Background: an optimization exercise with open tools, aiming at small area and a short achievable clock period. Do not read the settings as production practice. Where RTL was checked, it was by simulation tests only, not by an equivalence proof against the original. Not every run is shown, and edits may drop behaviour that the tests do not exercise. For runs 2 to 5, only the layout was checked, not whether the RTL still works.

## config.mk

```make
export PLATFORM = sky130hd
export DESIGN_NAME = max_priority_queue
export DESIGN_NICKNAME = max_priority_queue
export VERILOG_FILES = /design/flow/design.v
export SDC_FILE = /design/flow/constraint.sdc
export NUM_CORES = 4
export LEC_CHECK = 0
export CAP_MARGIN = 20
export CORE_MARGIN = 2
export CORE_UTILIZATION = 45
export SLEW_MARGIN = 20
```

## constraint.sdc

```tcl
create_clock -name core_clock -period 15.0 [get_ports {clk}]
set_input_delay 3.0000 -clock core_clock [delete_from_list [all_inputs] [get_ports {clk}]]
set_output_delay 3.0000 -clock core_clock [all_outputs]
set_load 0.01 [all_outputs]
```

## design.v

```verilog
module max_priority_queue_data_structure #(
    parameter DATA_WIDTH = 8,  
    parameter PQ_DEPTH = 8,  
    parameter INDEX_OUT_WIDTH = $clog2(PQ_DEPTH)  
)(
    input wire [DATA_WIDTH*PQ_DEPTH-1:0] data_in,  
    input wire [PQ_DEPTH-1:0] valid_vector_in,  
    output wire [DATA_WIDTH-1:0] pq_out,  
    output wire pq_valid_out,  
    output wire [INDEX_OUT_WIDTH-1:0] pq_index_out  
);
    generate  
        if(PQ_DEPTH == 2) begin  
            assign pq_out = (data_in[DATA_WIDTH*2-1:DATA_WIDTH] >= data_in[DATA_WIDTH-1:0]) ?  
                                (valid_vector_in[1] ? data_in[DATA_WIDTH*2-1:DATA_WIDTH] : data_in[DATA_WIDTH-1:0]) :  
                                (valid_vector_in[0] ? data_in[DATA_WIDTH-1:0] : data_in[DATA_WIDTH*2-1:DATA_WIDTH]);  
            assign pq_valid_out = |valid_vector_in;  
            assign pq_index_out = (data_in[DATA_WIDTH*2-1:DATA_WIDTH] >= data_in[DATA_WIDTH-1:0]) ?  
                                    (valid_vector_in[1] ? 1'b1 : 1'b0) :  
                                    (valid_vector_in[0] ? 1'b0 : 1'b1);  
        end
        else begin  
            localparam HALF = PQ_DEPTH/2;  
            localparam INDEX_OUT_WIDTH_HALF = $clog2(HALF);  
            wire [DATA_WIDTH-1:0] pq_out_left, pq_out_right;  
            wire pq_valid_out_left, pq_valid_out_right;  
            wire [INDEX_OUT_WIDTH_HALF-1:0] pq_index_out_left, pq_index_out_right;  
            max_priority_queue_data_structure #(
                .DATA_WIDTH(DATA_WIDTH),  
                .PQ_DEPTH(HALF),  
                .INDEX_OUT_WIDTH(INDEX_OUT_WIDTH_HALF)  
            ) pq_left (
                .data_in(data_in[DATA_WIDTH*PQ_DEPTH-1:DATA_WIDTH*HALF]),  
                .valid_vector_in(valid_vector_in[PQ_DEPTH-1:HALF]),  
                .pq_out(pq_out_left),  
                .pq_valid_out(pq_valid_out_left),  
                .pq_index_out(pq_index_out_left)  
            );
            max_priority_queue_data_structure #(
                .DATA_WIDTH(DATA_WIDTH),  
                .PQ_DEPTH(HALF),  
                .INDEX_OUT_WIDTH(INDEX_OUT_WIDTH_HALF)  
            ) pq_right (
                .data_in(data_in[DATA_WIDTH*HALF-1:0]),  
                .valid_vector_in(valid_vector_in[HALF-1:0]),  
                .pq_out(pq_out_right),  
                .pq_valid_out(pq_valid_out_right),  
                .pq_index_out(pq_index_out_right)  
            );
            assign pq_out = (pq_out_left >= pq_out_right) ?  
                                (pq_valid_out_left ? pq_out_left : pq_out_right) :  
                                (pq_valid_out_right ? pq_out_right : pq_out_left);  
            assign pq_valid_out = pq_valid_out_left | pq_valid_out_right;  
            assign pq_index_out = (pq_out_left >= pq_out_right) ?  
                                    (pq_valid_out_left ? {1'b1, pq_index_out_left} : {1'b0, pq_index_out_right}) :  
                                    (pq_valid_out_right ? {1'b0, pq_index_out_right} : {1'b1, pq_index_out_left});  
        end
    endgenerate  
endmodule  
module max_priority_queue #(
    parameter DATA_WIDTH = 16,  
    parameter PQ_DEPTH = 32  
)(
    input wire clk,  
    input wire reset,  
    input wire [DATA_WIDTH-1:0] data_in,  
    input wire valid_in,  
    input wire [1:0] op,  
    output wire ready_out,  
    output wire [DATA_WIDTH-1:0] pq_out,  
    output wire valid_out,  
    input wire ready_in  
);
    localparam PQ_FL_PTR_SIZE  = $clog2(PQ_DEPTH);  
    localparam OP_NOP  = 2'b00,  
               OP_PUSH = 2'b01,  
               OP_POP  = 2'b10,  
               OP_TOP  = 2'b11;  
    reg [PQ_DEPTH-1:0] pq_valid_vector;  
    reg [DATA_WIDTH*PQ_DEPTH-1:0] pq_data_vector;  
    reg [PQ_FL_PTR_SIZE-1:0] pq_free_list [0:PQ_DEPTH-1];  
    reg [PQ_FL_PTR_SIZE-1:0] pq_fl_rd_ptr, pq_fl_wr_ptr;  
    wire [PQ_FL_PTR_SIZE-1:0] pq_popped_index_out;  
    always@(posedge clk) begin  
        if(reset) begin  
            pq_valid_vector <= 'd0;  
            pq_data_vector <= 'd0;  
            pq_fl_rd_ptr <= 'd0;  
            pq_fl_wr_ptr <= 'd0;  
            for(integer i=0; i<PQ_DEPTH; i=i+1) begin  
                pq_free_list[i] <= i;  
            end
        end
        else begin  
            case(op)  
                OP_PUSH: begin  
                    if(valid_in && ready_out) begin  
                        pq_valid_vector[pq_free_list[pq_fl_rd_ptr]] <= 1'b1;  
                        pq_data_vector[DATA_WIDTH*pq_free_list[pq_fl_rd_ptr] +: DATA_WIDTH] <= data_in;  
                        pq_fl_rd_ptr <= pq_fl_rd_ptr + 1'b1;  
                    end
                end
                OP_POP: begin  
                    if(ready_in && valid_out) begin  
                        pq_valid_vector[pq_popped_index_out] <= 1'b0;  
                        pq_free_list[pq_fl_wr_ptr] <= pq_popped_index_out;  
                        pq_fl_wr_ptr <= pq_fl_wr_ptr + 1'b1;  
                    end
                end
                default : begin  
                end
            endcase  
        end
    end  
    max_priority_queue_data_structure #(
        .DATA_WIDTH(DATA_WIDTH),  
        .PQ_DEPTH(PQ_DEPTH),  
        .INDEX_OUT_WIDTH(PQ_FL_PTR_SIZE)  
    ) pq_data_structure (
        .data_in(pq_data_vector),  
        .valid_vector_in(pq_valid_vector),  
        .pq_out(pq_out),  
        .pq_valid_out(valid_out),  
        .pq_index_out(pq_popped_index_out)  
    );
    assign ready_out = ~&pq_valid_vector;  
endmodule  
```

## run.sh

```bash
#!/bin/bash
# synth_recipe.tcl (not shown) runs the flow's synth.tcl, then flattens the netlist and writes it again
# the make line also repeats each setting of config.mk as NAME=value (left out here)
make -C /OpenROAD-flow-scripts/flow DESIGN_CONFIG=/design/flow/config.mk WORK_HOME=/design/flow/orfs CLKGATE_MAP_FILE= SYNTH_SCRIPT=/design/flow/synth_recipe.tcl finish
```

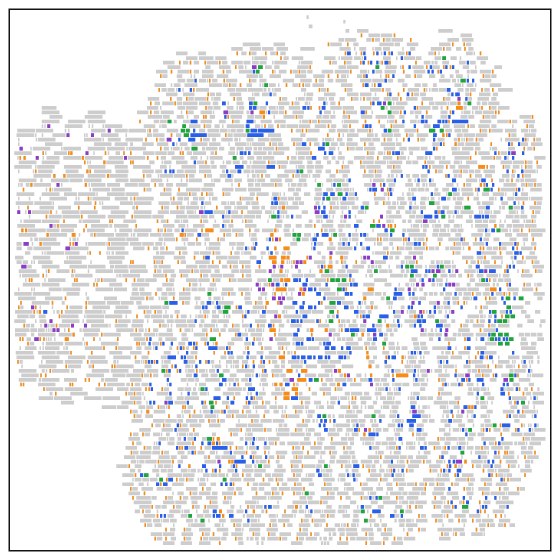
run_1/gates.png
legend:
  green:
    family: non-inverting ao/oa cells
    cells: 113
    most_used: a21o_1
  orange:
    family: nor cells
    cells: 930
    most_used: nor2_1
    where: all over the die
  blue:
    family: aoi and oai cells
    cells: 631
    most_used: a21oi_1
  purple:
    family: and/or cells
    cells: 99
    most_used: or2_2
final instance count without filler cells: 6,571
most common cell after layout, fill and taps aside: nor2_1
multi-input logic portion of the cell area: 0.532

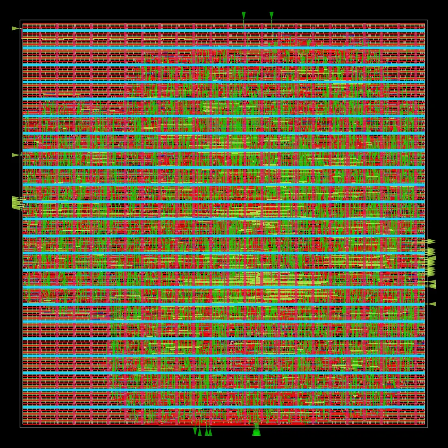
run_1/top_view.png
Die Area: 0.105 sq mm
Ports: 40
Rows: 117
Die Wd: 324 um

==> flow_summary.yaml, run 1 <==
hold_path:
  hold_class: "register to register"
  hold_end: "pq_data_vector[424]$_SDFFE_PP0P_"
  worstHoldStart: "pq_data_vector[424]$_SDFFE_PP0P_"
  hold_depth: 2
sta:
  finalCritPeriodShare: 0.982
  setup_slack_ns: 0.269
  holdWs_ns: 0.458
  worst_slew_pin_slew_ns: 1.18
  slew_headroom: 0.215
  fmax_ghz: 0.0679
  clock_skew_ns: 0.0331
  post-route-min-period_ns: 14.73
  slew_viol_final: 0
  hold_viol: 0
  setup_viol: 0
drt:
  firstDrtPassIters: 6
  vias_per_cell: 5.58
  routedWlPerCell_um: 21.0
  drt_iter0_markers: 3094
  ant_nets: 0
finish:
  syn_to_final_growth_pct: 15.7
  drive_above_1_share: 0.158
  final_util: 0.524
  design_area_sq_mm: 0.0533
  nFillCells: 9361
  nNetsFinal: 5662
synthesis:
  synth_area_leaders: "dfxtp_1 24%, mux2i_1 15%, ha_1 14%"
  yosysSeqAreaShare: 0.347
  synth.most_common_cell: "nor2_1"
  syn-instance-count: 5036
  synthDominantCellAreaShare: 0.243
  synth-seq-cells: 719
  synth_area_sq_mm: 0.0461
  yosys_most_used_dff: "dfxtp_1"
  ys_types: 81
  ys_top_cells_by_count: "830 x nor2_1, 698 x mux2i_1, 559 x dfxtp_1"
  synth-async-reset-ratio: 0
  synth-edff-count: 160
  yosysWarnings: 1
die:
  start_util: 0.453
clock_tree:
  tritoncts: "yes"
  clk_latency_ns: 0.69
  h-tree-depth: 3
  cts-buffers-inserted: 84
  clock-sinks: 719
  holdBufCountCts: 0
  clockRootBuffer: "clkbuf_16"
  path_clk_slew_ns: 0.06
  cts_buffer_depth: 3
placed_design:
  post-place-ws_ns: -0.427
  dp_hpwl_um: 96500
  dpl_cell_area_sq_mm: 0.0485
  place.gp.congestion: 0.942
run:
  cap_violations: 0
global_routing:
  grt_pass1_vias: 34639
  grt_pass1_wl_um: 210000
  track_usage: 0.259
  antenna_found_initial: 2
  grt_max_degree: 214
  overflow: 0
setup_path:
  path_common_cell: "ha_1"
  cp_slowest_cell: "clkdlybuf4s50_1"
  crit_fanout: 18
  worstReg2RegStart: "pq_data_vector[143]$_SDFFE_PP0P_"
  required_ns: 12.00
  timing.rr.end: "pq_valid_vector[27]$_SDFFE_PP0P_"
  criticalPathCategory: "register to output port"
  critPathMaxStageDelay_ns: 0.54
  path_delay_family: "compound AO/OA/AOI/OAI gates"
  reg2reg_slack_ns: 2.12
  cp.arrival_ns: 11.73
  cp-start-kind: "register"
status:
  outcome: "timing/DRC/antenna clean"
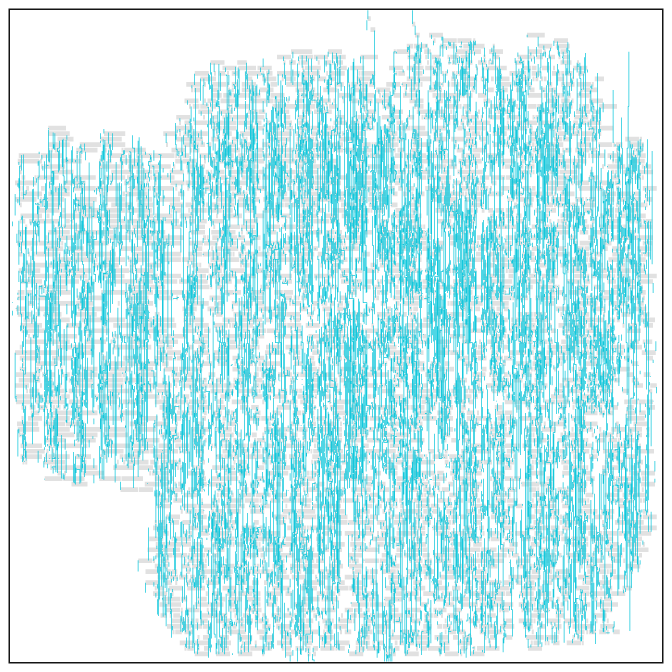
run_1/m2.png
nets with wire on the layer: 4,541
wire length on this layer: 63.4 mm
longest straight run: 139 um
via count: 36,648
DRT Wirelength: 138,000 um
global-route met2 utilization: 0.425

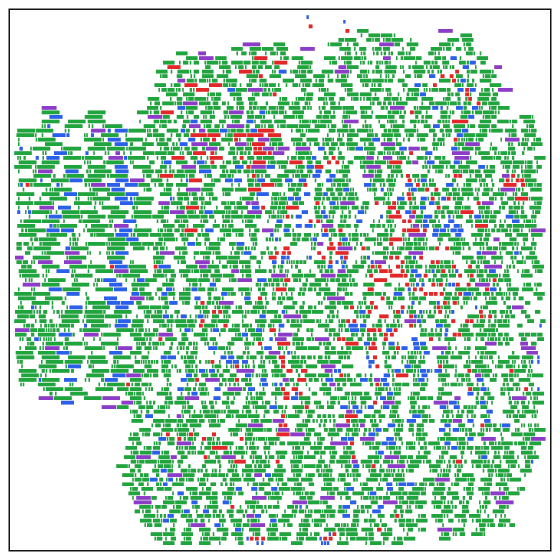
run_1/sizing.png
legend:
  purple:
    size: x6 and larger
    cells: 163
  blue:
    size: x2
    cells: 390
  green:
    size: x1 and smaller
    cells: 4,383
  red:
    size: x3 and x4
    cells: 267

run 1: final cells by class:
class                           count  area, sq um  area share
Clock inverter                     40          637      0.0120
Multi-Input combinational cell   3602        28400       0.532
Inverter                          449         1690      0.0316
Sequential cell                   719        16000       0.300
Timing Repair Buffer              276         2510      0.0471
Clock buffer                      117         2380      0.0446
Tap cell                         1368         1710      0.0321
run 1: stage by stage:
step | TNS, ns | std cells
final | 0 | 6571
after global routing | -1.28 | 6571
after CTS | 0 | 6514
after detailed placement | -0.427 | 6338
after global placement | -0.429 | 6337
after floorplan | 0 | 5036
run 1: kinds of logic after synthesis:
kind of cell / Yosys count / share of synthesized area
muxes: 896 / 0.212
buffers and inverters: 719 / 0.0623
xor gates and xnor gates: 15 / 0.00302
AOI/OAI and AO/OA: 744 / 0.101
adders and majority gates: 508 / 0.138
DFF: 719 / 0.347
and+or+nand+nor: 1435 / 0.136
run 1: placed cells by master (no fill, tap or decap), types with 15 or more instances in the layout:
cell type,netlist,routed
nor2_1,830,828
mux2i_1,698,609
dfxtp_1,559,555
ha_1,508,508
inv_1,448,448
a21oi_1,337,331
nand2_1,247,247
buf_4,18,194
edfxtp_1,160,160
mux2_2,146,145
o21ai_0,113,96
clkbuf_16,0,87
nand4_1,53,53
mux2i_2,2,51
nand2b_1,50,50
mux4_2,50,50
nand3_1,46,46
nor3_1,47,45
a21o_1,43,43
mux2i_4,0,40
or2_2,38,38
a311oi_1,25,25
o21a_1,24,24
o211ai_1,23,23
buf_12,0,23
a211oi_1,36,20
a22oi_1,20,20
clkdlybuf4s50_1,0,20
clkbuf_1,206,18
buf_2,21,18
a22o_1,17,17
and2_1,16,16
a211oi_2,0,15
clkbuf_8,0,15
run 1: flip-flops by register name, summed over array words and instances (netlist names), named ones only:
name	count
pq_valid_vector	32
pq_data_vector	512
pq_fl_wr_ptr	5
pq_free_list	160
pq_fl_rd_ptr	5
run 1: timing repair:
| item | CTS | global route |
|---|---|---|
| setup endpoints to repair | 16 | 16 |
| buffers inserted | 17 | 50 |
| pin swaps | 5 | 27 |
| cloned | 2 | 8 |
| resized for setup | 67 | 172 |
run 1: worst max-delay path by stage:
stage | startpoint | to | slack (ns) | cells after the start
floorplan | pq_data_vector[80]$_SDFFE_PP0P_ | pq_out[13] | 0.03 | 47
global placement | pq_data_vector[464]$_SDFFE_PP0P_ | pq_out[0] | -0.43 | 44
detailed placement | pq_data_vector[464]$_SDFFE_PP0P_ | pq_out[0] | -0.43 | 44
CTS | pq_data_vector[464]$_SDFFE_PP0P_ | pq_out[0] | 0.01 | 44
global route | pq_data_vector[143]$_SDFFE_PP0P_ | pq_out[11] | -0.11 | 47
finish | pq_data_vector[143]$_SDFFE_PP0P_ | pq_out[13] | 0.27 | 46
run 1: layer usage:
| layer | share of wire | track usage | vias up |
|---|---|---|---|
| met1 | 0.46 | 0.353 | 17680 |
| met4 | 0.030 | 0.0743 | 0 |
| li1 | - | - | 17848 |
| met5 | 0 | 0 | - |
| met3 | 0.056 | 0.0395 | 250 |
| met2 | 0.46 | 0.425 | 870 |
run 1: worst register-to-register path, delay by kind of cell, from the launching register on:
kind | cells | cell delay (ns)
AO/OA/AOI/OAI | 20 | 3.98
multiplexers | 8 | 2.89
AND/OR/NAND/NOR | 6 | 2.11
adder cells (fa/ha/maj) | 6 | 1.80
buffers and inverters | 9 | 1.46
flip-flops | 1 | 0.34
XOR/XNOR | 1 | 0.11
==> run 2, diff against run 1 <==
==> design.v (replaced) <==
module max_priority_queue #(
    parameter DATA_WIDTH = 16,
    parameter PQ_DEPTH = 32
)(
    input wire clk,
    input wire reset,
    input wire [DATA_WIDTH-1:0] data_in,
    input wire valid_in,
    input wire [1:0] op,
    output wire ready_out,
    output wire [DATA_WIDTH-1:0] pq_out,
    output wire valid_out,
    input wire ready_in
);
    localparam W = DATA_WIDTH;
    localparam N = PQ_DEPTH;
    reg [W*N-1:0] cv;  
    reg [N-1:0] v;
    wire push = (op == 2'b01) & valid_in & ~v[N-1];
    wire pop  = (op == 2'b10) & ready_in & v[0];
    wire [N:0] g;
    assign g[0] = 1'b1;
    genvar i;
    generate
        for (i = 0; i < N; i = i + 1) begin : cmp
            assign g[i+1] = v[i] & (cv[W*i +: W] >= data_in);
        end
    endgenerate
    generate
        for (i = 0; i < N; i = i + 1) begin : cells
            wire take_d    = push & ~g[i+1] & g[i];
            wire take_prev = push & ~g[i];
            wire take_next = pop;
            wire keep      = ~(take_d | take_prev | take_next);
            wire [W-1:0] prev_v = (i == 0)   ? {W{1'b0}} : cv[W*((i == 0) ? 0 : i-1) +: W];
            wire [W-1:0] next_v = (i == N-1) ? cv[W*i +: W] : cv[W*((i == N-1) ? i : i+1) +: W];
            always @(posedge clk) begin
                cv[W*i +: W] <= ({W{keep}} & cv[W*i +: W]) |
                           ({W{take_d}} & data_in) |
                           ({W{take_prev}} & prev_v) |
                           ({W{take_next}} & next_v);
            end
        end
    endgenerate
    always @(posedge clk) begin
        if (reset)
            v <= {N{1'b0}};
        else if (push)
            v <= {v[N-2:0], 1'b1};
        else if (pop)
            v <= {1'b0, v[N-1:1]};
    end
    assign pq_out = cv[W-1:0];
    assign valid_out = v[0];
    assign ready_out = ~v[N-1];
endmodule
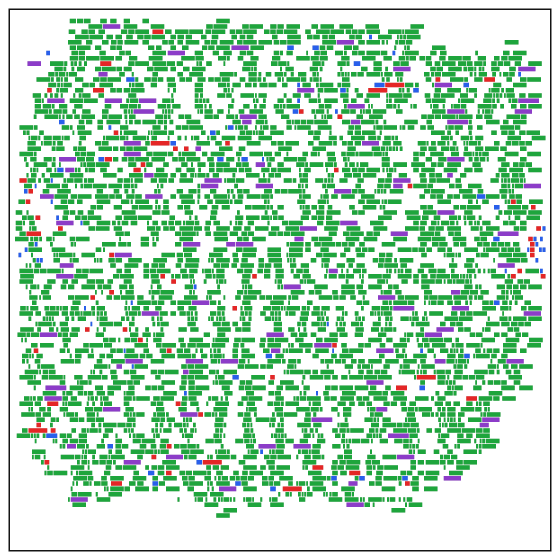
run_2/sizing.png
legend:
  green:
    size: x1 and smaller
    cells: 3,139
  red:
    size: x3 and x4
    cells: 69
  blue:
    size: x2
    cells: 77
  purple:
    size: x6 and larger
    cells: 99
PnR worst setup slack: 7.90 ns
Area growth, synth to finish: 9.49%
Buffers, non-clock: 86

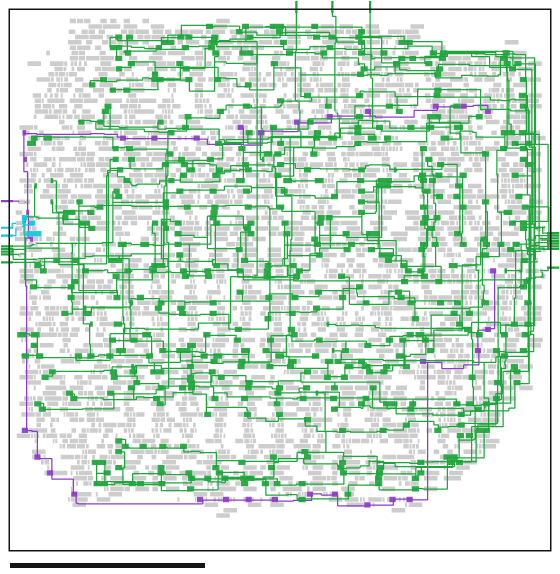
run_2/port_trees.png
Scale bar: 100 um.
legend:
  green:
    port: data_in
    bits: 16
    direction: input
    edge: 8 right, 5 left, 3 top
    end_cells: 528
    buffers: 28
    wire: 12,900 um
  cyan:
    port: op
    bits: 2
    direction: input
    edge: left
    end_cells: 4
    buffers: 2
    wire: 31.9 um
  purple:
    port: reset
    bits: 1
    direction: input
    edge: left
    end_cells: 32
    buffers: 2
    wire: 870 um

==> run 2 against run 1 <==
Effect of this change:
- clock skew down 0.0085 ns
- still clean on timing, DRC and antenna
- utilization is 2.5 points lower
- die area fell by 27%
- sequential share of layout area shrank 0.22 points
- design area is 31% lower
==> flow_summary.yaml, run 2 <==
global_routing:
  grt_max_degree: 181
  grt_pass1_vias: 29430
  grt_pass1_wl_um: 178000
  busiest_layer: "met2"
  track_usage: 0.292
  grtUsageMet3: 0.0400
  use_met1: 0.399
  overflow: 0
  antenna_found_initial: 1
  use_met2: 0.469
synthesis:
  syn-instance-count: 3441
  ys_top_cells_by_count: "544 x dfxtp_1, 496 x ha_1, 418 x a221o_1"
  synthDominantCellAreaShare: 0.326
  synth-edff-count: 0
  yosys_most_used_dff: "dfxtp_1"
  yosysWarnings: 1
  yosysSeqAreaShare: 0.326
  synth.most_common_cell: "dfxtp_1"
  synth-async-reset-ratio: 0
  ys_types: 67
  synth_area_sq_mm: 0.0334
  synth_area_leaders: "dfxtp_1 33%, ha_1 19%, a221o_1 13%"
  avgSynthCellArea_sq_um: 9.70
  synth-seq-cells: 544
finish:
  drive_above_1_share: 0.0724
  layout_commonest_cell: "dfxtp_1"
  nNetsFinal: 3854
  final_cells: 4343
  regMostFlops: "cv"
  nFillCells: 6651
  layout_common_cells: "544 x dfxtp_1, 496 x ha_1, 418 x a221o_1"
  largest_reg_flops: 512
die:
  io_pins: 40
  dieArea_sq_mm: 0.0764
  start_util: 0.456
  row_count: 99
  die_height_um: 276
  fp.dieW_um: 276
drt:
  routedWlPerCell_um: 26.5
  ant_nets: 0
  drt_iter0_markers: 3395
  route.vias.total: 30516
  wl_um: 115000
  vias_per_cell: 7.03
  firstDrtPassIters: 8
clock_tree:
  h-tree-depth: 3
  tritoncts: "yes"
  clock-sinks: 544
  postCtsSetupRepairBufs: 0
  path_clk_slew_ns: 0.06
  cts-buffers-inserted: 66
  cts_buffer_depth: 3
  clk_latency_ns: 0.62
  clockRootBuffer: "clkbuf_16"
  cts_resized: 0
  holdBufCountCts: 0
placed_design:
  place.gp.congestion: 0.884
  dpl.cell_count: 4226
  io_buffer_count: 39
  dp_hpwl_um: 79000
sta:
  slew_viol_final: 0
  grt_setup_unrepaired: "no"
  post-route-min-period_ns: 7.10
  clock_skew_ns: 0.0247
  holdWs_ns: 0.479
  finalCritPeriodShare: 0.473
  fmax_ghz: 0.141
  setup_viol: 0
  tns_ns: 0
  worst_slew_pin_slew_ns: 1.08
  slew_headroom: 0.274
  hold_viol: 0
run:
  cap_violations: 0
setup_path:
  cp-start-kind: "input port"
  criticalPathCategory: "input port to register"
  required_ns: 15.57
  crit_fanout: 31
  cp.arrival_ns: 7.66
  reg2reg_slack_ns: 10.89
hold_path:
  hold_class: "register to register"
status:
  outcome: "timing/DRC/antenna clean"
run 2: cell count changes in the layout (fill, tap and decap cells not counted), moves of 40 or more:
cell	previous run	this run
mux2_2	145	0
nand2b_1	50	7
inv_1	448	104
mux4_2	50	0
a22o_1	17	401
buf_4	194	45
a221o_1	2	418
a21oi_1	331	176
edfxtp_1	160	0
mux2i_1	609	1
nor2_1	828	116
mux2i_4	40	0
mux2i_2	51	0
a222oi_1	0	78
run 2: final timing paths:
path / cells after the start / startpoint / endpoint
max: 13 / data_in[8] / cv[471]$_DFF_P_
min: 2 / cv[488]$_DFF_P_ / cv[488]$_DFF_P_
max reg2reg: 7 / v[31]$_SDFFE_PP0P_ / cv[471]$_DFF_P_
min reg2reg: 2 / cv[488]$_DFF_P_ / cv[488]$_DFF_P_
run 2: metal layers:
| metal | routed length, um | up-vias | share of wire |
|---|---|---|---|
| li1 | - | 13839 | - |
| met1 | 50300 | 14999 | 0.44 |
| met2 | 52000 | 1399 | 0.45 |
| met3 | 8560 | 279 | 0.074 |
| met4 | 4210 | 0 | 0.037 |
| met5 | 0 | - | 0 |
run 2: worst max-delay path: stages:
cell and delay, ns:
buf_2 0.08, buf_4 0.48, inv_2 0.33, buf_4 0.40
ha_1 0.29, a21oi_1 0.28, o211ai_1 0.15, a21oi_1 0.27
o21ai_1 0.13, a21oi_1 0.77, buf_4 0.35, and3_1 0.73
a221o_1 0.28
run 2: cells by family after synthesis:
kind of cell,count (synthesis),synth area share
DFF,544,0.326
and+or+nand+nor,634,0.0913
muxes,1,0.000300
AOI/OAI and AO/OA,1388,0.350
adders and majority gates,496,0.186
buffers and inverters,378,0.0463
run 2: layout make-up:
class | count | area [sq um] | share of cell area
multi-input cells | 2519 | 21000 | 0.575
flip-flops and latches | 544 | 10900 | 0.298
clock buffers | 90 | 1910 | 0.0524
well taps | 959 | 1200 | 0.0328
repair buffers | 86 | 688 | 0.0188
inverters | 119 | 447 | 0.0122
clock inverters | 26 | 377 | 0.0103
run 2: through the flow:
| step | cell area (sq um) | setup slack, ns | utilization |
|---|---|---|---|
| final | 36500 | 7.90 | 0.499 |
| after global routing | 36500 | 7.66 | 0.499 |
| after CTS | 36500 | 7.93 | 0.498 |
| after detailed placement | 34200 | 7.29 | 0.467 |
| after global placement | 34200 | 7.38 | 0.467 |
| after floorplan | 33400 | 9.08 | - |
==> run 3, diff against run 2 <==
==> design.v (replaced) <==
module max_priority_queue #(
    parameter DATA_WIDTH = 16,
    parameter PQ_DEPTH = 32
)(
    input wire clk,
    input wire reset,
    input wire [DATA_WIDTH-1:0] data_in,
    input wire valid_in,
    input wire [1:0] op,
    output wire ready_out,
    output wire [DATA_WIDTH-1:0] pq_out,
    output wire valid_out,
    input wire ready_in
);
    localparam W = DATA_WIDTH;
    localparam N = PQ_DEPTH;
    localparam CW = $clog2(PQ_DEPTH) + 1;
    reg [W*N-1:0] cv;        
    reg [W-1:0] d_reg;       
    reg pend_push, pend_pop, pend_clr;
    reg [W-1:0] top;         
    reg [CW-1:0] cnt;        
    reg not_full, not_empty;
    wire push_in = ~reset & (op == 2'b01) & valid_in & not_full;
    wire pop_in  = ~reset & (op == 2'b10) & ready_in & not_empty;
    wire [N:0] g;
    assign g[0] = 1'b1;
    genvar i;
    generate
        for (i = 0; i < N; i = i + 1) begin : cmp
            cmp_ge #(.W(W)) u_ge (.a(cv[W*i +: W]), .b(d_reg), .ge(g[i+1]));
        end
    endgenerate
    generate
        for (i = 0; i < N; i = i + 1) begin : cells
            wire take_d    = ~pend_clr & pend_push & ~g[i+1] & g[i];
            wire take_prev = ~pend_clr & pend_push & ~g[i];
            wire take_next = ~pend_clr & pend_pop;
            wire keep      = ~pend_clr & ~pend_push & ~pend_pop | pend_push & g[i+1];
            wire [W-1:0] prev_v = (i == 0)   ? {W{1'b0}} : cv[W*((i == 0) ? 0 : i-1) +: W];
            wire [W-1:0] next_v = (i == N-1) ? {W{1'b0}} : cv[W*((i == N-1) ? i : i+1) +: W];
            always @(posedge clk) begin
                cv[W*i +: W] <= ({W{keep}} & cv[W*i +: W]) |
                                ({W{take_d}} & d_reg) |
                                ({W{take_prev}} & prev_v) |
                                ({W{take_next}} & next_v);
            end
        end
    endgenerate
    always @(posedge clk) begin
        d_reg <= data_in;
        pend_push <= push_in;
        pend_pop <= pop_in;
        pend_clr <= reset;
    end
    wire [W-1:0] c0 = cv[0 +: W];
    wire [W-1:0] c1 = cv[W +: W];
    wire [W-1:0] c2 = cv[2*W +: W];
    reg [W-1:0] second;
    always @(*) begin
        if (pend_clr)
            second = {W{1'b0}};
        else if (pend_push)
            second = ~g[1] ? c0 : (g[2] ? c1 : d_reg);
        else if (pend_pop)
            second = c2;
        else
            second = c1;
    end
    wire top_ge_x;
    cmp_ge #(.W(W)) u_top (.a(top), .b(data_in), .ge(top_ge_x));
    always @(posedge clk) begin
        if (reset)
            top <= {W{1'b0}};
        else if (push_in & ~top_ge_x)
            top <= data_in;
        else if (pop_in)
            top <= second;
    end
    always @(posedge clk) begin
        if (reset) begin
            cnt <= {CW{1'b0}};
            not_full <= 1'b1;
            not_empty <= 1'b0;
        end else if (push_in) begin
            cnt <= cnt + 1'b1;
            not_full <= (cnt != N-1);
            not_empty <= 1'b1;
        end else if (pop_in) begin
            cnt <= cnt - 1'b1;
            not_full <= 1'b1;
            not_empty <= (cnt != 1);
        end
    end
    assign pq_out = top;
    assign valid_out = not_empty;
    assign ready_out = not_full;
endmodule
module cmp_ge #(parameter W = 16) (
    input wire [W-1:0] a,
    input wire [W-1:0] b,
    output wire ge
);
    wire [W:0] c;
    assign c[0] = 1'b1;
    genvar k;
    generate
        for (k = 0; k < W; k = k + 1) begin : r
            assign c[k+1] = (a[k] & ~b[k]) | (a[k] & c[k]) | (~b[k] & c[k]);
        end
    endgenerate
    assign ge = c[W];
endmodule
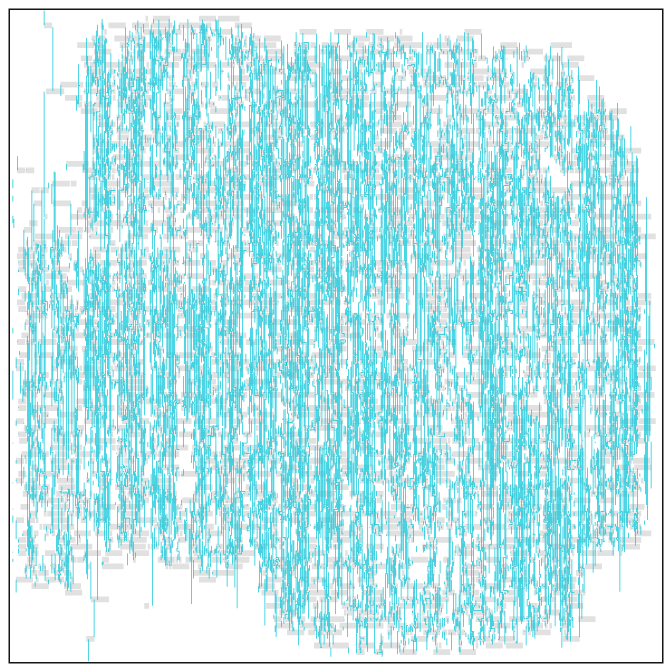
run_3/m2.png
longest straight run: 78.8 um
wire length on this layer: 57.6 mm
main direction: vertical

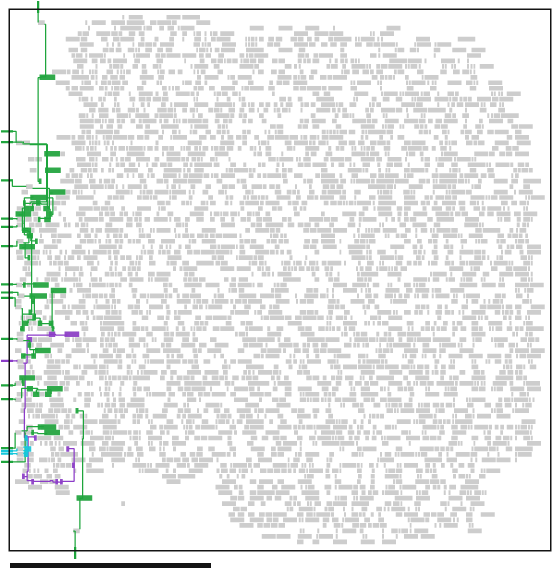
run_3/port_trees.png
Scale bar: 100 um.
legend:
  green:
    port: data_in
    bits: 16
    direction: input
    edge: 14 left, 1 top, 1 bottom
    end_cells: 50
    buffers: 16
    wire: 671 um
  purple:
    port: reset
    bits: 1
    direction: input
    edge: left
    end_cells: 11
    buffers: 1
    wire: 152 um
  cyan:
    port: op
    bits: 2
    direction: input
    edge: left
    end_cells: 3
    buffers: 2
    wire: 23.3 um
port bufs: 39

==> run 3 against run 2 <==
Effect of this change:
- still clean on timing, DRC and antenna
- critical path depth down 3
- routed wire length up 14%
- synthesized cell count up 9.9%
- via count up 9.0%
- sequential share of layout area up 2.6 points
- maximum frequency up 19%
- clock skew down 0.0032 ns
- hold slack better by 0.011 ns
==> flow_summary.yaml, run 3 <==
sta:
  setup_slack_ns: 9.01
  slew_headroom: 0.250
  fmax_ghz: 0.167
  grt_setup_unrepaired: "no"
  finalCritPeriodShare: 0.399
  setup_viol: 0
global_routing:
  grt_pass1_wl_um: 198000
  grt_pass1_vias: 31058
  antenna_found_initial: 1
  busiest_layer: "met2"
  grt_max_degree: 210
  grtUsageMet3: 0.0658
  use_met2: 0.547
finish:
  layout_common_cells: "693 x nand2_1, 539 x dfxtp_1, 339 x a222oi_1"
  largest_reg_flops: 512
  final_util: 0.493
  drive_above_1_share: 0.0765
  layout_commonest_cell: "nand2_1"
  nFillCells: 6700
  nNetsFinal: 3614
  syn_to_final_growth_pct: 8.80
die:
  dieArea_sq_mm: 0.0722
  io_pins: 40
  row_count: 97
run:
  cap_violations: 0
synthesis:
  synth_area_leaders: "dfxtp_1 35%, a222oi_1 11%, nand2_1 8.2%"
  yosysWarnings: 1
  avgSynthCellArea_sq_um: 8.34
  synthDominantCellAreaShare: 0.352
  yosysSeqAreaShare: 0.352
  synth-seq-cells: 555
  syn-instance-count: 3783
  synth-edff-count: 0
  ys_top_cells_by_count: "693 x nand2_1, 555 x dfxtp_1, 339 x a222oi_1"
clock_tree:
  postCtsSetupRepairBufs: 0
  path_clk_slew_ns: 0.06
  cts_resized: 0
  holdBufCountCts: 0
  clockRootBuffer: "clkbuf_16"
  h-tree-depth: 3
hold_path:
  hold_class: "register to register"
setup_path:
  crit_fanout: 22
  cp-start-kind: "input port"
  cp.arrival_ns: 6.47
drt:
  ant_nets: 0
  firstDrtPassIters: 13
  drt_iter0_markers: 5582
  routedWlPerCell_um: 28.6
placed_design:
  place.gp.congestion: 1.03
status:
  outcome: "timing/DRC/antenna clean"
## run 3: cell types whose count changed after synthesis, moves of 87 or more
| cell | delta |
|---|---|
| ha_1 | -493 |
| a222oi_1 | +261 |
| a221o_1 | -298 |
| o22ai_1 | +87 |
| a22o_1 | -313 |
| nand2b_1 | +112 |
| nand2_1 | +439 |
## run 3: worst max-delay path, stage by stage
cell             delay, ns
clkdlybuf4s50_1       0.56
nor2b_1               0.07
maj3_1                0.36
maj3_1                0.38
a2111oi_0             0.40
a21oi_1               0.20
a41oi_1               0.32
or3_1                 0.65
a2111oi_0             0.17
or3b_1                0.38
## run 3: path summary, 6_finish.rpt
kind | startpoint | to | slack, ns | depth (start not counted)
setup / recovery | data_in[11] | top[14]$_SDFFE_PP0P_ | 9.01 | 10
hold / removal | cv[465]$_DFF_P_ | cv[481]$_DFF_P_ | 0.49 | 2
setup reg to reg | d_reg[3]$_DFF_P_ | cv[123]$_DFF_P_ | 9.61 | 11
hold reg to reg | cv[465]$_DFF_P_ | cv[481]$_DFF_P_ | 0.49 | 2
## run 3: cell families (layout without fill, tap and decap cells)
kind of cell / Yosys count / count (layout) / share of synthesized area
adders and majority gates: 104 / 104 / 0.0338
AOI/OAI and AO/OA: 1468 / 1468 / 0.377
muxes: 1 / 1 / 0.000317
DFF: 555 / 555 / 0.352
and+or+nand+nor: 1125 / 1125 / 0.164
buffers and inverters: 525 / 376 / 0.0716
xor gates and xnor gates: 5 / 5 / 0.00139
## run 3: per-layer routing
layer / wire length (um) / share of wire
met5: 0 / 0
met4: 8990 / 0.069
met3: 12900 / 0.098
met2: 57600 / 0.44
met1: 51500 / 0.39
## run 3: final cells by class
class	instances	area [sq um]	area share
Tap cell	940	1180	0.0343
Inverter	152	574	0.0167
Timing Repair Buffer	109	932	0.0272
Clock inverter	11	163	0.00474
Multi-Input combinational cell	2703	18300	0.533
Clock buffer	104	2060	0.0600
Sequential cell	555	11100	0.324
## run 3: metrics by stage
step	hold WS, ns	cell area (sq um)	instances
2_1_floorplan	0.444	31600	3783
3_3_place_gp	0.472	32000	4458
3_5_place_dp	0.480	32100	4459
4_1_cts	0.490	34300	4574
5_1_grt	0.540	34300	4574
6_report	0.489	34300	4574
==> run 4, diff against run 3 <==
==> flow/run.sh (new file) <==
#!/bin/bash
# Standard layout, with timing repair aimed well below the clock period.
set -euo pipefail
bash standard.sh SETUP_SLACK_MARGIN=11 finish > standard_flow.log 2>&1
==> standard.sh (new file) <==
#!/bin/bash
# synth_recipe.tcl (not shown) runs the flow's synth.tcl, then flattens the netlist and writes it again
# the make line also repeats each setting of config.mk as NAME=value (left out here)
make -C /OpenROAD-flow-scripts/flow DESIGN_CONFIG=/design/flow/config.mk WORK_HOME=/design/flow/orfs CLKGATE_MAP_FILE= SYNTH_SCRIPT=/design/flow/synth_recipe.tcl "${@:-finish}"
removed: run.sh
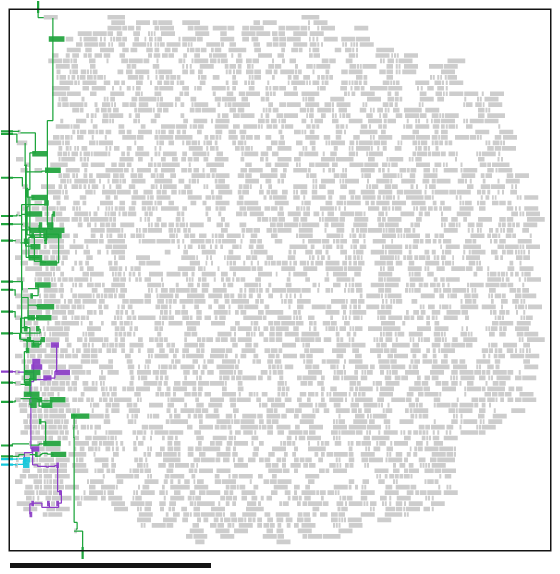
run_4/port_trees.png
Scale bar: 100 um.
legend:
  purple:
    port: reset
    bits: 1
    direction: input
    edge: left
    end_cells: 13
    buffers: 1
    wire: 164 um
  green:
    port: data_in
    bits: 16
    direction: input
    edge: 14 left, 1 top, 1 bottom
    end_cells: 50
    buffers: 17
    wire: 903 um
  cyan:
    port: op
    bits: 2
    direction: input
    edge: left
    end_cells: 3
    buffers: 2
    wire: 19.2 um

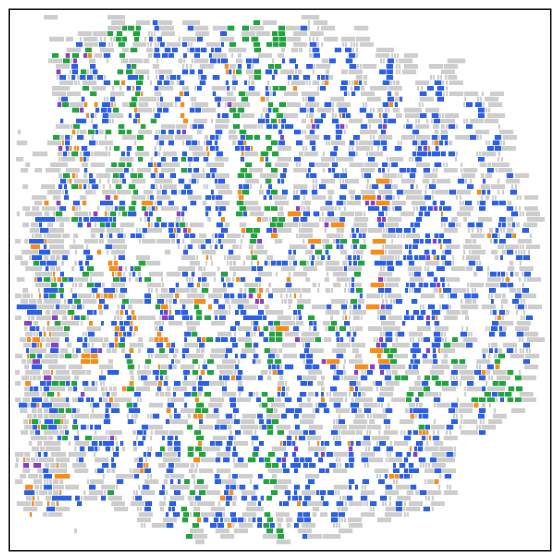
run_4/gates.png
legend:
  purple:
    family: and/or cells
    cells: 66
    most_used: and2_1
    where: all over the die
  orange:
    family: nor cells
    cells: 209
    most_used: nor2_1
    where: all over the die
  blue:
    family: aoi and oai cells
    cells: 1,169
    most_used: a222oi_1
    where: all over the die
  green:
    family: non-inverting ao/oa cells
    cells: 299
    most_used: a221o_1

==> run 4 against run 3 <==
Effect of this change:
- cell count grew 1.1%
- worst setup slack gained 1.4 ns
- design area grew 3.6%
- still clean on timing, DRC and antenna
- synthesized area is the same
- critical path type unchanged
- via count is essentially flat
- sequential share of layout area shrank 0.95 points
==> flow_summary.yaml, run 4 <==
die:
  fp.dieW_um: 269
  io_pins: 40
synthesis:
  synth_top_family_by_area: "compound AO/OA/AOI/OAI gates"
  avgSynthCellArea_sq_um: 8.34
  synth_xor_area_frac: 0.00139
  synth_area_leaders: "dfxtp_1 35%, a222oi_1 11%, nand2_1 8.2%"
  synthDominantCellAreaShare: 0.352
  synth-async-reset-ratio: 0
  synth-edff-count: 0
  synth-seq-cells: 555
  synthAdderAreaFrac: 0.0338
  synthMuxAreaShare: 0.000317
  yosys_most_used_dff: "dfxtp_1"
  syn-instance-count: 3783
  ys_types: 91
  synth_compound_area_frac: 0.377
  yosys.area_share.simple: 0.164
setup_path:
  crit_fanout: 4
  required_ns: 15.50
  criticalPathCategory: "input port to register"
  path_buf_inv: 1
  path_common_cell: "maj3_2"
  critPathMaxStageDelay_ns: 0.35
  cp_slowest_cell: "maj3_2"
  path_delay_family: "compound AO/OA/AOI/OAI gates"
  cp-start-kind: "input port"
sta:
  clock_skew_ns: 0.0157
  fmax_ghz: 0.219
  setup_slack_ns: 10.43
  slew_headroom: 0.214
  post-route-min-period_ns: 4.57
  tns_ns: 0
  worst_slew_pin_slew_ns: 1.18
placed_design:
  post-place-ws_ns: 8.79
  dp_hpwl_um: 80200
  io_buffer_count: 39
  place.gp.congestion: 0.923
clock_tree:
  path_clk_slew_ns: 0.06
  h-tree-depth: 3
  clock-sinks: 555
  cts-buffers-inserted: 67
  clockRootBuffer: "clkbuf_16"
  clk_latency_ns: 0.62
  holdBufCountCts: 0
  tritoncts: "yes"
finish:
  layout_commonest_cell: "nand2_1"
  nFillCells: 6591
  nNetsFinal: 3662
  syn_to_final_growth_pct: 12.7
  drive_above_1_share: 0.126
  layout_common_cells: "691 x nand2_1, 521 x dfxtp_1, 339 x a222oi_1"
global_routing:
  antenna_found_initial: 2
  grt_max_degree: 266
  busiest_layer: "met2"
  overflow: 0
  use_met2: 0.531
  track_usage: 0.330
  grtUsageMet3: 0.0466
  grt_pass1_vias: 31544
  grt_pass1_wl_um: 189000
status:
  outcome: "timing/DRC/antenna clean"
run:
  cap_violations: 0
drt:
  drt_iter0_markers: 5487
  ant_nets: 0
  wl_um: 124000
  vias_per_cell: 7.20
  routedWlPerCell_um: 26.8
  route.vias.total: 33285
[run 4: cell counts after synthesis]
Identical to the previous run, type by type.
[run 4: final timing paths]
check	startpoint	endpoint	cells past startpoint
hold reg to reg	cnt[5]$_SDFFE_PP0P_	not_empty$_SDFFE_PP0P_	2
hold / removal	cnt[5]$_SDFFE_PP0P_	not_empty$_SDFFE_PP0P_	2
setup / recovery	data_in[11]	top[14]$_SDFFE_PP0P_	10
setup reg to reg	d_reg[11]$_DFF_P_	top[5]$_SDFFE_PP0P_	10
[run 4: cell families after synthesis]
kind of cell	Yosys count
muxes	1
xor gates and xnor gates	5
AOI/OAI and AO/OA	1468
buffers and inverters	525
and+or+nand+nor	1125
adders and majority gates	104
DFF	555
[run 4: what timing repair did]
item	in CTS	in global routing
setup endpoints to repair	524	481
setup buffers	42	16
pin swaps	29	22
gates resized for setup	268	81
hold endpoints to repair	0	0
gates cloned	2	1
[run 4: stage by stage]
step | hold slack [ns] | std cells | area [sq um] | utilization
floorplan | 0.444 | 3783 | 31700 | -
global placement | 0.479 | 4445 | 32000 | 0.460
detailed placement | 0.490 | 4446 | 32000 | 0.460
CTS | 0.490 | 4606 | 35100 | 0.504
global route | 0.531 | 4624 | 35600 | 0.510
finish | 0.507 | 4624 | 35600 | 0.510
[run 4: worst min-delay path, delay by kind of cell, from the launching register on]
kind / cells / cell delay, ns
buf+inv: 1 / 0.07
flops: 1 / 0.34
compound gates: 1 / 0.06
[run 4: per-layer routing]
layer | vias to the layer above | routed length [um]
met2 | 1985 | 56600
met3 | 359 | 11200
met4 | 2 | 7110
li1 | 14684 | -
met1 | 16255 | 49000
met5 | - | 26
[run 4: final cells by class]
cell class	count	area [sq um]	share of cell area
Clock inverter	13	133	0.00373
Multi-Input combinational cell	2706	18900	0.533
Tap cell	940	1180	0.0331
Sequential cell	555	11200	0.315
Inverter	152	623	0.0175
Clock buffer	103	1980	0.0558
Timing Repair Buffer	155	1500	0.0422
==> run 5, diff against run 4 <==
--- a/design.v
+++ b/design.v
@@ -30,3 +30,7 @@
         for (i = 0; i < N; i = i + 1) begin : cmp
-            cmp_ge #(.W(W)) u_ge (.a(cv[W*i +: W]), .b(d_reg), .ge(g[i+1]));
+            if (i < 2) begin : cf
+                cmp_ge_fast #(.W(W)) u_ge (.a(cv[W*i +: W]), .b(d_reg), .ge(g[i+1]));
+            end else begin : cs
+                cmp_ge #(.W(W)) u_ge (.a(cv[W*i +: W]), .b(d_reg), .ge(g[i+1]));
+            end
         end
@@ -70,3 +74,3 @@
     wire top_ge_x;
-    cmp_ge #(.W(W)) u_top (.a(top), .b(data_in), .ge(top_ge_x));
+    cmp_ge_fast #(.W(W)) u_top (.a(top), .b(data_in), .ge(top_ge_x));
     always @(posedge clk) begin
@@ -113 +117,30 @@
 endmodule
+module cmp_ge_fast #(parameter W = 16) (
+    input wire [W-1:0] a,
+    input wire [W-1:0] b,
+    output wire ge
+);
+    wire gt, lt;
+    cmp_tree #(.W(W)) t (.a(a), .b(b), .gt(gt), .lt(lt));
+    assign ge = ~lt;
+endmodule
+module cmp_tree #(parameter W = 16) (
+    input wire [W-1:0] a,
+    input wire [W-1:0] b,
+    output wire gt,
+    output wire lt
+);
+    generate
+        if (W == 1) begin : leaf
+            assign gt = a[0] & ~b[0];
+            assign lt = ~a[0] & b[0];
+        end else begin : node
+            localparam L = W / 2;
+            wire gt_h, lt_h, gt_l, lt_l;
+            cmp_tree #(.W(W-L)) h (.a(a[W-1:L]), .b(b[W-1:L]), .gt(gt_h), .lt(lt_h));
+            cmp_tree #(.W(L))   l (.a(a[L-1:0]), .b(b[L-1:0]), .gt(gt_l), .lt(lt_l));
+            assign gt = gt_h | (~lt_h & gt_l);
+            assign lt = lt_h | (~gt_h & lt_l);
+        end
+    endgenerate
+endmodule
--- a/config.mk
+++ b/config.mk
@@ -9,3 +9,6 @@
 export CORE_MARGIN = 2
-export CORE_UTILIZATION = 45
+export CORE_UTILIZATION = 40
+export CTS_BUF_LIST = sky130_fd_sc_hd__clkbuf_8
+export CTS_CLUSTER_SIZE = 30
+export PLACE_DENSITY = 0.5
 export SLEW_MARGIN = 20
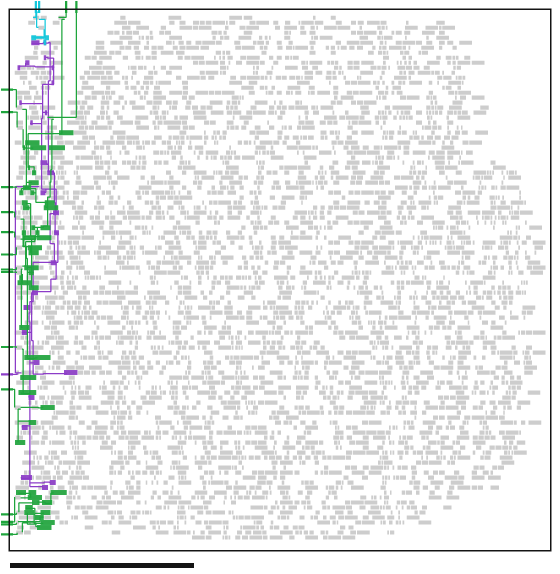
run_5/port_trees.png
Scale bar: 100 um.
legend:
  cyan:
    port: op
    bits: 2
    direction: input
    edge: top
    end_cells: 3
    buffers: 2
    wire: 50.3 um
  green:
    port: data_in
    bits: 16
    direction: input
    edge: 14 left, 2 top
    end_cells: 52
    buffers: 17
    wire: 866 um
  purple:
    port: reset
    bits: 1
    direction: input
    edge: left
    end_cells: 27
    buffers: 3
    wire: 713 um

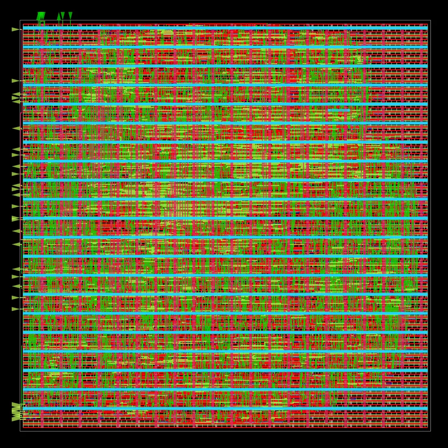
run_5/top_view.png
Die Area: 0.0864 sq mm
Die Wd: 294 um
final core area utilization: 0.449
Rows: 106
DRT Wirelength: 155,000 um

==> run 5 against run 4 <==
Effect of this change:
- still clean on timing, DRC and antenna
- synthesized area increased by 6.6%
- utilization decreased by 6.1 points
- design area increased by 5.5%
- critical endpoint is now top[4]$_SDFFE_PP0P_
==> flow_summary.yaml, run 5 <==
status:
  outcome: "timing/DRC/antenna clean"
setup_path:
  critPathMaxStageDelay_ns: 0.34
  worstReg2RegStart: "d_reg[8]$_DFF_P_"
  path_common_cell: "maj3_2"
  criticalPathCategory: "input port to register"
  timing.rr.end: "top[2]$_SDFFE_PP0P_"
  cp_slowest_cell: "maj3_2"
  cp.arrival_ns: 5.68
  required_ns: 15.66
  cp_cell_sequence: "buf_6, nor2b_4, maj3_2, maj3_2, maj3_2, maj3_2, maj3_2, a21o_1, a21oi_4, buf_12, mux2_4"
clock_tree:
  cts_buffer_depth: 3
  cts-buffers-inserted: 109
sta:
  grt_setup_unrepaired: "yes"
  tns_ns: 0
  slew_headroom: 0.193
  post-route-min-period_ns: 5.03
  hold_viol: 0
synthesis:
  yosysWarnings: 1
  yosys_most_used_dff: "dfxtp_1"
  synth_area_leaders: "dfxtp_1 33%, a221o_1 6.8%, a22o_1 5.3%"
  synthDominantCellAreaShare: 0.330
  avgSynthCellArea_sq_um: 8.36
  synth-seq-cells: 555
  syn-instance-count: 4023
  yosysSeqAreaShare: 0.330
global_routing:
  grt_max_degree: 207
  overflow: 0
placed_design:
  place.gp.congestion: 0.865
  io_buffer_count: 39
  dp_hpwl_um: 102000
hold_path:
  hold_class: "register to register"
  hold_end: "cv[480]$_DFF_P_"
finish:
  syn_to_final_growth_pct: 11.5
  layout_common_cells: "520 x dfxtp_1, 411 x nand2_1, 247 x inv_1"
  largest_reg_flops: 512
  nNetsFinal: 3940
drt:
  routedWlPerCell_um: 30.5
  drt_iter0_markers: 4474
  firstDrtPassIters: 7
[run 5: changes by cell type after synthesis, moves of 59 or more]
| cell | before | now |
|---|---|---|
| a221o_1 | 120 | 228 |
| a222oi_1 | 339 | 90 |
| a22o_1 | 88 | 204 |
| a22oi_1 | 83 | 178 |
| inv_1 | 138 | 229 |
| nand2_1 | 693 | 415 |
| nand3_1 | 28 | 87 |
| nor2_1 | 84 | 150 |
| o211ai_1 | 45 | 107 |
[run 5: cells by family (layout without fill, tap and decap cells)]
logic type	count (synthesis)	in the layout	synth area share
AO/OA/AOI/OAI	1627	1627	0.385
AND/OR/NAND/NOR	1015	1015	0.144
buffers and inverters	623	596	0.0785
flip-flops	555	555	0.330
adder cells (fa/ha/maj)	135	135	0.0408
multiplexers	63	63	0.0198
XOR/XNOR	5	5	0.00130
other	0	1	0
[run 5: layer usage]
metal,part of all wire,global-route usage,up-vias
li1,-,-,15499
met1,0.43,0.485,17147
met2,0.42,0.511,1937
met3,0.095,0.0687,390
met4,0.053,0.169,2
met5,0.000084,0,-
[run 5: how the worst max path moves through the flow]
| stage | to | slack, ns |
|---|---|---|
| floorplan | top[12]$_SDFFE_PP0P_ | 9.44 |
| global placement | top[0]$_SDFFE_PP0P_ | 8.44 |
| detailed placement | top[4]$_SDFFE_PP0P_ | 8.45 |
| CTS | top[4]$_SDFFE_PP0P_ | 9.95 |
| global route | top[2]$_SDFFE_PP0P_ | 9.95 |
| finish | top[4]$_SDFFE_PP0P_ | 9.97 |
[run 5: timing repair]
item                                    4_1_cts  5_1_grt
hold endpoints to repair                      0        0
gates resized for setup                     174       47
pin swaps                                     8       10
buffers inserted                             15        5
cloned                                        1        1
endpoints found under the setup margin      428      352
[run 5: area by class of cell]
type	instances	area [sq um]	area share
inverter	238	923	0.0246
multi-input combinational	2845	20300	0.540
sequential	555	11200	0.298
timing repair buffer	166	1540	0.0410
clock buffer	136	1870	0.0499
clock inverter	56	374	0.00998
antenna	1	2.50	0.0000667
tap	1080	1350	0.0360
[run 5: worst min-delay path, cell delays in order (launching register included)]
cell and delay, ns:
dfxtp_1 0.36, a222oi_1 0.07, o21ai_0 0.07
[run 5: through the flow]
stage | cell area [sq um] | instances | utilization | setup WS [ns] | hold slack (ns)
after floorplan | 33700 | 4023 | - | 9.44 | 0.447
after global placement | 34600 | 4861 | 0.415 | 8.44 | 0.486
after detailed placement | 34600 | 4862 | 0.415 | 8.45 | 0.486
after CTS | 37300 | 5070 | 0.447 | 9.95 | 0.489
after global routing | 37500 | 5077 | 0.449 | 9.95 | 0.544
final | 37500 | 5077 | 0.449 | 9.97 | 0.489
==> run 6, diff against run 5 <==
--- a/design.v
+++ b/design.v
@@ -23,2 +23,14 @@
     reg not_full, not_empty;
+    function ge_small;
+        input [W-1:0] a;
+        input [W-1:0] b;
+        integer k;
+        reg c;
+        begin
+            c = 1'b1;
+            for (k = 0; k < W; k = k + 1)
+                c = (a[k] & ~b[k]) | (a[k] & c) | (~b[k] & c);
+            ge_small = c;
+        end
+    endfunction
     wire push_in = ~reset & (op == 2'b01) & valid_in & not_full;
@@ -31,5 +43,5 @@
             if (i < 2) begin : cf
-                cmp_ge_fast #(.W(W)) u_ge (.a(cv[W*i +: W]), .b(d_reg), .ge(g[i+1]));
+                pq_ge_fast #(.W(W)) u_ge (.a(cv[W*i +: W]), .b(d_reg), .ge(g[i+1]));
             end else begin : cs
-                cmp_ge #(.W(W)) u_ge (.a(cv[W*i +: W]), .b(d_reg), .ge(g[i+1]));
+                assign g[i+1] = ge_small(cv[W*i +: W], d_reg);
             end
@@ -73,12 +85,9 @@
     end
-    wire top_ge_x;
-    cmp_ge_fast #(.W(W)) u_top (.a(top), .b(data_in), .ge(top_ge_x));
-    always @(posedge clk) begin
-        if (reset)
-            top <= {W{1'b0}};
-        else if (push_in & ~top_ge_x)
-            top <= data_in;
-        else if (pop_in)
-            top <= second;
-    end
+    wire [W-1:0] top_next;
+    pq_top_next #(.W(W)) u_top_next (
+        .reset(reset), .push_in(push_in), .pop_in(pop_in),
+        .data_in(data_in), .top(top), .second(second), .top_next(top_next)
+    );
+    always @(posedge clk)
+        top <= top_next;
     always @(posedge clk) begin
@@ -102,3 +111,18 @@
 endmodule
-module cmp_ge #(parameter W = 16) (
+module pq_top_next #(parameter W = 16) (
+    input wire reset,
+    input wire push_in,
+    input wire pop_in,
+    input wire [W-1:0] data_in,
+    input wire [W-1:0] top,
+    input wire [W-1:0] second,
+    output wire [W-1:0] top_next
+);
+    wire top_ge_x;
+    pq_ge_fast #(.W(W)) u_ge (.a(top), .b(data_in), .ge(top_ge_x));
+    assign top_next = reset ? {W{1'b0}} :
+                      (push_in & ~top_ge_x) ? data_in :
+                      pop_in ? second : top;
+endmodule
+module pq_ge_fast #(parameter W = 16) (
     input wire [W-1:0] a,
@@ -107,40 +131,19 @@
 );
-    wire [W:0] c;
-    assign c[0] = 1'b1;
-    genvar k;
-    generate
-        for (k = 0; k < W; k = k + 1) begin : r
-            assign c[k+1] = (a[k] & ~b[k]) | (a[k] & c[k]) | (~b[k] & c[k]);
+    function ge_tree;
+        input [W-1:0] a;
+        input [W-1:0] b;
+        integer k, n;
+        reg [W-1:0] gt, lt;
+        begin
+            gt = a & ~b;
+            lt = ~a & b;
+            for (n = 1; n < W; n = n * 2)
+                for (k = 0; k + n < W; k = k + 2 * n) begin
+                    gt[k] = gt[k + n] | (~lt[k + n] & gt[k]);
+                    lt[k] = lt[k + n] | (~gt[k + n] & lt[k]);
+                end
+            ge_tree = ~lt[0];
         end
-    endgenerate
-    assign ge = c[W];
+    endfunction
+    assign ge = ge_tree(a, b);
 endmodule
-module cmp_ge_fast #(parameter W = 16) (
-    input wire [W-1:0] a,
-    input wire [W-1:0] b,
-    output wire ge
-);
-    wire gt, lt;
-    cmp_tree #(.W(W)) t (.a(a), .b(b), .gt(gt), .lt(lt));
-    assign ge = ~lt;
-endmodule
-module cmp_tree #(parameter W = 16) (
-    input wire [W-1:0] a,
-    input wire [W-1:0] b,
-    output wire gt,
-    output wire lt
-);
-    generate
-        if (W == 1) begin : leaf
-            assign gt = a[0] & ~b[0];
-            assign lt = ~a[0] & b[0];
-        end else begin : node
-            localparam L = W / 2;
-            wire gt_h, lt_h, gt_l, lt_l;
-            cmp_tree #(.W(W-L)) h (.a(a[W-1:L]), .b(b[W-1:L]), .gt(gt_h), .lt(lt_h));
-            cmp_tree #(.W(L))   l (.a(a[L-1:0]), .b(b[L-1:0]), .gt(gt_l), .lt(lt_l));
-            assign gt = gt_h | (~lt_h & gt_l);
-            assign lt = lt_h | (~gt_h & lt_l);
-        end
-    endgenerate
-endmodule
==> flow/run.sh (replaced) <==
#!/bin/bash
# Standard layout, with the synthesis buffers removed before placement and
# timing repair aimed well below the clock period.
set -euo pipefail
bash standard.sh SETUP_SLACK_MARGIN=11 REMOVE_ABC_BUFFERS=1 finish > standard_flow.log 2>&1
--- a/config.mk
+++ b/config.mk
@@ -10,5 +10,7 @@
 export CORE_UTILIZATION = 40
-export CTS_BUF_LIST = sky130_fd_sc_hd__clkbuf_8
-export CTS_CLUSTER_SIZE = 30
+export CTS_BUF_LIST = sky130_fd_sc_hd__clkbuf_16
+export CTS_CLUSTER_DIAMETER = 70
+export CTS_CLUSTER_SIZE = 24
 export PLACE_DENSITY = 0.5
 export SLEW_MARGIN = 20
+export SYNTH_HIERARCHICAL = 1
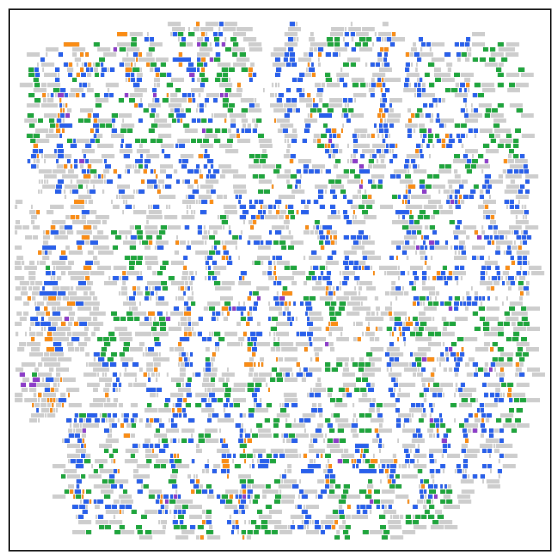
run_6/gates.png
legend:
  purple:
    family: and/or cells
    cells: 49
    most_used: and2_1
    where: all over the die
  orange:
    family: nor cells
    cells: 304
    most_used: nor2b_1
    where: all over the die
  blue:
    family: aoi and oai cells
    cells: 1,017
    most_used: a22oi_1
    where: all over the die
  green:
    family: non-inverting ao/oa cells
    cells: 574
    most_used: a221o_1
    where: all over the die
most common cell after layout, fill and taps aside: dfxtp_1
multi-input logic portion of the cell area: 0.539
final instance count without filler cells: 4,706

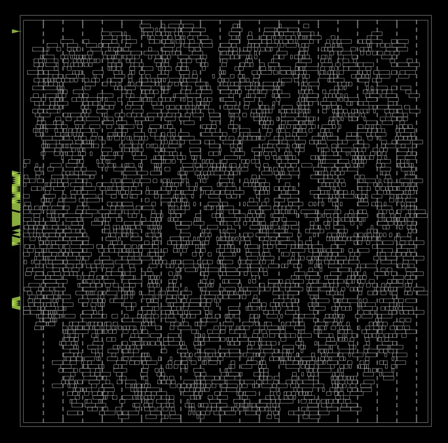
run_6/placed.png
Core Area: 0.0804 sq mm
tapcells inserted: 1,060
Filler cells: 7,774

==> run 6 against run 5 <==
Effect of this change:
- register-to-register slack improved by 0.25 ns
- utilization is 0.058 points lower
- synthesized area fell by 3.3%
- worst setup slack improved by 0.83 ns
- routed wire length is 2.2% higher
==> flow_summary.yaml, run 6 <==
sta:
  finalCritPeriodShare: 0.280
  setup_viol: 0
  tns_ns: 0
  slew_headroom: 0.147
  worst_slew_pin_slew_ns: 1.28
  hold_viol: 0
  clock_skew_ns: 0.0308
  post-route-min-period_ns: 4.19
  fmax_ghz: 0.238
  slew_viol_final: 0
  grt_setup_unrepaired: "yes"
drt:
  drt_iter0_markers: 4588
  route.vias.total: 34067
  drc: 0
  wl_um: 158000
  ant_nets: 0
  routedWlPerCell_um: 33.7
  firstDrtPassIters: 9
  vias_per_cell: 7.24
global_routing:
  grt_pass1_vias: 32412
  use_met2: 0.549
  track_usage: 0.368
  grt_max_degree: 96
  use_met1: 0.477
  antenna_found_initial: 4
  grtUsageMet3: 0.0812
  grt_pass1_wl_um: 229000
  busiest_layer: "met2"
  overflow: 0
die:
  die_height_um: 289
  row_count: 104
  fp.dieW_um: 289
  io_pins: 40
  dieArea_sq_mm: 0.0835
  start_util: 0.404
placed_design:
  place.gp.congestion: 0.927
  io_buffer_count: 39
  dp_hpwl_um: 104000
setup_path:
  crit_fanout: 8
  timing.rr.end: "cv[497]$_DFF_P_"
  cp.arrival_ns: 4.72
  reg2reg_slack_ns: 11.06
  cp-start-kind: "input port"
  criticalPathCategory: "input port to register"
  reg2reg_depth: 10
  required_ns: 15.53
  worstSetupEndpointType: "register"
  worstReg2RegStart: "d_reg[11]$_DFF_P_"
synthesis:
  synth-edff-count: 0
  yosys_most_used_dff: "dfxtp_1"
  yosysSeqAreaShare: 0.342
  synth.most_common_cell: "dfxtp_1"
  synthDominantCellAreaShare: 0.342
  synth-seq-cells: 555
  synth_top_cell_by_area: "dfxtp_1"
  synth_area_sq_mm: 0.0325
  yosysWarnings: 8
  ys_top_cells_by_count: "555 x dfxtp_1, 318 x nand2_1, 275 x a221o_1"
  synth_area_leaders: "dfxtp_1 34%, a221o_1 8.5%, a22o_1 5.7%"
  synth-async-reset-ratio: 0
  avgSynthCellArea_sq_um: 8.70
  ys_types: 90
  syn-instance-count: 3735
clock_tree:
  holdBufCountCts: 0
  h-tree-depth: 2
  cts-buffers-inserted: 47
  clk_latency_ns: 0.64
  clock-sinks: 555
  path_clk_slew_ns: 0.08
  cts_buffer_depth: 3
  clockRootBuffer: "clkbuf_16"
  tritoncts: "yes"
hold_path:
  hold_end: "cv[1]$_DFF_P_"
  hold_class: "register to register"
  hold_depth: 2
  worstHoldStart: "cv[1]$_DFF_P_"
finish:
  syn_to_final_growth_pct: 11.1
  drive_above_1_share: 0.122
  largest_reg_flops: 512
  layout_common_cells: "520 x dfxtp_1, 308 x nand2_1, 274 x a221o_1"
  nNetsFinal: 3631
  final_util: 0.449
status:
  outcome: "timing/DRC/antenna clean"
run:
  cap_violations: 0
==> run 6: cell count changes in the layout (fill, tap and decap cells not counted), sizes merged, moves of 32 or more <==
cell / before / now
nand2: 415 / 318
a221o: 228 / 275
nand3: 87 / 11
o21ai: 163 / 121
a21o: 18 / 50
a21oi: 116 / 74
a221oi: 65 / 19
clkbuf: 140 / 49
==> run 6: metrics by stage <==
step	cell area, sq um	worst slack (ns)	instances	hold slack, ns
after floorplan	30900	-3.46	3387	0.448
after global placement	33400	9.59	4570	0.479
after detailed placement	33500	9.55	4576	0.478
after CTS	35700	10.83	4687	0.499
after global routing	36100	10.79	4702	0.525
final	36100	10.81	4706	0.503
==> run 6: final cells by class <==
cell class              instances  area, sq um  share of cell area
inverters                     243          921              0.0255
diodes                          4         10.0            0.000277
clock inverters                36          343             0.00950
well taps                    1060         1330              0.0367
clock buffers                  49         1230              0.0340
repair buffers                168         1650              0.0457
flip-flops and latches        555        11200               0.310
multi-input cells            2591        19400               0.539
==> run 6: how the worst max path moves through the flow <==
stage | from | endpoint | slack, ns | depth (start not counted)
3_5_place_dp | data_in[6] | top[3]$_DFF_P_ | 9.55 | 9
6_report | data_in[12] | top[3]$_DFF_P_ | 10.81 | 9
5_1_grt | data_in[12] | top[10]$_DFF_P_ | 10.79 | 9
4_1_cts | data_in[12] | top[10]$_DFF_P_ | 10.83 | 9
2_1_floorplan | pend_pop$_DFF_P_ | cv[320]$_DFF_P_ | -3.46 | 3
3_3_place_gp | data_in[12] | top[1]$_DFF_P_ | 9.59 | 9
==> run 6: cell families (layout without fill, tap and decap cells) <==
logic type,count (synthesis),count (layout),synth area share
compound gates,1591,1591,0.401
simple gates,838,840,0.130
buf+inv,591,496,0.0765
flops,555,555,0.342
fa+ha+maj,137,137,0.0430
mux,18,18,0.00554
xor+xnor,5,5,0.00135
other cells,0,4,0
==> run 6: critical path: stages <==
cell and delay, ns:
buf_8 0.08, nand2b_4 0.05, maj3_2 0.29, maj3_2 0.33, o221ai_4 0.22, o31ai_4 0.12, buf_6 0.14, nand2b_4 0.21
a211oi_2 0.27
==> run 6: what timing repair did <==
action,4_1_cts,5_1_grt
endpoints found under the setup margin,417,346
hold endpoints to repair,0,0
pin swaps,15,18
setup buffers,20,11
resized for setup,231,57
cloned,6,0
==> run 6: layer usage <==
metal / share of wire / vias up
li1: - / 14498
met1: 0.40 / 16887
met2: 0.42 / 2171
met3: 0.10 / 509
met4: 0.077 / 2
met5: 0.000082 / -
==> run 7, diff against run 6 <==
--- a/config.mk
+++ b/config.mk
@@ -10,5 +10,2 @@
 export CORE_UTILIZATION = 40
-export CTS_BUF_LIST = sky130_fd_sc_hd__clkbuf_16
-export CTS_CLUSTER_DIAMETER = 70
-export CTS_CLUSTER_SIZE = 24
 export PLACE_DENSITY = 0.5
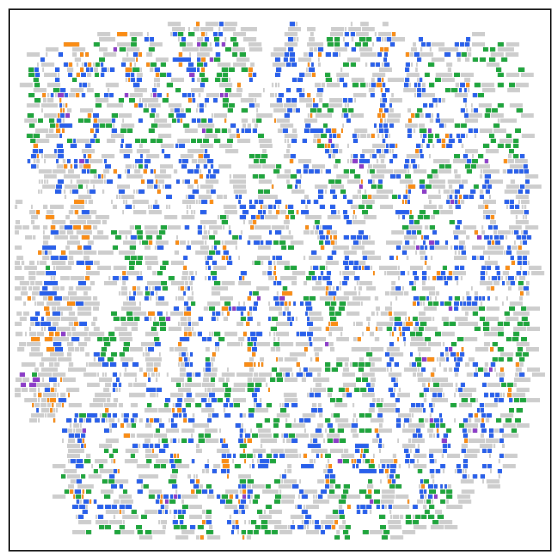
run_7/gates.png
legend:
  green:
    family: non-inverting ao/oa cells
    cells: 574
    most_used: a221o_1
    where: all over the die
  purple:
    family: and/or cells
    cells: 49
    most_used: and2_1
    where: all over the die
  orange:
    family: nor cells
    cells: 304
    most_used: nor2b_1
    where: all over the die
  blue:
    family: aoi and oai cells
    cells: 1,017
    most_used: a22oi_1
    where: all over the die

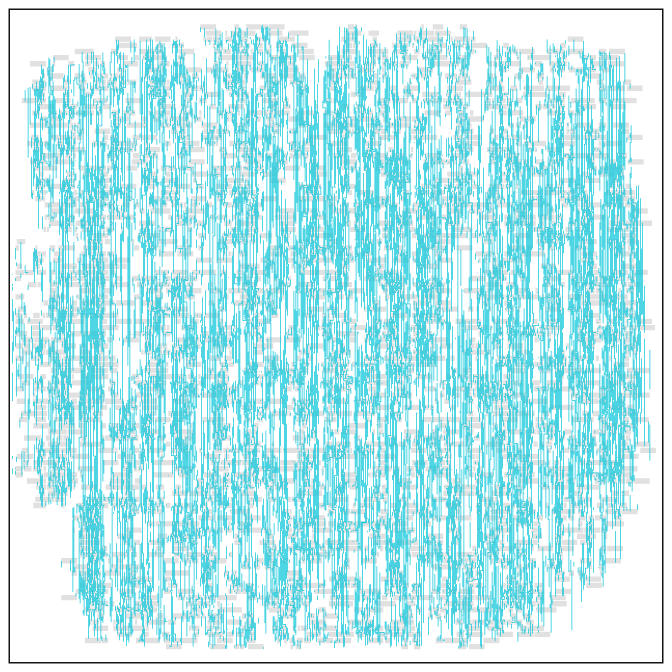
run_7/m2.png
wire length on this layer: 67.6 mm
longest straight run: 124 um
nets with wire on the layer: 3,010
share of all routed wire: 43%
DRT Wirelength: 159,000 um
via count: 34,324
global-route met2 utilization: 0.550

==> run 7 against run 6 <==
Effect of this change:
- critical path depth stayed put
- design area up 2.1%
- clock skew shrank 0.0047 ns
- via count increased by 0.75%
- register-to-register slack worse by 0.04 ns
- maximum frequency is 1.4% higher
- critical path type unchanged
- critical endpoint is now top[6]$_DFF_P_
- highest routed layer unchanged
==> flow_summary.yaml, run 7 <==
placed_design:
  place.gp.congestion: 0.927
  dpl_cell_area_sq_mm: 0.0335
  io_buffer_count: 39
  dp_hpwl_um: 104000
clock_tree:
  tritoncts: "yes"
  path_clk_slew_ns: 0.06
  h-tree-depth: 3
  cts-buffers-inserted: 69
  holdBufCountCts: 0
  cts_buffer_depth: 3
drt:
  vias_per_cell: 7.24
  routedWlPerCell_um: 33.5
  ant_nets: 0
  firstDrtPassIters: 10
  drt_iter0_markers: 4621
sta:
  post-route-min-period_ns: 4.14
  clock_skew_ns: 0.0262
  finalCritPeriodShare: 0.276
  slew_viol_final: 0
  hold_viol: 0
  slew_headroom: 0.153
setup_path:
  criticalPathCategory: "input port to register"
  cp-start-kind: "input port"
  cp.arrival_ns: 4.67
  crit_fanout: 8
synthesis:
  synth-seq-cells: 555
  synth_top_family_by_area: "compound AO/OA/AOI/OAI gates"
  syn-instance-count: 3735
  synth_xor_area_frac: 0.00135
  yosys.area_share.simple: 0.130
  synth.most_common_cell: "dfxtp_1"
  avgSynthCellArea_sq_um: 8.70
  yosysWarnings: 8
  synth_area_sq_mm: 0.0325
  synthMuxAreaShare: 0.00554
  yosys_most_used_dff: "dfxtp_1"
  synth-edff-count: 0
global_routing:
  grt_max_degree: 96
  grtUsageMet3: 0.0869
  antenna_found_initial: 6
  use_met1: 0.476
  grt_pass1_wl_um: 230000
  grt_pass1_vias: 32724
  track_usage: 0.369
finish:
  design_area_sq_mm: 0.0369
  largest_reg_flops: 512
  nFillCells: 7766
  multi_input_area_sq_mm: 0.0195
  nNetsFinal: 3652
  layout_commonest_cell: "dfxtp_1"
die:
  row_count: 104
  dieArea_sq_mm: 0.0835
  die_height_um: 289
hold_path:
  hold_depth: 2
status:
  outcome: "timing/DRC/antenna clean"
==> run 7: repair_timing <==
item / 4_1_cts / 5_1_grt
cloned: 5 / 0
pin swaps: 15 / 16
endpoints found under the hold margin: 0 / 0
endpoints found under the setup margin: 413 / 360
resized for setup: 234 / 69
buffers inserted: 19 / 14
==> run 7: routing by layer <==
layer | routed length [um] | share of wire
met5 | 51 | 0.00032
met4 | 11900 | 0.075
met3 | 16600 | 0.10
met2 | 67600 | 0.43
met1 | 62800 | 0.39
==> run 7: final timing paths <==
kind                    startpoint        endpoint  slack, ns
hold reg to reg      cv[1]$_DFF_P_   cv[1]$_DFF_P_       0.49
setup reg to reg  d_reg[4]$_DFF_P_  top[6]$_DFF_P_      11.02
hold / removal       cv[1]$_DFF_P_   cv[1]$_DFF_P_       0.49
setup / recovery       data_in[12]  top[6]$_DFF_P_      10.86
==> run 7: cell type report <==
cell class,instances,area share
flip-flops and latches,555,0.303
diodes,5,0.000339
multi-input cells,2591,0.528
clock inverters,29,0.00903
clock buffers,94,0.0536
well taps,1060,0.0360
repair buffers,167,0.0447
inverters,243,0.0249
==> run 7: cells by family (layout without fill, tap and decap cells) <==
logic type                 count (synthesis)  in the layout
buffers and inverters                    591            533
muxes                                     18             18
and+or+nand+nor                          838            840
AOI/OAI and AO/OA                       1591           1591
xor gates and xnor gates                   5              5
adders and majority gates                137            137
DFF                                      555            555
other                                      0              5
==> run 7: per-stage QoR <==
stage                util  setup TNS [ns]  cells  hold slack (ns)  setup slack (ns)
finish              0.458               0   4744            0.495             10.86
floorplan               -        -1124.87   3387            0.448             -3.46
detailed placement  0.417               0   4576            0.478              9.55
global placement    0.415               0   4570            0.479              9.59
global route        0.458               0   4740            0.523             10.81
CTS                 0.453               0   4723            0.494             10.86
==> run 7: worst max-delay path: stages <==
cell	delay [ns]
buf_8	0.08
nand2b_4	0.05
maj3_2	0.29
maj3_2	0.34
o221ai_4	0.20
o31ai_4	0.11
buf_6	0.15
nand2b_4	0.22
a211oi_2	0.23
==> run 8, diff against run 7 <==
==> flow/run.sh (replaced) <==
#!/bin/bash
# Standard layout, with the synthesis buffers removed before placement and
# timing repair aimed below the clock period.
set -euo pipefail
bash standard.sh SETUP_SLACK_MARGIN=10.9 REMOVE_ABC_BUFFERS=1 finish > standard_flow.log 2>&1
--- a/config.mk
+++ b/config.mk
@@ -10,2 +10,5 @@
 export CORE_UTILIZATION = 40
+export CTS_BUF_LIST = sky130_fd_sc_hd__clkbuf_16
+export CTS_CLUSTER_DIAMETER = 70
+export CTS_CLUSTER_SIZE = 30
 export PLACE_DENSITY = 0.5
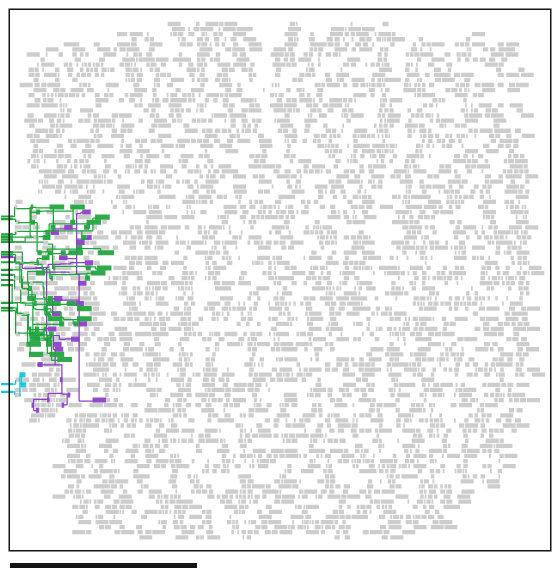
run_8/port_trees.png
Scale bar: 100 um.
legend:
  purple:
    port: reset
    bits: 1
    direction: input
    edge: left
    end_cells: 24
    buffers: 3
    wire: 376 um
  cyan:
    port: op
    bits: 2
    direction: input
    edge: left
    end_cells: 2
    buffers: 2
    wire: 27.4 um
  green:
    port: data_in
    bits: 16
    direction: input
    edge: left
    end_cells: 55
    buffers: 18
    wire: 886 um

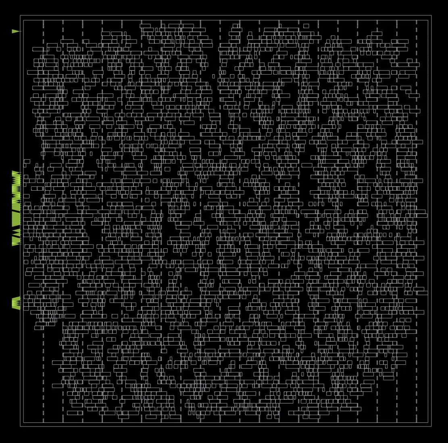
run_8/placed.png
Seq area share: 0.312
Seq cells: 555
final core area utilization: 0.445

==> run 8 against run 7 <==
Effect of this change:
- synthesized cell count did not move
- critical path depth did not move
- count of clock-buffer cells in the layout fell by 45
- worst setup slack got worse by 0.045 ns
- clock skew rose by 0.0043 ns
- via count fell by 0.91%
- non-clock buffer count fell by 9
- sequential share of layout area rose by 0.87 points
- global-route usage fell by 0.21 points
==> flow_summary.yaml, run 8 <==
sta:
  hold_viol: 0
  slew_viol_final: 0
  worst_slew_pin_slew_ns: 1.31
  setup_viol: 0
  post-route-min-period_ns: 4.18
  tns_ns: 0
  fmax_ghz: 0.239
  slew_headroom: 0.122
  finalCritPeriodShare: 0.279
  grt_setup_unrepaired: "yes"
  clock_skew_ns: 0.0304
finish:
  nNetsFinal: 3621
  largest_reg_flops: 512
  design_area_sq_mm: 0.0358
  drive_above_1_share: 0.116
  final_cells: 4697
  syn_to_final_growth_pct: 10.2
  layout_commonest_cell: "dfxtp_1"
  layout_common_cells: "520 x dfxtp_1, 310 x nand2_1, 275 x a221o_1"
  nFillCells: 7820
synthesis:
  avgSynthCellArea_sq_um: 8.70
  ys_types: 90
  synth_area_leaders: "dfxtp_1 34%, a221o_1 8.5%, a22o_1 5.7%"
  yosysSeqAreaShare: 0.342
  synthDominantCellAreaShare: 0.342
  yosys_most_used_dff: "dfxtp_1"
  ys_top_cells_by_count: "555 x dfxtp_1, 318 x nand2_1, 275 x a221o_1"
  synth_top_cell_by_area: "dfxtp_1"
  synth_area_sq_mm: 0.0325
  synth-async-reset-ratio: 0
  synth-edff-count: 0
  yosysWarnings: 8
  syn-instance-count: 3735
  synth-seq-cells: 555
  synth.most_common_cell: "dfxtp_1"
die:
  fp.dieW_um: 289
  start_util: 0.404
  die_height_um: 289
  row_count: 104
  core_area_sq_mm: 0.0804
  io_pins: 40
  dieArea_sq_mm: 0.0835
setup_path:
  crit_fanout: 8
  cp-start-kind: "input port"
  cp.arrival_ns: 4.71
  path_buf_inv: 2
  timing.rr.end: "cv[68]$_DFF_P_"
  cp_slowest_cell: "maj3_2"
  path_delay_family: "adder cells"
  reg2reg_slack_ns: 10.87
  criticalPathCategory: "input port to register"
  required_ns: 15.53
  critPathMaxStageDelay_ns: 0.34
  worstSetupEndpointType: "register"
  worstReg2RegStart: "d_reg[13]$_DFF_P_"
  cp_cell_sequence: "buf_8, nand2b_4, maj3_2, maj3_2, o221ai_4, o31ai_4, buf_6, nand2b_4, a211oi_2"
  reg2reg_depth: 9
status:
  outcome: "timing/DRC/antenna clean"
clock_tree:
  cts-buffers-inserted: 47
  h-tree-depth: 2
  path_clk_slew_ns: 0.08
  cts_buffer_depth: 3
  clockRootBuffer: "clkbuf_16"
  holdBufCountCts: 0
  clock-sinks: 555
  clk_latency_ns: 0.64
  tritoncts: "yes"
global_routing:
  grt_pass1_wl_um: 229000
  overflow: 0
  grt_max_degree: 96
  track_usage: 0.367
  grt_pass1_vias: 32425
  antenna_found_initial: 9
drt:
  drt_iter0_markers: 4779
  ant_nets: 0
  drc: 0
  route.vias.total: 34010
  routedWlPerCell_um: 33.7
  firstDrtPassIters: 10
  vias_per_cell: 7.24
  wl_um: 158000
hold_path:
  hold_end: "cv[1]$_DFF_P_"
  hold_class: "register to register"
  worstHoldStart: "cv[1]$_DFF_P_"
  hold_depth: 2
placed_design:
  place.gp.congestion: 0.927
  io_buffer_count: 39
  dpl_cell_area_sq_mm: 0.0335
  dpl.cell_count: 4576
  dp_hpwl_um: 104000
run:
  cap_violations: 0
## run 8: logic make-up (layout without fill, tap and decap cells)
group	Yosys count	in the layout	share of synthesized area
compound gates	1591	1591	0.401
other cells	0	5	0
simple gates	838	840	0.130
mux	18	18	0.00554
xor+xnor	5	5	0.00135
buf+inv	591	486	0.0765
fa+ha+maj	137	137	0.0430
flops	555	555	0.342
## run 8: through the flow
step	hold WS, ns	utilization	setup slack, ns
2_1_floorplan	0.448	-	-3.46
3_3_place_gp	0.479	0.415	9.59
3_5_place_dp	0.478	0.417	9.55
4_1_cts	0.499	0.442	10.82
5_1_grt	0.525	0.445	10.79
6_report	0.503	0.445	10.82
## run 8: final cells by class
class	instances	area, sq um	share of cell area
Multi-Input combinational cell	2591	19300	0.540
Sequential cell	555	11200	0.312
Timing Repair Buffer	158	1480	0.0412
Tap cell	1060	1330	0.0370
Clock buffer	49	1230	0.0342
Inverter	243	921	0.0257
Clock inverter	36	343	0.00957
Antenna cell	5	12.5	0.000349
## run 8: repair_timing
| item | CTS | global route |
|---|---|---|
| resized for setup | 206 | 54 |
| cloned | 6 | 0 |
| endpoints found under the setup margin | 331 | 292 |
| pin swaps | 14 | 15 |
| setup buffers | 17 | 5 |
## run 8: metal layers
metal,up-vias,track usage,wire length (um)
met3,534,0.0861,16400
met5,-,0,118
met1,16794,0.474,62700
li1,14481,-,-
met4,16,0.242,12100
met2,2185,0.547,66700
## run 8: worst reg2reg max path: stages (launching register included)
cell,delay [ns]
dfxtp_2,0.32
clkbuf_8,0.34
inv_2,0.47
buf_4,0.59
o221ai_1,0.29
a221oi_1,0.33
a211oi_2,0.13
o31ai_1,0.72
a21o_1,0.64
a221o_1,0.27
## run 8: worst max-delay path by stage
stage / from / slack (ns) / depth (start not counted) / end
floorplan: pend_pop$_DFF_P_ / -3.46 / 3 / cv[320]$_DFF_P_
finish: data_in[12] / 10.82 / 9 / top[3]$_DFF_P_
global placement: data_in[12] / 9.59 / 9 / top[1]$_DFF_P_
global route: data_in[3] / 10.79 / 9 / top[10]$_DFF_P_
CTS: data_in[8] / 10.82 / 9 / top[10]$_DFF_P_
detailed placement: data_in[6] / 9.55 / 9 / top[3]$_DFF_P_
==> run 9, diff against run 8 <==
--- a/config.mk
+++ b/config.mk
@@ -9,3 +9,3 @@
 export CORE_MARGIN = 2
-export CORE_UTILIZATION = 40
+export CORE_UTILIZATION = 50
 export CTS_BUF_LIST = sky130_fd_sc_hd__clkbuf_16
@@ -13,3 +13,3 @@
 export CTS_CLUSTER_SIZE = 30
-export PLACE_DENSITY = 0.5
+export PLACE_DENSITY = 0.6
 export SLEW_MARGIN = 20
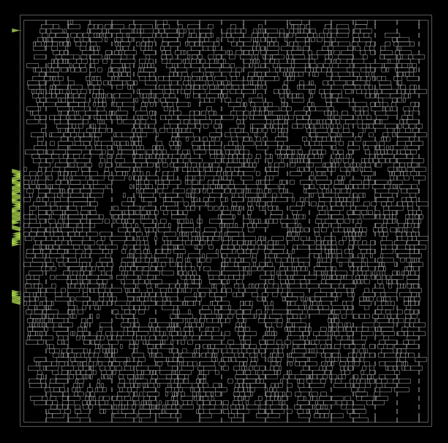
run_9/placed.png
Rows: 93
Seq area share: 0.316
final instance count without filler cells: 4,466

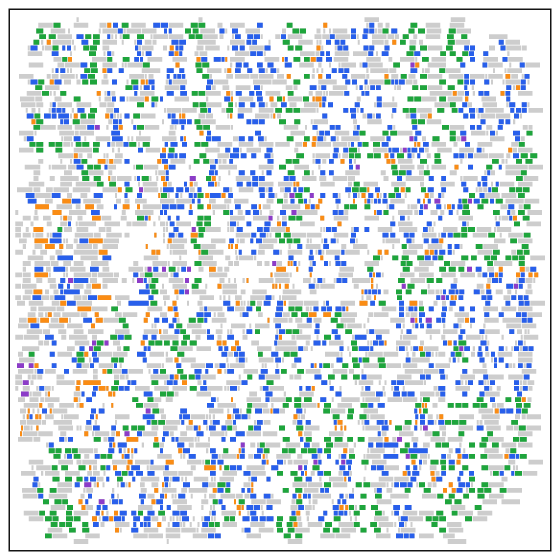
run_9/gates.png
legend:
  green:
    family: non-inverting ao/oa cells
    cells: 574
    most_used: a221o_1
    where: all over the die
  orange:
    family: nor cells
    cells: 304
    most_used: nor2b_1
    where: all over the die
  blue:
    family: aoi and oai cells
    cells: 1,017
    most_used: a22oi_1
    where: all over the die
  purple:
    family: and/or cells
    cells: 49
    most_used: and2_1

==> run 9 against run 8 <==
Effect of this change:
- sequential share of layout area rose by 0.36 points
- die area fell by 20%
- synthesized area did not move
- critical endpoint is now top[10]$_DFF_P_
==> flow_summary.yaml, run 9 <==
clock_tree:
  h-tree-depth: 2
  cts-buffers-inserted: 44
  clockRootBuffer: "clkbuf_16"
  tritoncts: "yes"
synthesis:
  synth_top_cell_by_area: "dfxtp_1"
  synth_area_leaders: "dfxtp_1 34%, a221o_1 8.5%, a22o_1 5.7%"
  avgSynthCellArea_sq_um: 8.70
  syn-instance-count: 3735
  yosysWarnings: 8
  yosysSeqAreaShare: 0.342
finish:
  layout_commonest_cell: "dfxtp_1"
  largest_reg_flops: 512
  layout_common_cells: "520 x dfxtp_1, 318 x nand2_1, 275 x a221o_1"
  design_area_sq_mm: 0.0354
global_routing:
  grt_pass1_wl_um: 204000
  track_usage: 0.394
sta:
  setup_viol: 0
  clock_skew_ns: 0.0298
  grt_setup_unrepaired: "yes"
  slew_viol_final: 0
  tns_ns: 0
  worst_slew_pin_slew_ns: 1.29
  slew_headroom: 0.139
placed_design:
  io_buffer_count: 39
  post-place-ws_ns: 9.74
die:
  core_area_sq_mm: 0.0643
  io_pins: 40
  fp.dieW_um: 259
  start_util: 0.505
  dieArea_sq_mm: 0.0670
setup_path:
  critPathMaxStageDelay_ns: 0.33
  criticalPathCategory: "input port to register"
  required_ns: 15.53
  cp_slowest_cell: "maj3_2"
drt:
  ant_nets: 0
  routedWlPerCell_um: 30.7
  drc: 0
  drt_iter0_markers: 5143
  firstDrtPassIters: 9
  route.vias.total: 33421
hold_path:
  hold_class: "register to register"
status:
  outcome: "timing/DRC/antenna clean"
==> run 9: cell counts after synthesis <==
Identical to the previous run, type by type.
==> run 9: area by class of cell <==
cell class | instances | area, sq um
Timing Repair Buffer | 141 | 1310
Inverter | 243 | 918
Multi-Input combinational cell | 2591 | 19400
Antenna cell | 3 | 7.51
Sequential cell | 555 | 11200
Tap cell | 855 | 1070
Clock buffer | 45 | 1130
Fill cell | 5901 | 28900
Clock inverter | 33 | 407
==> run 9: worst paths after layout <==
check                          from                endpoint  slack (ns)  cells past startpoint
max                     data_in[12]         top[10]$_DFF_P_       10.88                      8
min          not_empty$_SDFFE_PP0P_  not_empty$_SDFFE_PP0P_        0.49                      1
max reg2reg       d_reg[11]$_DFF_P_         cv[504]$_DFF_P_       10.94                     11
min reg2reg  not_empty$_SDFFE_PP0P_  not_empty$_SDFFE_PP0P_        0.49                      1
==> run 9: critical path, delay by kind of cell <==
kind | cells | cell delay, ns
AO/OA/AOI/OAI | 3 | 0.64
adder cells (fa/ha/maj) | 2 | 0.63
buffers and inverters | 1 | 0.09
AND/OR/NAND/NOR | 2 | 0.30
==> run 9: metal layers <==
layer,global-route usage,part of all wire,wire length [um],up-vias
met5,0,0.000095,13,-
met4,0.250,0.068,9320,2
met3,0.0752,0.10,14300,426
met2,0.599,0.43,59400,2123
met1,0.513,0.39,54100,16441
li1,-,-,-,14429
==> run 9: timing repair <==
action	4_1_cts	5_1_grt
setup buffers	16	8
pin swaps	15	28
setup endpoints to repair	436	287
gates resized for setup	226	58
gates cloned	4	0
==> run 9: through the flow <==
| step | std cells | hold WS (ns) |
|---|---|---|
| 5_1_grt | 4463 | 0.507 |
| 3_3_place_gp | 4354 | 0.475 |
| 6_report | 4466 | 0.493 |
| 3_5_place_dp | 4354 | 0.479 |
| 2_1_floorplan | 3387 | 0.448 |
| 4_1_cts | 4452 | 0.494 |
==> run 9: logic make-up (layout without fill, tap and decap cells) <==
family / Yosys count / after routing / synth area share
other cells: 0 / 3 / 0
mux: 18 / 18 / 0.00554
compound gates: 1591 / 1591 / 0.401
flops: 555 / 555 / 0.342
buf+inv: 591 / 462 / 0.0765
simple gates: 838 / 840 / 0.130
xor+xnor: 5 / 5 / 0.00135
fa+ha+maj: 137 / 137 / 0.0430
==> run 10, diff against run 9 <==
==> flow/run.sh (replaced) <==
#!/bin/bash
# Standard layout, with the synthesis buffers removed before placement,
# timing repair aimed below the clock period, and a clock tree without
# dummy loads.
set -euo pipefail
bash standard.sh SETUP_SLACK_MARGIN=10.9 REMOVE_ABC_BUFFERS=1 \
  "CTS_ARGS=-sink_clustering_enable -repair_clock_nets -dont_use_dummy_load -sink_clustering_size 30 -sink_clustering_max_diameter 70 -buf_list sky130_fd_sc_hd__clkbuf_16" \
  finish > standard_flow.log 2>&1
--- a/config.mk
+++ b/config.mk
@@ -9,7 +9,4 @@
 export CORE_MARGIN = 2
-export CORE_UTILIZATION = 50
-export CTS_BUF_LIST = sky130_fd_sc_hd__clkbuf_16
-export CTS_CLUSTER_DIAMETER = 70
-export CTS_CLUSTER_SIZE = 30
-export PLACE_DENSITY = 0.6
+export CORE_UTILIZATION = 40
+export PLACE_DENSITY = 0.5
 export SLEW_MARGIN = 20
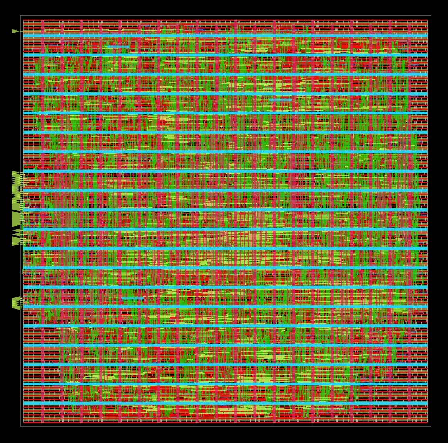
run_10/top_view.png
DRT Wirelength: 158,000 um
Rows: 104

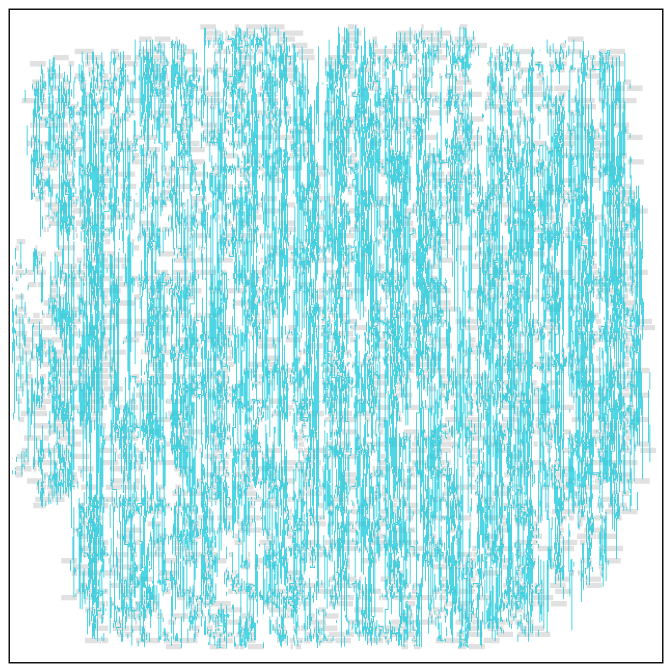
run_10/m2.png
share of all routed wire: 43%
main direction: vertical
wire length on this layer: 67.5 mm
via count: 34,102
global-route met2 utilization: 0.551

==> run 10 against run 9 <==
Effect of this change:
- synthesized area unchanged
- routed wire length up 15%
- maximum frequency down 1.7%
- worst setup slack worse by 0.072 ns
- sequential share of layout area down 0.069 points
- count of clock-buffer cells in the layout up 2
- first-iteration DRC count down 7.6%
- critical path depth up 1
- via count up 2.0%
- design area up 0.20%
- global-route usage down 2.7 points
- critical endpoint is now top[12]$_DFF_P_
- highest routed layer unchanged
==> flow_summary.yaml, run 10 <==
sta:
  post-route-min-period_ns: 4.20
  fmax_ghz: 0.238
  holdWs_ns: 0.488
  grt_setup_unrepaired: "yes"
  slew_viol_final: 0
  worst_slew_pin_slew_ns: 1.30
  clock_skew_ns: 0.0441
  hold_viol: 0
  setup_viol: 0
setup_path:
  reg2reg_depth: 9
  startpoint: "data_in[12]"
  critPathMaxStageDelay_ns: 0.34
  path_buf_inv: 2
  timing.rr.end: "cv[68]$_DFF_P_"
  worstSetupPathDepth: 9
  criticalPathCategory: "input port to register"
  cp_slowest_cell: "maj3_2"
clock_tree:
  clock-sinks: 555
  clk_latency_ns: 0.63
  tritoncts: "yes"
  h-tree-depth: 2
finish:
  drive_above_1_share: 0.109
  layout_commonest_cell: "dfxtp_1"
  nFillCells: 7852
  largest_reg_flops: 512
  layout_common_cells: "520 x dfxtp_1, 310 x nand2_1, 275 x a221o_1"
  regArea_sq_mm: 0.0112
  syn_to_final_growth_pct: 9.19
  multi_input_area_sq_mm: 0.0194
hold_path:
  hold_depth: 2
  hold_end: "not_full$_SDFFE_PP1P_"
  hold_class: "register to register"
  worstHoldStart: "not_full$_SDFFE_PP1P_"
synthesis:
  synth_area_sq_mm: 0.0325
  avgSynthCellArea_sq_um: 8.70
  yosysWarnings: 8
  synth.most_common_cell: "dfxtp_1"
  syn-instance-count: 3735
  synthDominantCellAreaShare: 0.342
  synth-seq-cells: 555
  ys_types: 90
  synth-edff-count: 0
  synth_area_leaders: "dfxtp_1 34%, a221o_1 8.5%, a22o_1 5.7%"
placed_design:
  dp_hpwl_um: 104000
  dpl_cell_area_sq_mm: 0.0335
  dpl.cell_count: 4576
  post-place-ws_ns: 9.55
  io_buffer_count: 39
status:
  outcome: "timing/DRC/antenna clean"
die:
  core_area_sq_mm: 0.0804
  die_height_um: 289
  fp.dieW_um: 289
  start_util: 0.404
  dieArea_sq_mm: 0.0835
global_routing:
  overflow: 0
  grt_pass1_wl_um: 229000
  grt_max_degree: 96
  antenna_found_initial: 6
  track_usage: 0.367
  grt_pass1_vias: 32378
drt:
  ant_nets: 0
  drt_iter0_markers: 4753
  firstDrtPassIters: 10
## run 10: cell counts after synthesis
No cell type changed its count.
## run 10: worst max path at each step
stage	slack, ns	to
final	10.80	top[12]$_DFF_P_
after global routing	10.74	top[10]$_DFF_P_
after CTS	10.78	top[10]$_DFF_P_
after detailed placement	9.55	top[3]$_DFF_P_
after global placement	9.59	top[1]$_DFF_P_
after floorplan	-3.46	cv[320]$_DFF_P_
## run 10: worst reg2reg max path: stages, from the launching register on
cell,delay (ns)
dfxtp_2,0.32
clkbuf_8,0.35
inv_2,0.45
buf_4,0.59
o221ai_1,0.28
a221oi_1,0.36
a211oi_2,0.14
o31ai_1,0.72
a21o_1,0.64
a221o_1,0.27
## run 10: final cells by class
class                      count  area share
tap                         1060      0.0374
sequential                   555       0.315
clock buffer                  47      0.0331
inverter                     243      0.0260
multi-input combinational   2591       0.546
antenna                       10    0.000705
timing repair buffer         157      0.0420
## run 10: stage by stage
stage | TNS, ns | utilization
finish | 0 | 0.441
global placement | 0 | 0.415
global route | 0 | 0.441
floorplan | -1124.87 | -
CTS | 0 | 0.437
detailed placement | 0 | 0.417
## run 10: routing by layer
layer / track usage / vias to the layer above / wire, um
li1: - / 14461 / -
met1: 0.475 / 16976 / 63300
met2: 0.551 / 2160 / 67500
met3: 0.0815 / 499 / 15800
met4: 0.236 / 6 / 11600
met5: 0 / - / 41
## run 10: kinds of logic (layout without fill, tap and decap cells)
family                     after synthesis  in the layout  synth area share
adders and majority gates              137            137            0.0430
buffers and inverters                  591            447            0.0765
other                                    0             10                 0
xor gates and xnor gates                 5              5           0.00135
DFF                                    555            555             0.342
and+or+nand+nor                        838            840             0.130
muxes                                   18             18           0.00554
AOI/OAI and AO/OA                     1591           1591             0.401
## run 10: what timing repair did
item | CTS | global route
gates cloned | 6 | 0
setup endpoints to repair | 322 | 213
pin swaps | 15 | 12
hold buffers | 0 | 0
setup buffers | 15 | 5
resized for setup | 206 | 52
==> run 11, diff against run 10 <==
--- a/config.mk
+++ b/config.mk
@@ -9,4 +9,4 @@
 export CORE_MARGIN = 2
-export CORE_UTILIZATION = 40
-export PLACE_DENSITY = 0.5
+export CORE_UTILIZATION = 50
+export PLACE_DENSITY = 0.6
 export SLEW_MARGIN = 20
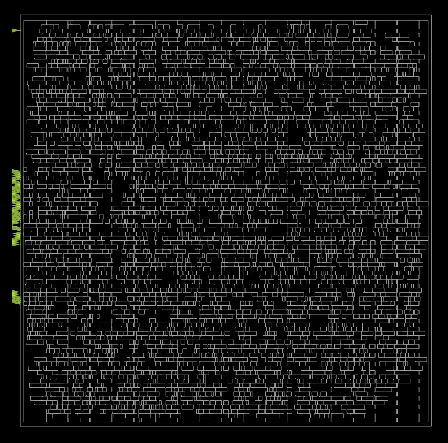
run_11/placed.png
tapcells inserted: 855
final instance count without filler cells: 4,422

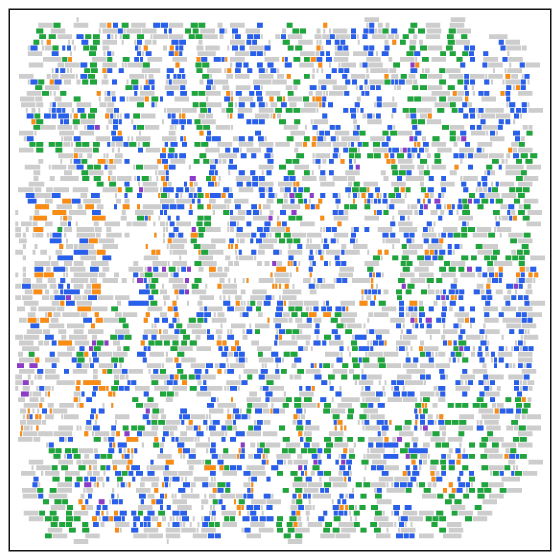
run_11/gates.png
legend:
  purple:
    family: and/or cells
    cells: 49
    most_used: and2_1
  orange:
    family: nor cells
    cells: 304
    most_used: nor2b_1
    where: all over the die
  blue:
    family: aoi and oai cells
    cells: 1,017
    most_used: a22oi_1
    where: all over the die
  green:
    family: non-inverting ao/oa cells
    cells: 574
    most_used: a221o_1
    where: all over the die
multi-input logic portion of the cell area: 0.557

==> run 11 against run 10 <==
Effect of this change:
- still clean
- critical endpoint is now top[11]$_DFF_P_
- global-route usage increased by 2.6 points
- maximum frequency grew 2.1%
- sequential cell count stayed put
- synthesized area stayed put
- sequential share of layout area increased by 0.61 points
- cell count decreased by 5.2%
==> flow_summary.yaml, run 11 <==
placed_design:
  post-place-ws_ns: 9.74
  place.gp.congestion: 0.931
  io_buffer_count: 39
  dpl_cell_area_sq_mm: 0.0330
  dp_hpwl_um: 90700
global_routing:
  antenna_found_initial: 5
  grt_pass1_wl_um: 204000
  overflow: 0
  grt_pass1_vias: 31480
  track_usage: 0.393
setup_path:
  criticalPathCategory: "input port to register"
  timing.rr.end: "cv[75]$_DFF_P_"
  reg2reg_depth: 10
  cp-start-kind: "input port"
  worstReg2RegStart: "d_reg[6]$_DFF_P_"
  path_common_cell: "o31ai_4"
  reg2reg_slack_ns: 10.92
  cp_slowest_cell: "maj3_2"
  required_ns: 15.50
clock_tree:
  path_clk_slew_ns: 0.06
  clock-sinks: 555
  tritoncts: "yes"
  clockRootBuffer: "clkbuf_16"
  h-tree-depth: 2
  cts-buffers-inserted: 44
  cts_buffer_depth: 3
  clk_latency_ns: 0.63
sta:
  hold_viol: 0
  tns_ns: 0
  slew_viol_final: 0
  fmax_ghz: 0.243
  holdWs_ns: 0.494
  post-route-min-period_ns: 4.11
  finalCritPeriodShare: 0.274
  setup_viol: 0
  grt_setup_unrepaired: "yes"
  clock_skew_ns: 0.0504
  worst_slew_pin_slew_ns: 1.30
synthesis:
  ys_types: 90
  yosysSeqAreaShare: 0.342
  synth_area_sq_mm: 0.0325
  avgSynthCellArea_sq_um: 8.70
  syn-instance-count: 3735
  synth-edff-count: 0
  ys_top_cells_by_count: "555 x dfxtp_1, 318 x nand2_1, 275 x a221o_1"
  synth.most_common_cell: "dfxtp_1"
  synth_top_cell_by_area: "dfxtp_1"
  synthDominantCellAreaShare: 0.342
drt:
  vias_per_cell: 7.51
  route.vias.total: 33206
  wl_um: 137000
  drc: 0
  routedWlPerCell_um: 30.9
  firstDrtPassIters: 13
  drt_iter0_markers: 5277
finish:
  drive_above_1_share: 0.100
  final_util: 0.541
  nNetsFinal: 3591
  design_area_sq_mm: 0.0348
  largest_reg_flops: 512
  layout_common_cells: "520 x dfxtp_1, 318 x nand2_1, 275 x a221o_1"
  layout_commonest_cell: "dfxtp_1"
die:
  dieArea_sq_mm: 0.0670
  core_area_sq_mm: 0.0643
  die_height_um: 259
  row_count: 93
  start_util: 0.505
run:
  cap_violations: 0
status:
  outcome: "timing/DRC/antenna clean"
hold_path:
  hold_class: "register to register"
  hold_depth: 2
## run 11: cell counts after synthesis
Identical to the previous run, type by type.
## run 11: cell families after synthesis
family / share of synthesized area
xor gates and xnor gates: 0.00135
AOI/OAI and AO/OA: 0.401
muxes: 0.00554
adders and majority gates: 0.0430
and+or+nand+nor: 0.130
DFF: 0.342
buffers and inverters: 0.0765
## run 11: through the flow
stage	cells
5_1_grt	4419
6_report	4422
4_1_cts	4413
3_3_place_gp	4354
2_1_floorplan	3387
3_5_place_dp	4354
## run 11: what timing repair did
action	in CTS	in global routing
resized for setup	216	61
pin swaps	18	23
setup endpoints to repair	437	268
buffers inserted	11	5
cloned	4	0
## run 11: how the worst max path moves through the flow
stage                     startpoint                   to  slack [ns]  cells after the start
global route             data_in[10]       top[5]$_DFF_P_       10.82                      9
detailed placement             reset  cnt[5]$_SDFFE_PP0P_        9.74                      9
finish                    data_in[8]      top[11]$_DFF_P_       10.89                      9
floorplan           pend_pop$_DFF_P_      cv[320]$_DFF_P_       -3.46                      3
global placement               reset  cnt[5]$_SDFFE_PP0P_        9.67                      9
CTS                   top[3]$_DFF_P_            pq_out[3]       10.89                      1
## run 11: layout make-up
class / instances / area [sq um] / share of cell area
Multi-Input combinational cell: 2591 / 19400 / 0.557
Sequential cell: 555 / 11200 / 0.321
Timing Repair Buffer: 131 / 1150 / 0.0330
Clock buffer: 44 / 1100 / 0.0316
Tap cell: 855 / 1070 / 0.0307
Inverter: 243 / 918 / 0.0264
Antenna cell: 3 / 7.51 / 0.000216
## run 11: worst max-delay path, delay by kind of cell
| family | cells | cell delay [ns] |
|---|---|---|
| AND/OR/NAND/NOR | 2 | 0.18 |
| AO/OA/AOI/OAI | 4 | 0.78 |
| buffers and inverters | 2 | 0.34 |
| adder cells (fa/ha/maj) | 1 | 0.32 |
## run 11: per-layer routing
layer	track usage	vias up	wire length, um
met5	0	-	42
met4	0.247	6	9450
met3	0.0734	437	14500
met2	0.599	2114	59200
met1	0.513	16288	53300
li1	-	14361	-
==> run 12, diff against run 11 <==
--- a/config.mk
+++ b/config.mk
@@ -9,4 +9,4 @@
 export CORE_MARGIN = 2
-export CORE_UTILIZATION = 50
-export PLACE_DENSITY = 0.6
+export CORE_UTILIZATION = 60
+export PLACE_DENSITY = 0.7
 export SLEW_MARGIN = 20
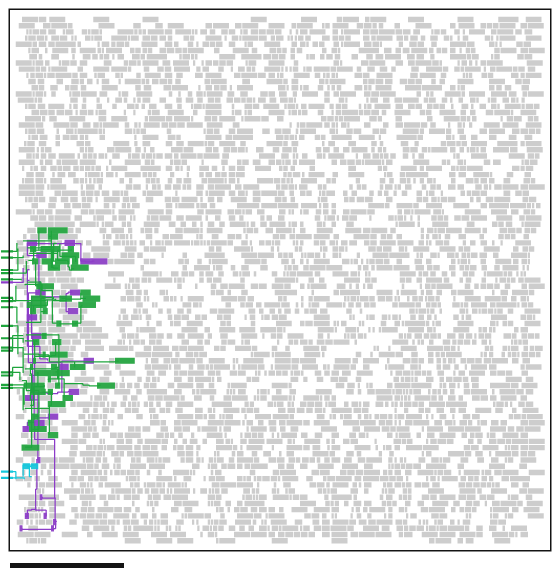
run_12/port_trees.png
Scale bar: 50 um.
legend:
  green:
    port: data_in
    bits: 16
    direction: input
    edge: left
    end_cells: 55
    buffers: 18
    wire: 746 um
  purple:
    port: reset
    bits: 1
    direction: input
    edge: left
    end_cells: 24
    buffers: 3
    wire: 486 um
  cyan:
    port: op
    bits: 2
    direction: input
    edge: left
    end_cells: 2
    buffers: 2
    wire: 30.0 um

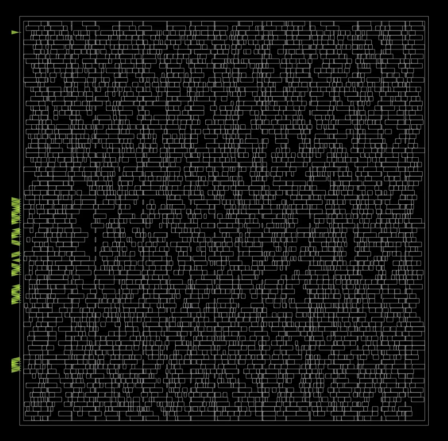
run_12/placed.png
Filler cells: 4,559
Core Area: 0.0537 sq mm

==> run 12 against run 11 <==
Effect of this change:
- worst setup slack got worse by 0.044 ns
- sequential cell count stayed put
- cell count down 3.6%
- global-route usage increased by 5.5 points
- die area decreased by 16%
- sequential share of layout area is 0.34 points higher
- largest cell class unchanged
- critical path type unchanged
- design area shrank 1.0%
- hold slack lost 0.0031 ns
- still clean on timing, DRC and antenna
- first-iteration DRC count grew 6.0%
==> flow_summary.yaml, run 12 <==
drt:
  wl_um: 132000
  firstDrtPassIters: 14
  routedWlPerCell_um: 30.9
  drc: 0
  ant_nets: 0
  drt_iter0_markers: 5594
  route.vias.total: 33730
  vias_per_cell: 7.92
finish:
  nNetsFinal: 3589
  drive_above_1_share: 0.0966
  largest_reg_flops: 512
  final_util: 0.641
  syn_to_final_growth_pct: 6.00
  layout_commonest_cell: "dfxtp_1"
  layout_common_cells: "520 x dfxtp_1, 317 x nand2_1, 275 x a221o_1"
  design_area_sq_mm: 0.0344
global_routing:
  grt_pass1_wl_um: 196000
  grt_max_degree: 109
  track_usage: 0.448
  grt_pass1_vias: 31693
  overflow: 0
  antenna_found_initial: 5
run:
  cap_violations: 0
setup_path:
  worstSetupEndpointType: "register"
  required_ns: 15.49
  cp.arrival_ns: 4.64
  criticalPathCategory: "input port to register"
  cp-start-kind: "input port"
  crit_fanout: 7
synthesis:
  synthMuxAreaShare: 0.00554
  synthDominantCellAreaShare: 0.342
  synth_area_sq_mm: 0.0325
  synth_area_leaders: "dfxtp_1 34%, a221o_1 8.5%, a22o_1 5.7%"
  yosys_most_used_dff: "dfxtp_1"
  ys_top_cells_by_count: "555 x dfxtp_1, 318 x nand2_1, 275 x a221o_1"
  ys_types: 90
  synth-edff-count: 0
  avgSynthCellArea_sq_um: 8.70
  synth_top_cell_by_area: "dfxtp_1"
  yosys.area_share.simple: 0.130
  synth_compound_area_frac: 0.401
  synth-async-reset-ratio: 0
  yosysSeqAreaShare: 0.342
  syn-instance-count: 3735
  synthAdderAreaFrac: 0.0430
  synth-seq-cells: 555
  synth_top_family_by_area: "compound AO/OA/AOI/OAI gates"
  yosysWarnings: 8
  synth_xor_area_frac: 0.00135
  synth.most_common_cell: "dfxtp_1"
sta:
  finalCritPeriodShare: 0.277
  grt_setup_unrepaired: "yes"
  fmax_ghz: 0.241
  clock_skew_ns: 0.0603
  slew_viol_final: 0
  worst_slew_pin_slew_ns: 1.26
  post-route-min-period_ns: 4.15
  hold_viol: 0
  slew_headroom: 0.156
  setup_viol: 0
die:
  start_util: 0.605
  die_height_um: 237
  io_pins: 40
  fp.dieW_um: 237
  row_count: 85
  dieArea_sq_mm: 0.0560
clock_tree:
  path_clk_slew_ns: 0.07
  clockRootBuffer: "clkbuf_16"
  cts_buffer_depth: 3
  clock-sinks: 555
  clk_latency_ns: 0.63
  cts-buffers-inserted: 37
  tritoncts: "yes"
  h-tree-depth: 2
  holdBufCountCts: 0
placed_design:
  place.gp.congestion: 1.00
  io_buffer_count: 39
  dpl_cell_area_sq_mm: 0.0328
  dp_hpwl_um: 87100
status:
  outcome: "timing/DRC/antenna clean"
hold_path:
  hold_class: "register to register"
run 12: cell counts after synthesis:
No cell type changed its count.
run 12: cell families (layout without fill, tap and decap cells):
logic type | Yosys count | in the layout
AOI/OAI and AO/OA | 1591 | 1591
and+or+nand+nor | 838 | 838
buffers and inverters | 591 | 418
DFF | 555 | 555
adders and majority gates | 137 | 137
muxes | 18 | 18
xor gates and xnor gates | 5 | 5
other | 0 | 3
run 12: worst paths after layout:
kind	startpoint	to	slack, ns	depth (start not counted)
hold / removal	cv[9]$_DFF_P_	cv[9]$_DFF_P_	0.49	2
setup / recovery	data_in[12]	top[4]$_DFF_P_	10.85	9
hold reg to reg	cv[9]$_DFF_P_	cv[9]$_DFF_P_	0.49	2
setup reg to reg	d_reg[12]$_DFF_P_	cv[382]$_DFF_P_	10.92	10
run 12: metal layers:
layer / up-vias / wire length [um] / track usage
met1: 16161 / 48100 / 0.569
met4: 8 / 10400 / 0.310
li1: 14359 / - / -
met2: 2600 / 54400 / 0.652
met3: 602 / 18500 / 0.133
met5: - / 55 / 0
run 12: layout make-up:
cell class | instances | area [sq um]
multi-input cells | 2589 | 19300
fillers | 4559 | 19300
flip-flops and latches | 555 | 11200
repair buffers | 138 | 1220
clock buffers | 37 | 926
inverters | 243 | 926
well taps | 696 | 871
diodes | 3 | 7.51
run 12: through the flow:
step,worst slack [ns],cells,TNS [ns],hold WS (ns)
after detailed placement,9.71,4193,0,0.481
after CTS,10.90,4248,0,0.497
final,10.85,4261,0,0.491
after global routing,10.81,4258,0,0.511
after floorplan,-3.46,3387,-1124.87,0.448
after global placement,9.71,4192,0,0.473
run 12: what timing repair did:
action / in CTS / in global routing
setup endpoints to repair: 402 / 329
gates resized for setup: 213 / 62
pin swaps: 15 / 19
cloned: 2 / 0
buffers inserted: 16 / 7
run 12: worst max-delay path, cell delays in order:
cell and delay [ns]:
buf_8 0.08, nand2b_4 0.05, maj3_2 0.30, maj3_2 0.34
o221ai_4 0.20, o31ai_4 0.13, nand2b_4 0.19, buf_12 0.15
a211oi_2 0.20
==> run 13, diff against run 12 <==
--- a/config.mk
+++ b/config.mk
@@ -9,4 +9,4 @@
 export CORE_MARGIN = 2
-export CORE_UTILIZATION = 60
-export PLACE_DENSITY = 0.7
+export CORE_UTILIZATION = 65
+export PLACE_DENSITY = 0.75
 export SLEW_MARGIN = 20
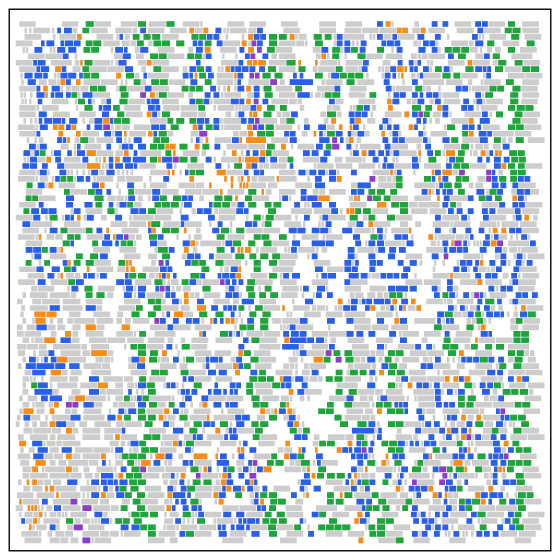
run_13/gates.png
legend:
  purple:
    family: and/or cells
    cells: 50
    most_used: and2_1
    where: all over the die
  orange:
    family: nor cells
    cells: 304
    most_used: nor2b_1
    where: all over the die
  blue:
    family: aoi and oai cells
    cells: 1,017
    most_used: a22oi_1
    where: all over the die
  green:
    family: non-inverting ao/oa cells
    cells: 574
    most_used: a221o_1
    where: all over the die

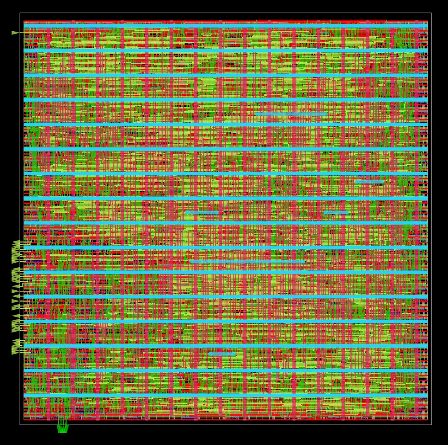
run_13/top_view.png
Design Area, Final: 0.0346 sq mm
DRT Wirelength: 139,000 um
die height: 228 um
final instance count without filler cells: 4,231
final core area utilization: 0.703

==> run 13 against run 12 <==
Effect of this change:
- still clean
- sequential share of layout area decreased by 0.095 points
- maximum frequency fell by 1.5%
- clock skew shrank 0.019 ns
- via count increased by 3.0%
- critical path type is now register to register
- highest routed layer unchanged
==> flow_summary.yaml, run 13 <==
die:
  dieArea_sq_mm: 0.0518
  fp.dieW_um: 228
  start_util: 0.661
  row_count: 81
  core_area_sq_mm: 0.0492
  io_pins: 40
setup_path:
  reg2reg_slack_ns: 10.78
  cp.arrival_ns: 4.77
  path_delay_family: "simple AND/OR/NAND/NOR gates"
  criticalPathCategory: "register to register"
  required_ns: 15.55
  worstSetupEndpointType: "register"
  reg2reg_depth: 6
  cp-start-kind: "register"
  crit_fanout: 35
  worstReg2RegStart: "pend_push$_DFF_P_"
  cp_cell_sequence: "inv_1, nor2_4, buf_4, nand2_1, o22ai_2, a221o_1"
  timing.rr.end: "cv[478]$_DFF_P_"
  worstSetupPathDepth: 6
  cp_slowest_cell: "o22ai_2"
  path_buf_inv: 2
  critPathMaxStageDelay_ns: 0.84
sta:
  grt_setup_unrepaired: "yes"
  setup_slack_ns: 10.78
  post-route-min-period_ns: 4.22
  clock_skew_ns: 0.0410
  hold_viol: 0
  worst_slew_pin_slew_ns: 1.31
  finalCritPeriodShare: 0.281
  slew_headroom: 0.125
  fmax_ghz: 0.237
  setup_viol: 0
  tns_ns: 0
  slew_viol_final: 0
synthesis:
  ys_top_cells_by_count: "555 x dfxtp_1, 318 x nand2_1, 275 x a221o_1"
  synth-edff-count: 0
  yosysWarnings: 8
  synth_area_leaders: "dfxtp_1 34%, a221o_1 8.5%, a22o_1 5.7%"
  yosys_most_used_dff: "dfxtp_1"
  synth_top_cell_by_area: "dfxtp_1"
  syn-instance-count: 3735
  synth.most_common_cell: "dfxtp_1"
  avgSynthCellArea_sq_um: 8.70
  synth-seq-cells: 555
  ys_types: 90
  synth-async-reset-ratio: 0
  synthDominantCellAreaShare: 0.342
  yosysSeqAreaShare: 0.342
  synth_area_sq_mm: 0.0325
clock_tree:
  h-tree-depth: 2
  clk_latency_ns: 0.63
  cts_buffer_depth: 3
  cts-buffers-inserted: 37
  path_clk_slew_ns: 0.11
  holdBufCountCts: 0
  clockRootBuffer: "clkbuf_16"
  clock-sinks: 555
  tritoncts: "yes"
finish:
  syn_to_final_growth_pct: 6.33
  nFillCells: 3925
  layout_common_cells: "520 x dfxtp_1, 312 x nand2_1, 275 x a221o_1"
  nNetsFinal: 3592
  largest_reg_flops: 512
  layout_commonest_cell: "dfxtp_1"
  drive_above_1_share: 0.105
placed_design:
  post-place-ws_ns: 9.26
  io_buffer_count: 39
  dp_hpwl_um: 88400
  dpl_cell_area_sq_mm: 0.0327
  place.gp.congestion: 1.05
hold_path:
  worstHoldStart: "cv[417]$_DFF_P_"
  hold_depth: 2
  hold_class: "register to register"
  hold_end: "cv[417]$_DFF_P_"
global_routing:
  antenna_found_initial: 8
  grt_max_degree: 243
  overflow: 0
  track_usage: 0.527
  grt_pass1_vias: 32574
  grt_pass1_wl_um: 205000
run:
  cap_violations: 0
drt:
  routedWlPerCell_um: 32.9
  drt_iter0_markers: 7536
  vias_per_cell: 8.21
  ant_nets: 0
  firstDrtPassIters: 14
  route.vias.total: 34754
  drc: 0
status:
  outcome: "timing/DRC/antenna clean"
[run 13: worst max-delay path by stage]
stage / startpoint / to / slack [ns]
floorplan: pend_pop$_DFF_P_ / cv[320]$_DFF_P_ / -3.46
global placement: data_in[0] / top[0]$_DFF_P_ / 9.26
finish: pend_push$_DFF_P_ / cv[478]$_DFF_P_ / 10.78
global route: d_reg[6]$_DFF_P_ / cv[424]$_DFF_P_ / 10.68
detailed placement: data_in[0] / top[0]$_DFF_P_ / 9.26
CTS: data_in[12] / top[12]$_DFF_P_ / 10.79
[run 13: metrics by stage]
step / cells / hold slack (ns)
floorplan: 3387 / 0.448
CTS: 4222 / 0.486
global placement: 4151 / 0.470
detailed placement: 4151 / 0.470
finish: 4231 / 0.494
global route: 4230 / 0.507
[run 13: logic make-up (layout without fill, tap and decap cells)]
group	count (synthesis)	after routing	share of synthesized area
AO/OA/AOI/OAI	1591	1591	0.401
XOR/XNOR	5	5	0.00135
adder cells (fa/ha/maj)	137	137	0.0430
buffers and inverters	591	418	0.0765
flip-flops	555	555	0.342
multiplexers	18	18	0.00554
other	0	2	0
AND/OR/NAND/NOR	838	841	0.130
[run 13: repair_timing]
action | CTS | global route
pin swaps | 19 | 20
buffers inserted | 30 | 6
setup endpoints to repair | 381 | 349
gates cloned | 4 | 0
gates resized for setup | 215 | 65
[run 13: final cells by class]
type	count	area [sq um]	area share
timing repair buffer	138	1250	0.0362
sequential	555	11200	0.324
clock buffer	37	926	0.0268
multi-input combinational	2592	19400	0.563
inverter	243	921	0.0267
antenna	2	5.00	0.000145
tap	664	831	0.0240
[run 13: per-layer routing]
metal | share of wire | vias up | global-route usage
li1 | - | 14382 | -
met1 | 0.34 | 16112 | 0.642
met2 | 0.38 | 3334 | 0.715
met3 | 0.18 | 914 | 0.242
met4 | 0.097 | 12 | 0.407
met5 | 0.0011 | - | 0.00854
[run 13: worst register-to-register path: stages, from the launching register on]
cell and delay (ns):
dfxtp_2 0.38, inv_1 0.53, nor2_4 0.77, buf_4 0.58, nand2_1 0.79, o22ai_2 0.84
a221o_1 0.25

## Gallery

Nets reached from selected ports.
shot_01.png
Scale bar: 50 um.
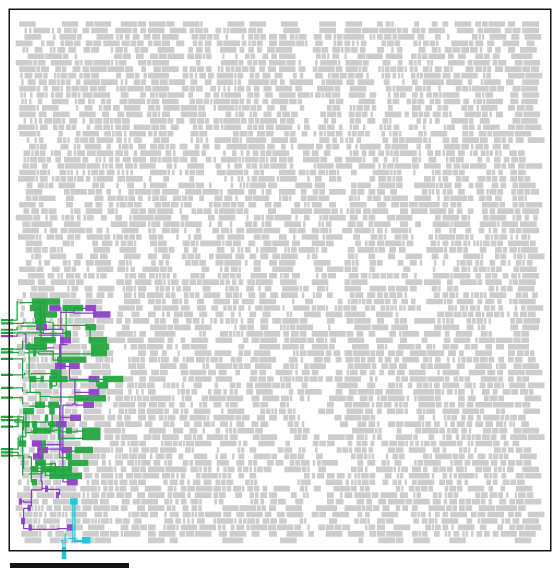
shot_02.png
Scale bar: 100 um.
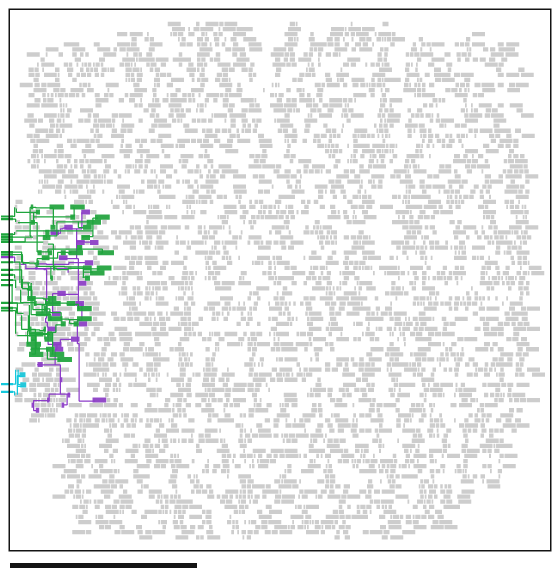
shot_03.png
Scale bar: 100 um.
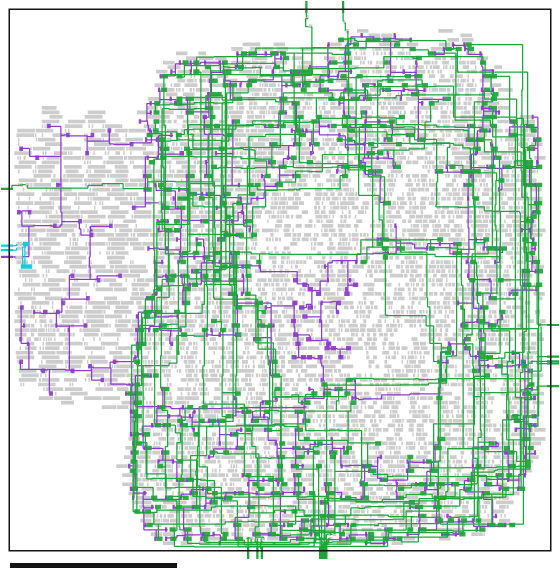
Run 1 is shot_03.png.
Run 13 is shot_01.png.
Run 6 is shot_02.png.
Of these, largest die: shot_03.png
Of these, smallest die: shot_01.png

Key to shot_02.png:
legend:
  purple:
    port: reset
    bits: 1
    direction: input
    edge: left
    end_cells: 24
    buffers: 3
    wire: 388 um
  cyan:
    port: op
    bits: 2
    direction: input
    edge: left
    end_cells: 2
    buffers: 2
    wire: 41.3 um
  green:
    port: data_in
    bits: 16
    direction: input
    edge: left
    end_cells: 55
    buffers: 18
    wire: 880 um


==> screenshots <==
Signal wires on met2.
Plate I
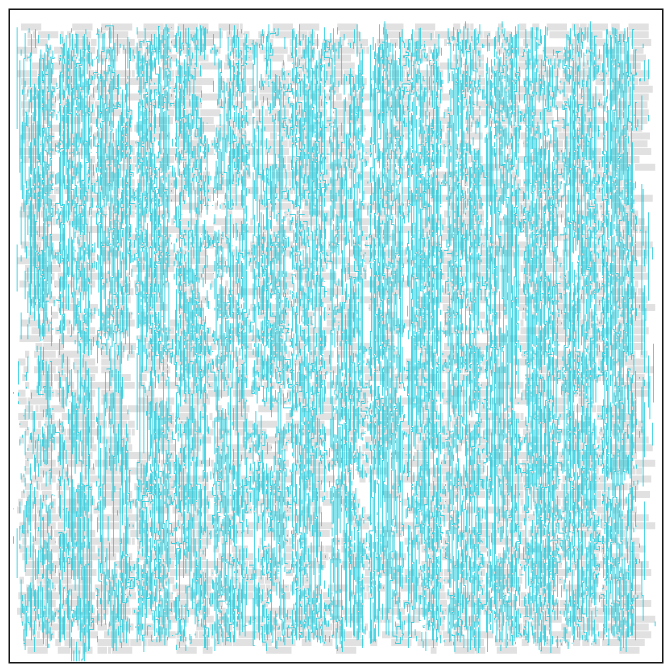
Plate II
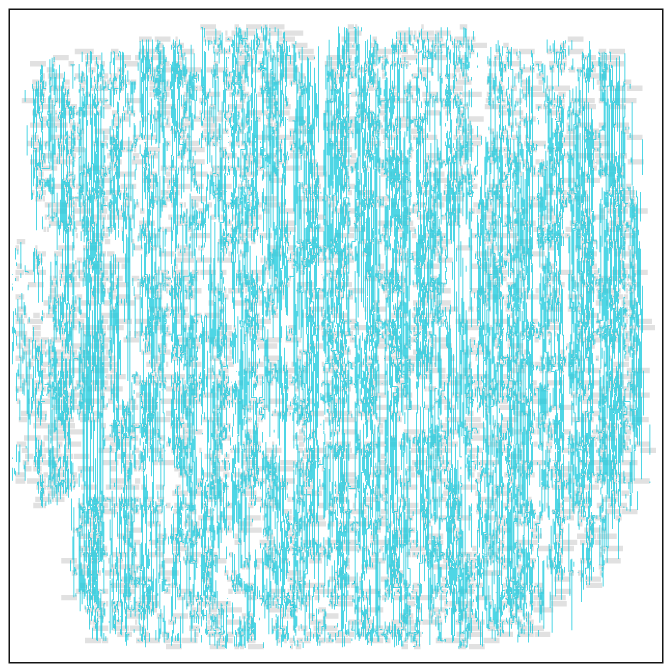
Plate III
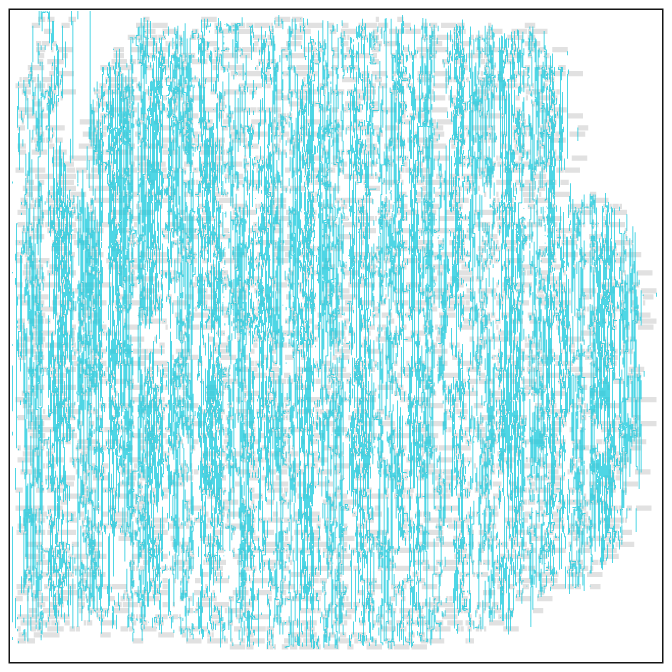
Plate IV
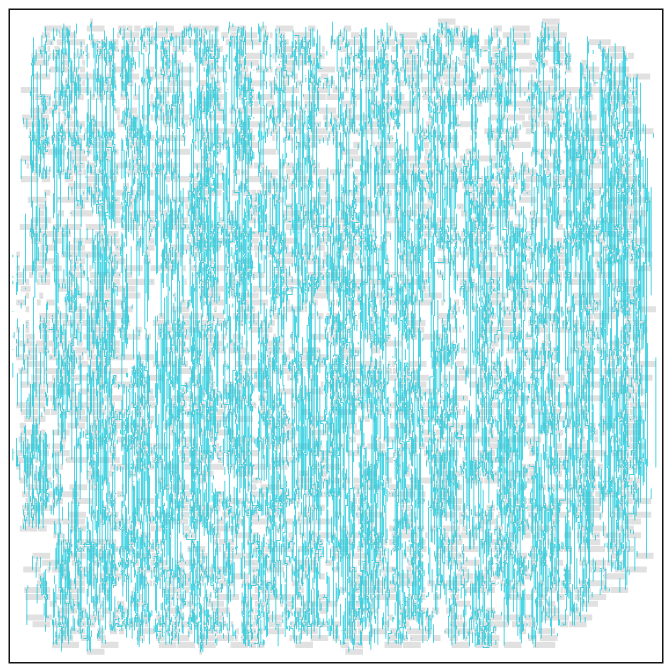
Plate V
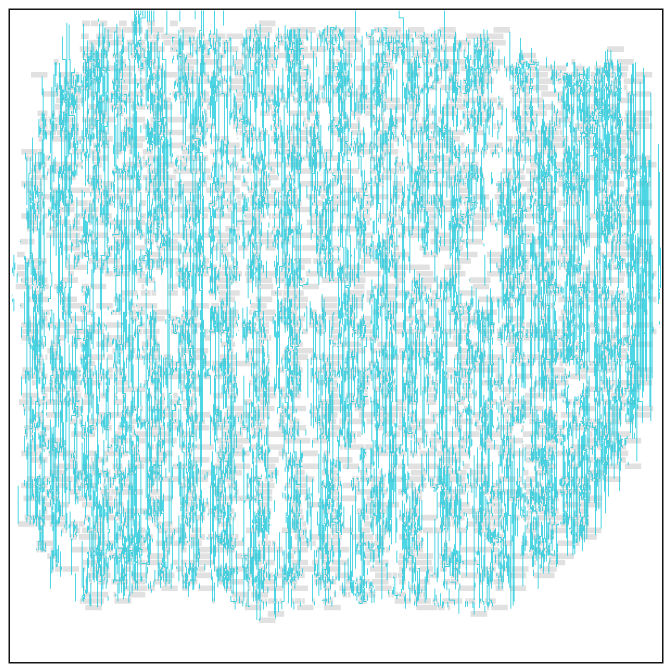
Plate VI
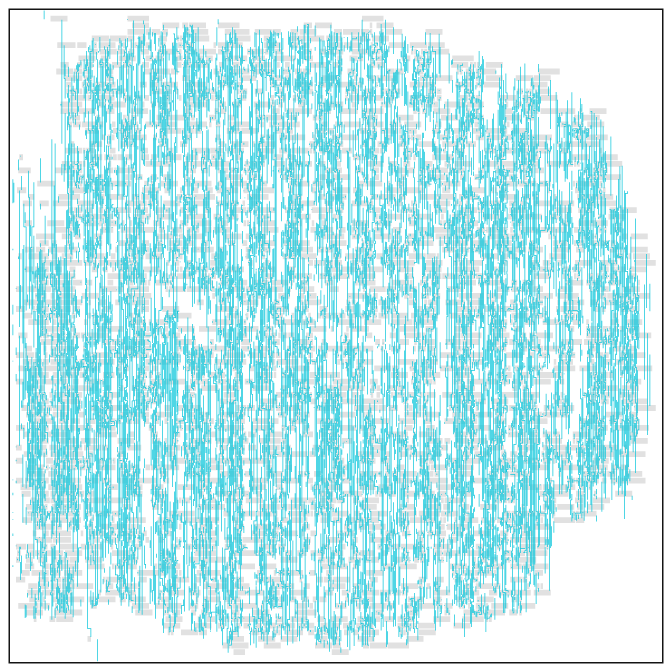
- run 4 = Plate VI
- run 5 = Plate III
- run 13 = Plate I
- run 6 = Plate II
- run 2 = Plate V
- run 11 = Plate IV

Key to Plate III:
main direction: vertical
share of all routed wire: 42%

[re-timing with driven ports]
The flow's constraints put no driver on any port. The routed layouts listed below were extracted and timed again, unchanged, in two steps.
Step 1 sets driving cells, clkbuf_16 on the clock port and buf_2 on the other inputs (assumed; they add their load-dependent delay and slew).
Step 2 also shifts input and output timing later by t, the mid clock arrival at the registers, as if the neighbouring blocks saw the same clock.
Slacks: ideal / step 1 / step 2; pairs: ideal / step 1.
run	shift t [ns]	slack for setup (ns)	worst setup path at the end
run 1	0.738	0.269 / 0.201 / 0.939	register to output
run 2	0.686	7.904 / 7.955 / 7.268	input to register
run 3	0.679	9.015 / 9.066 / 8.386	input to register
run 4	0.677	10.432 / 10.444 / 9.767	input to register
run 5	0.836	9.975 / 10.011 / 9.175	input to register
run 6	0.699	10.805 / 10.803 / 10.122	input to register
run 7	0.690	10.861 / 10.814 / 10.185	input to register
run 8	0.699	10.817 / 10.801 / 10.135	input to register
run 9	0.688	10.876 / 10.809 / 10.206	input to register
run 10	0.679	10.804 / 10.816 / 10.137	input to register
run 11	0.667	10.890 / 10.835 / 10.239	input to register
run 12	0.663	10.846 / 10.849 / 10.193	input to register
run 13	0.674	10.783 / 10.783 / 10.150	input to register
After both steps setup and hold are still met in every run listed. For run 5, which loses most, drivers alone change the setup slack by +0.036 ns; drivers and shift together by -0.800 ns.
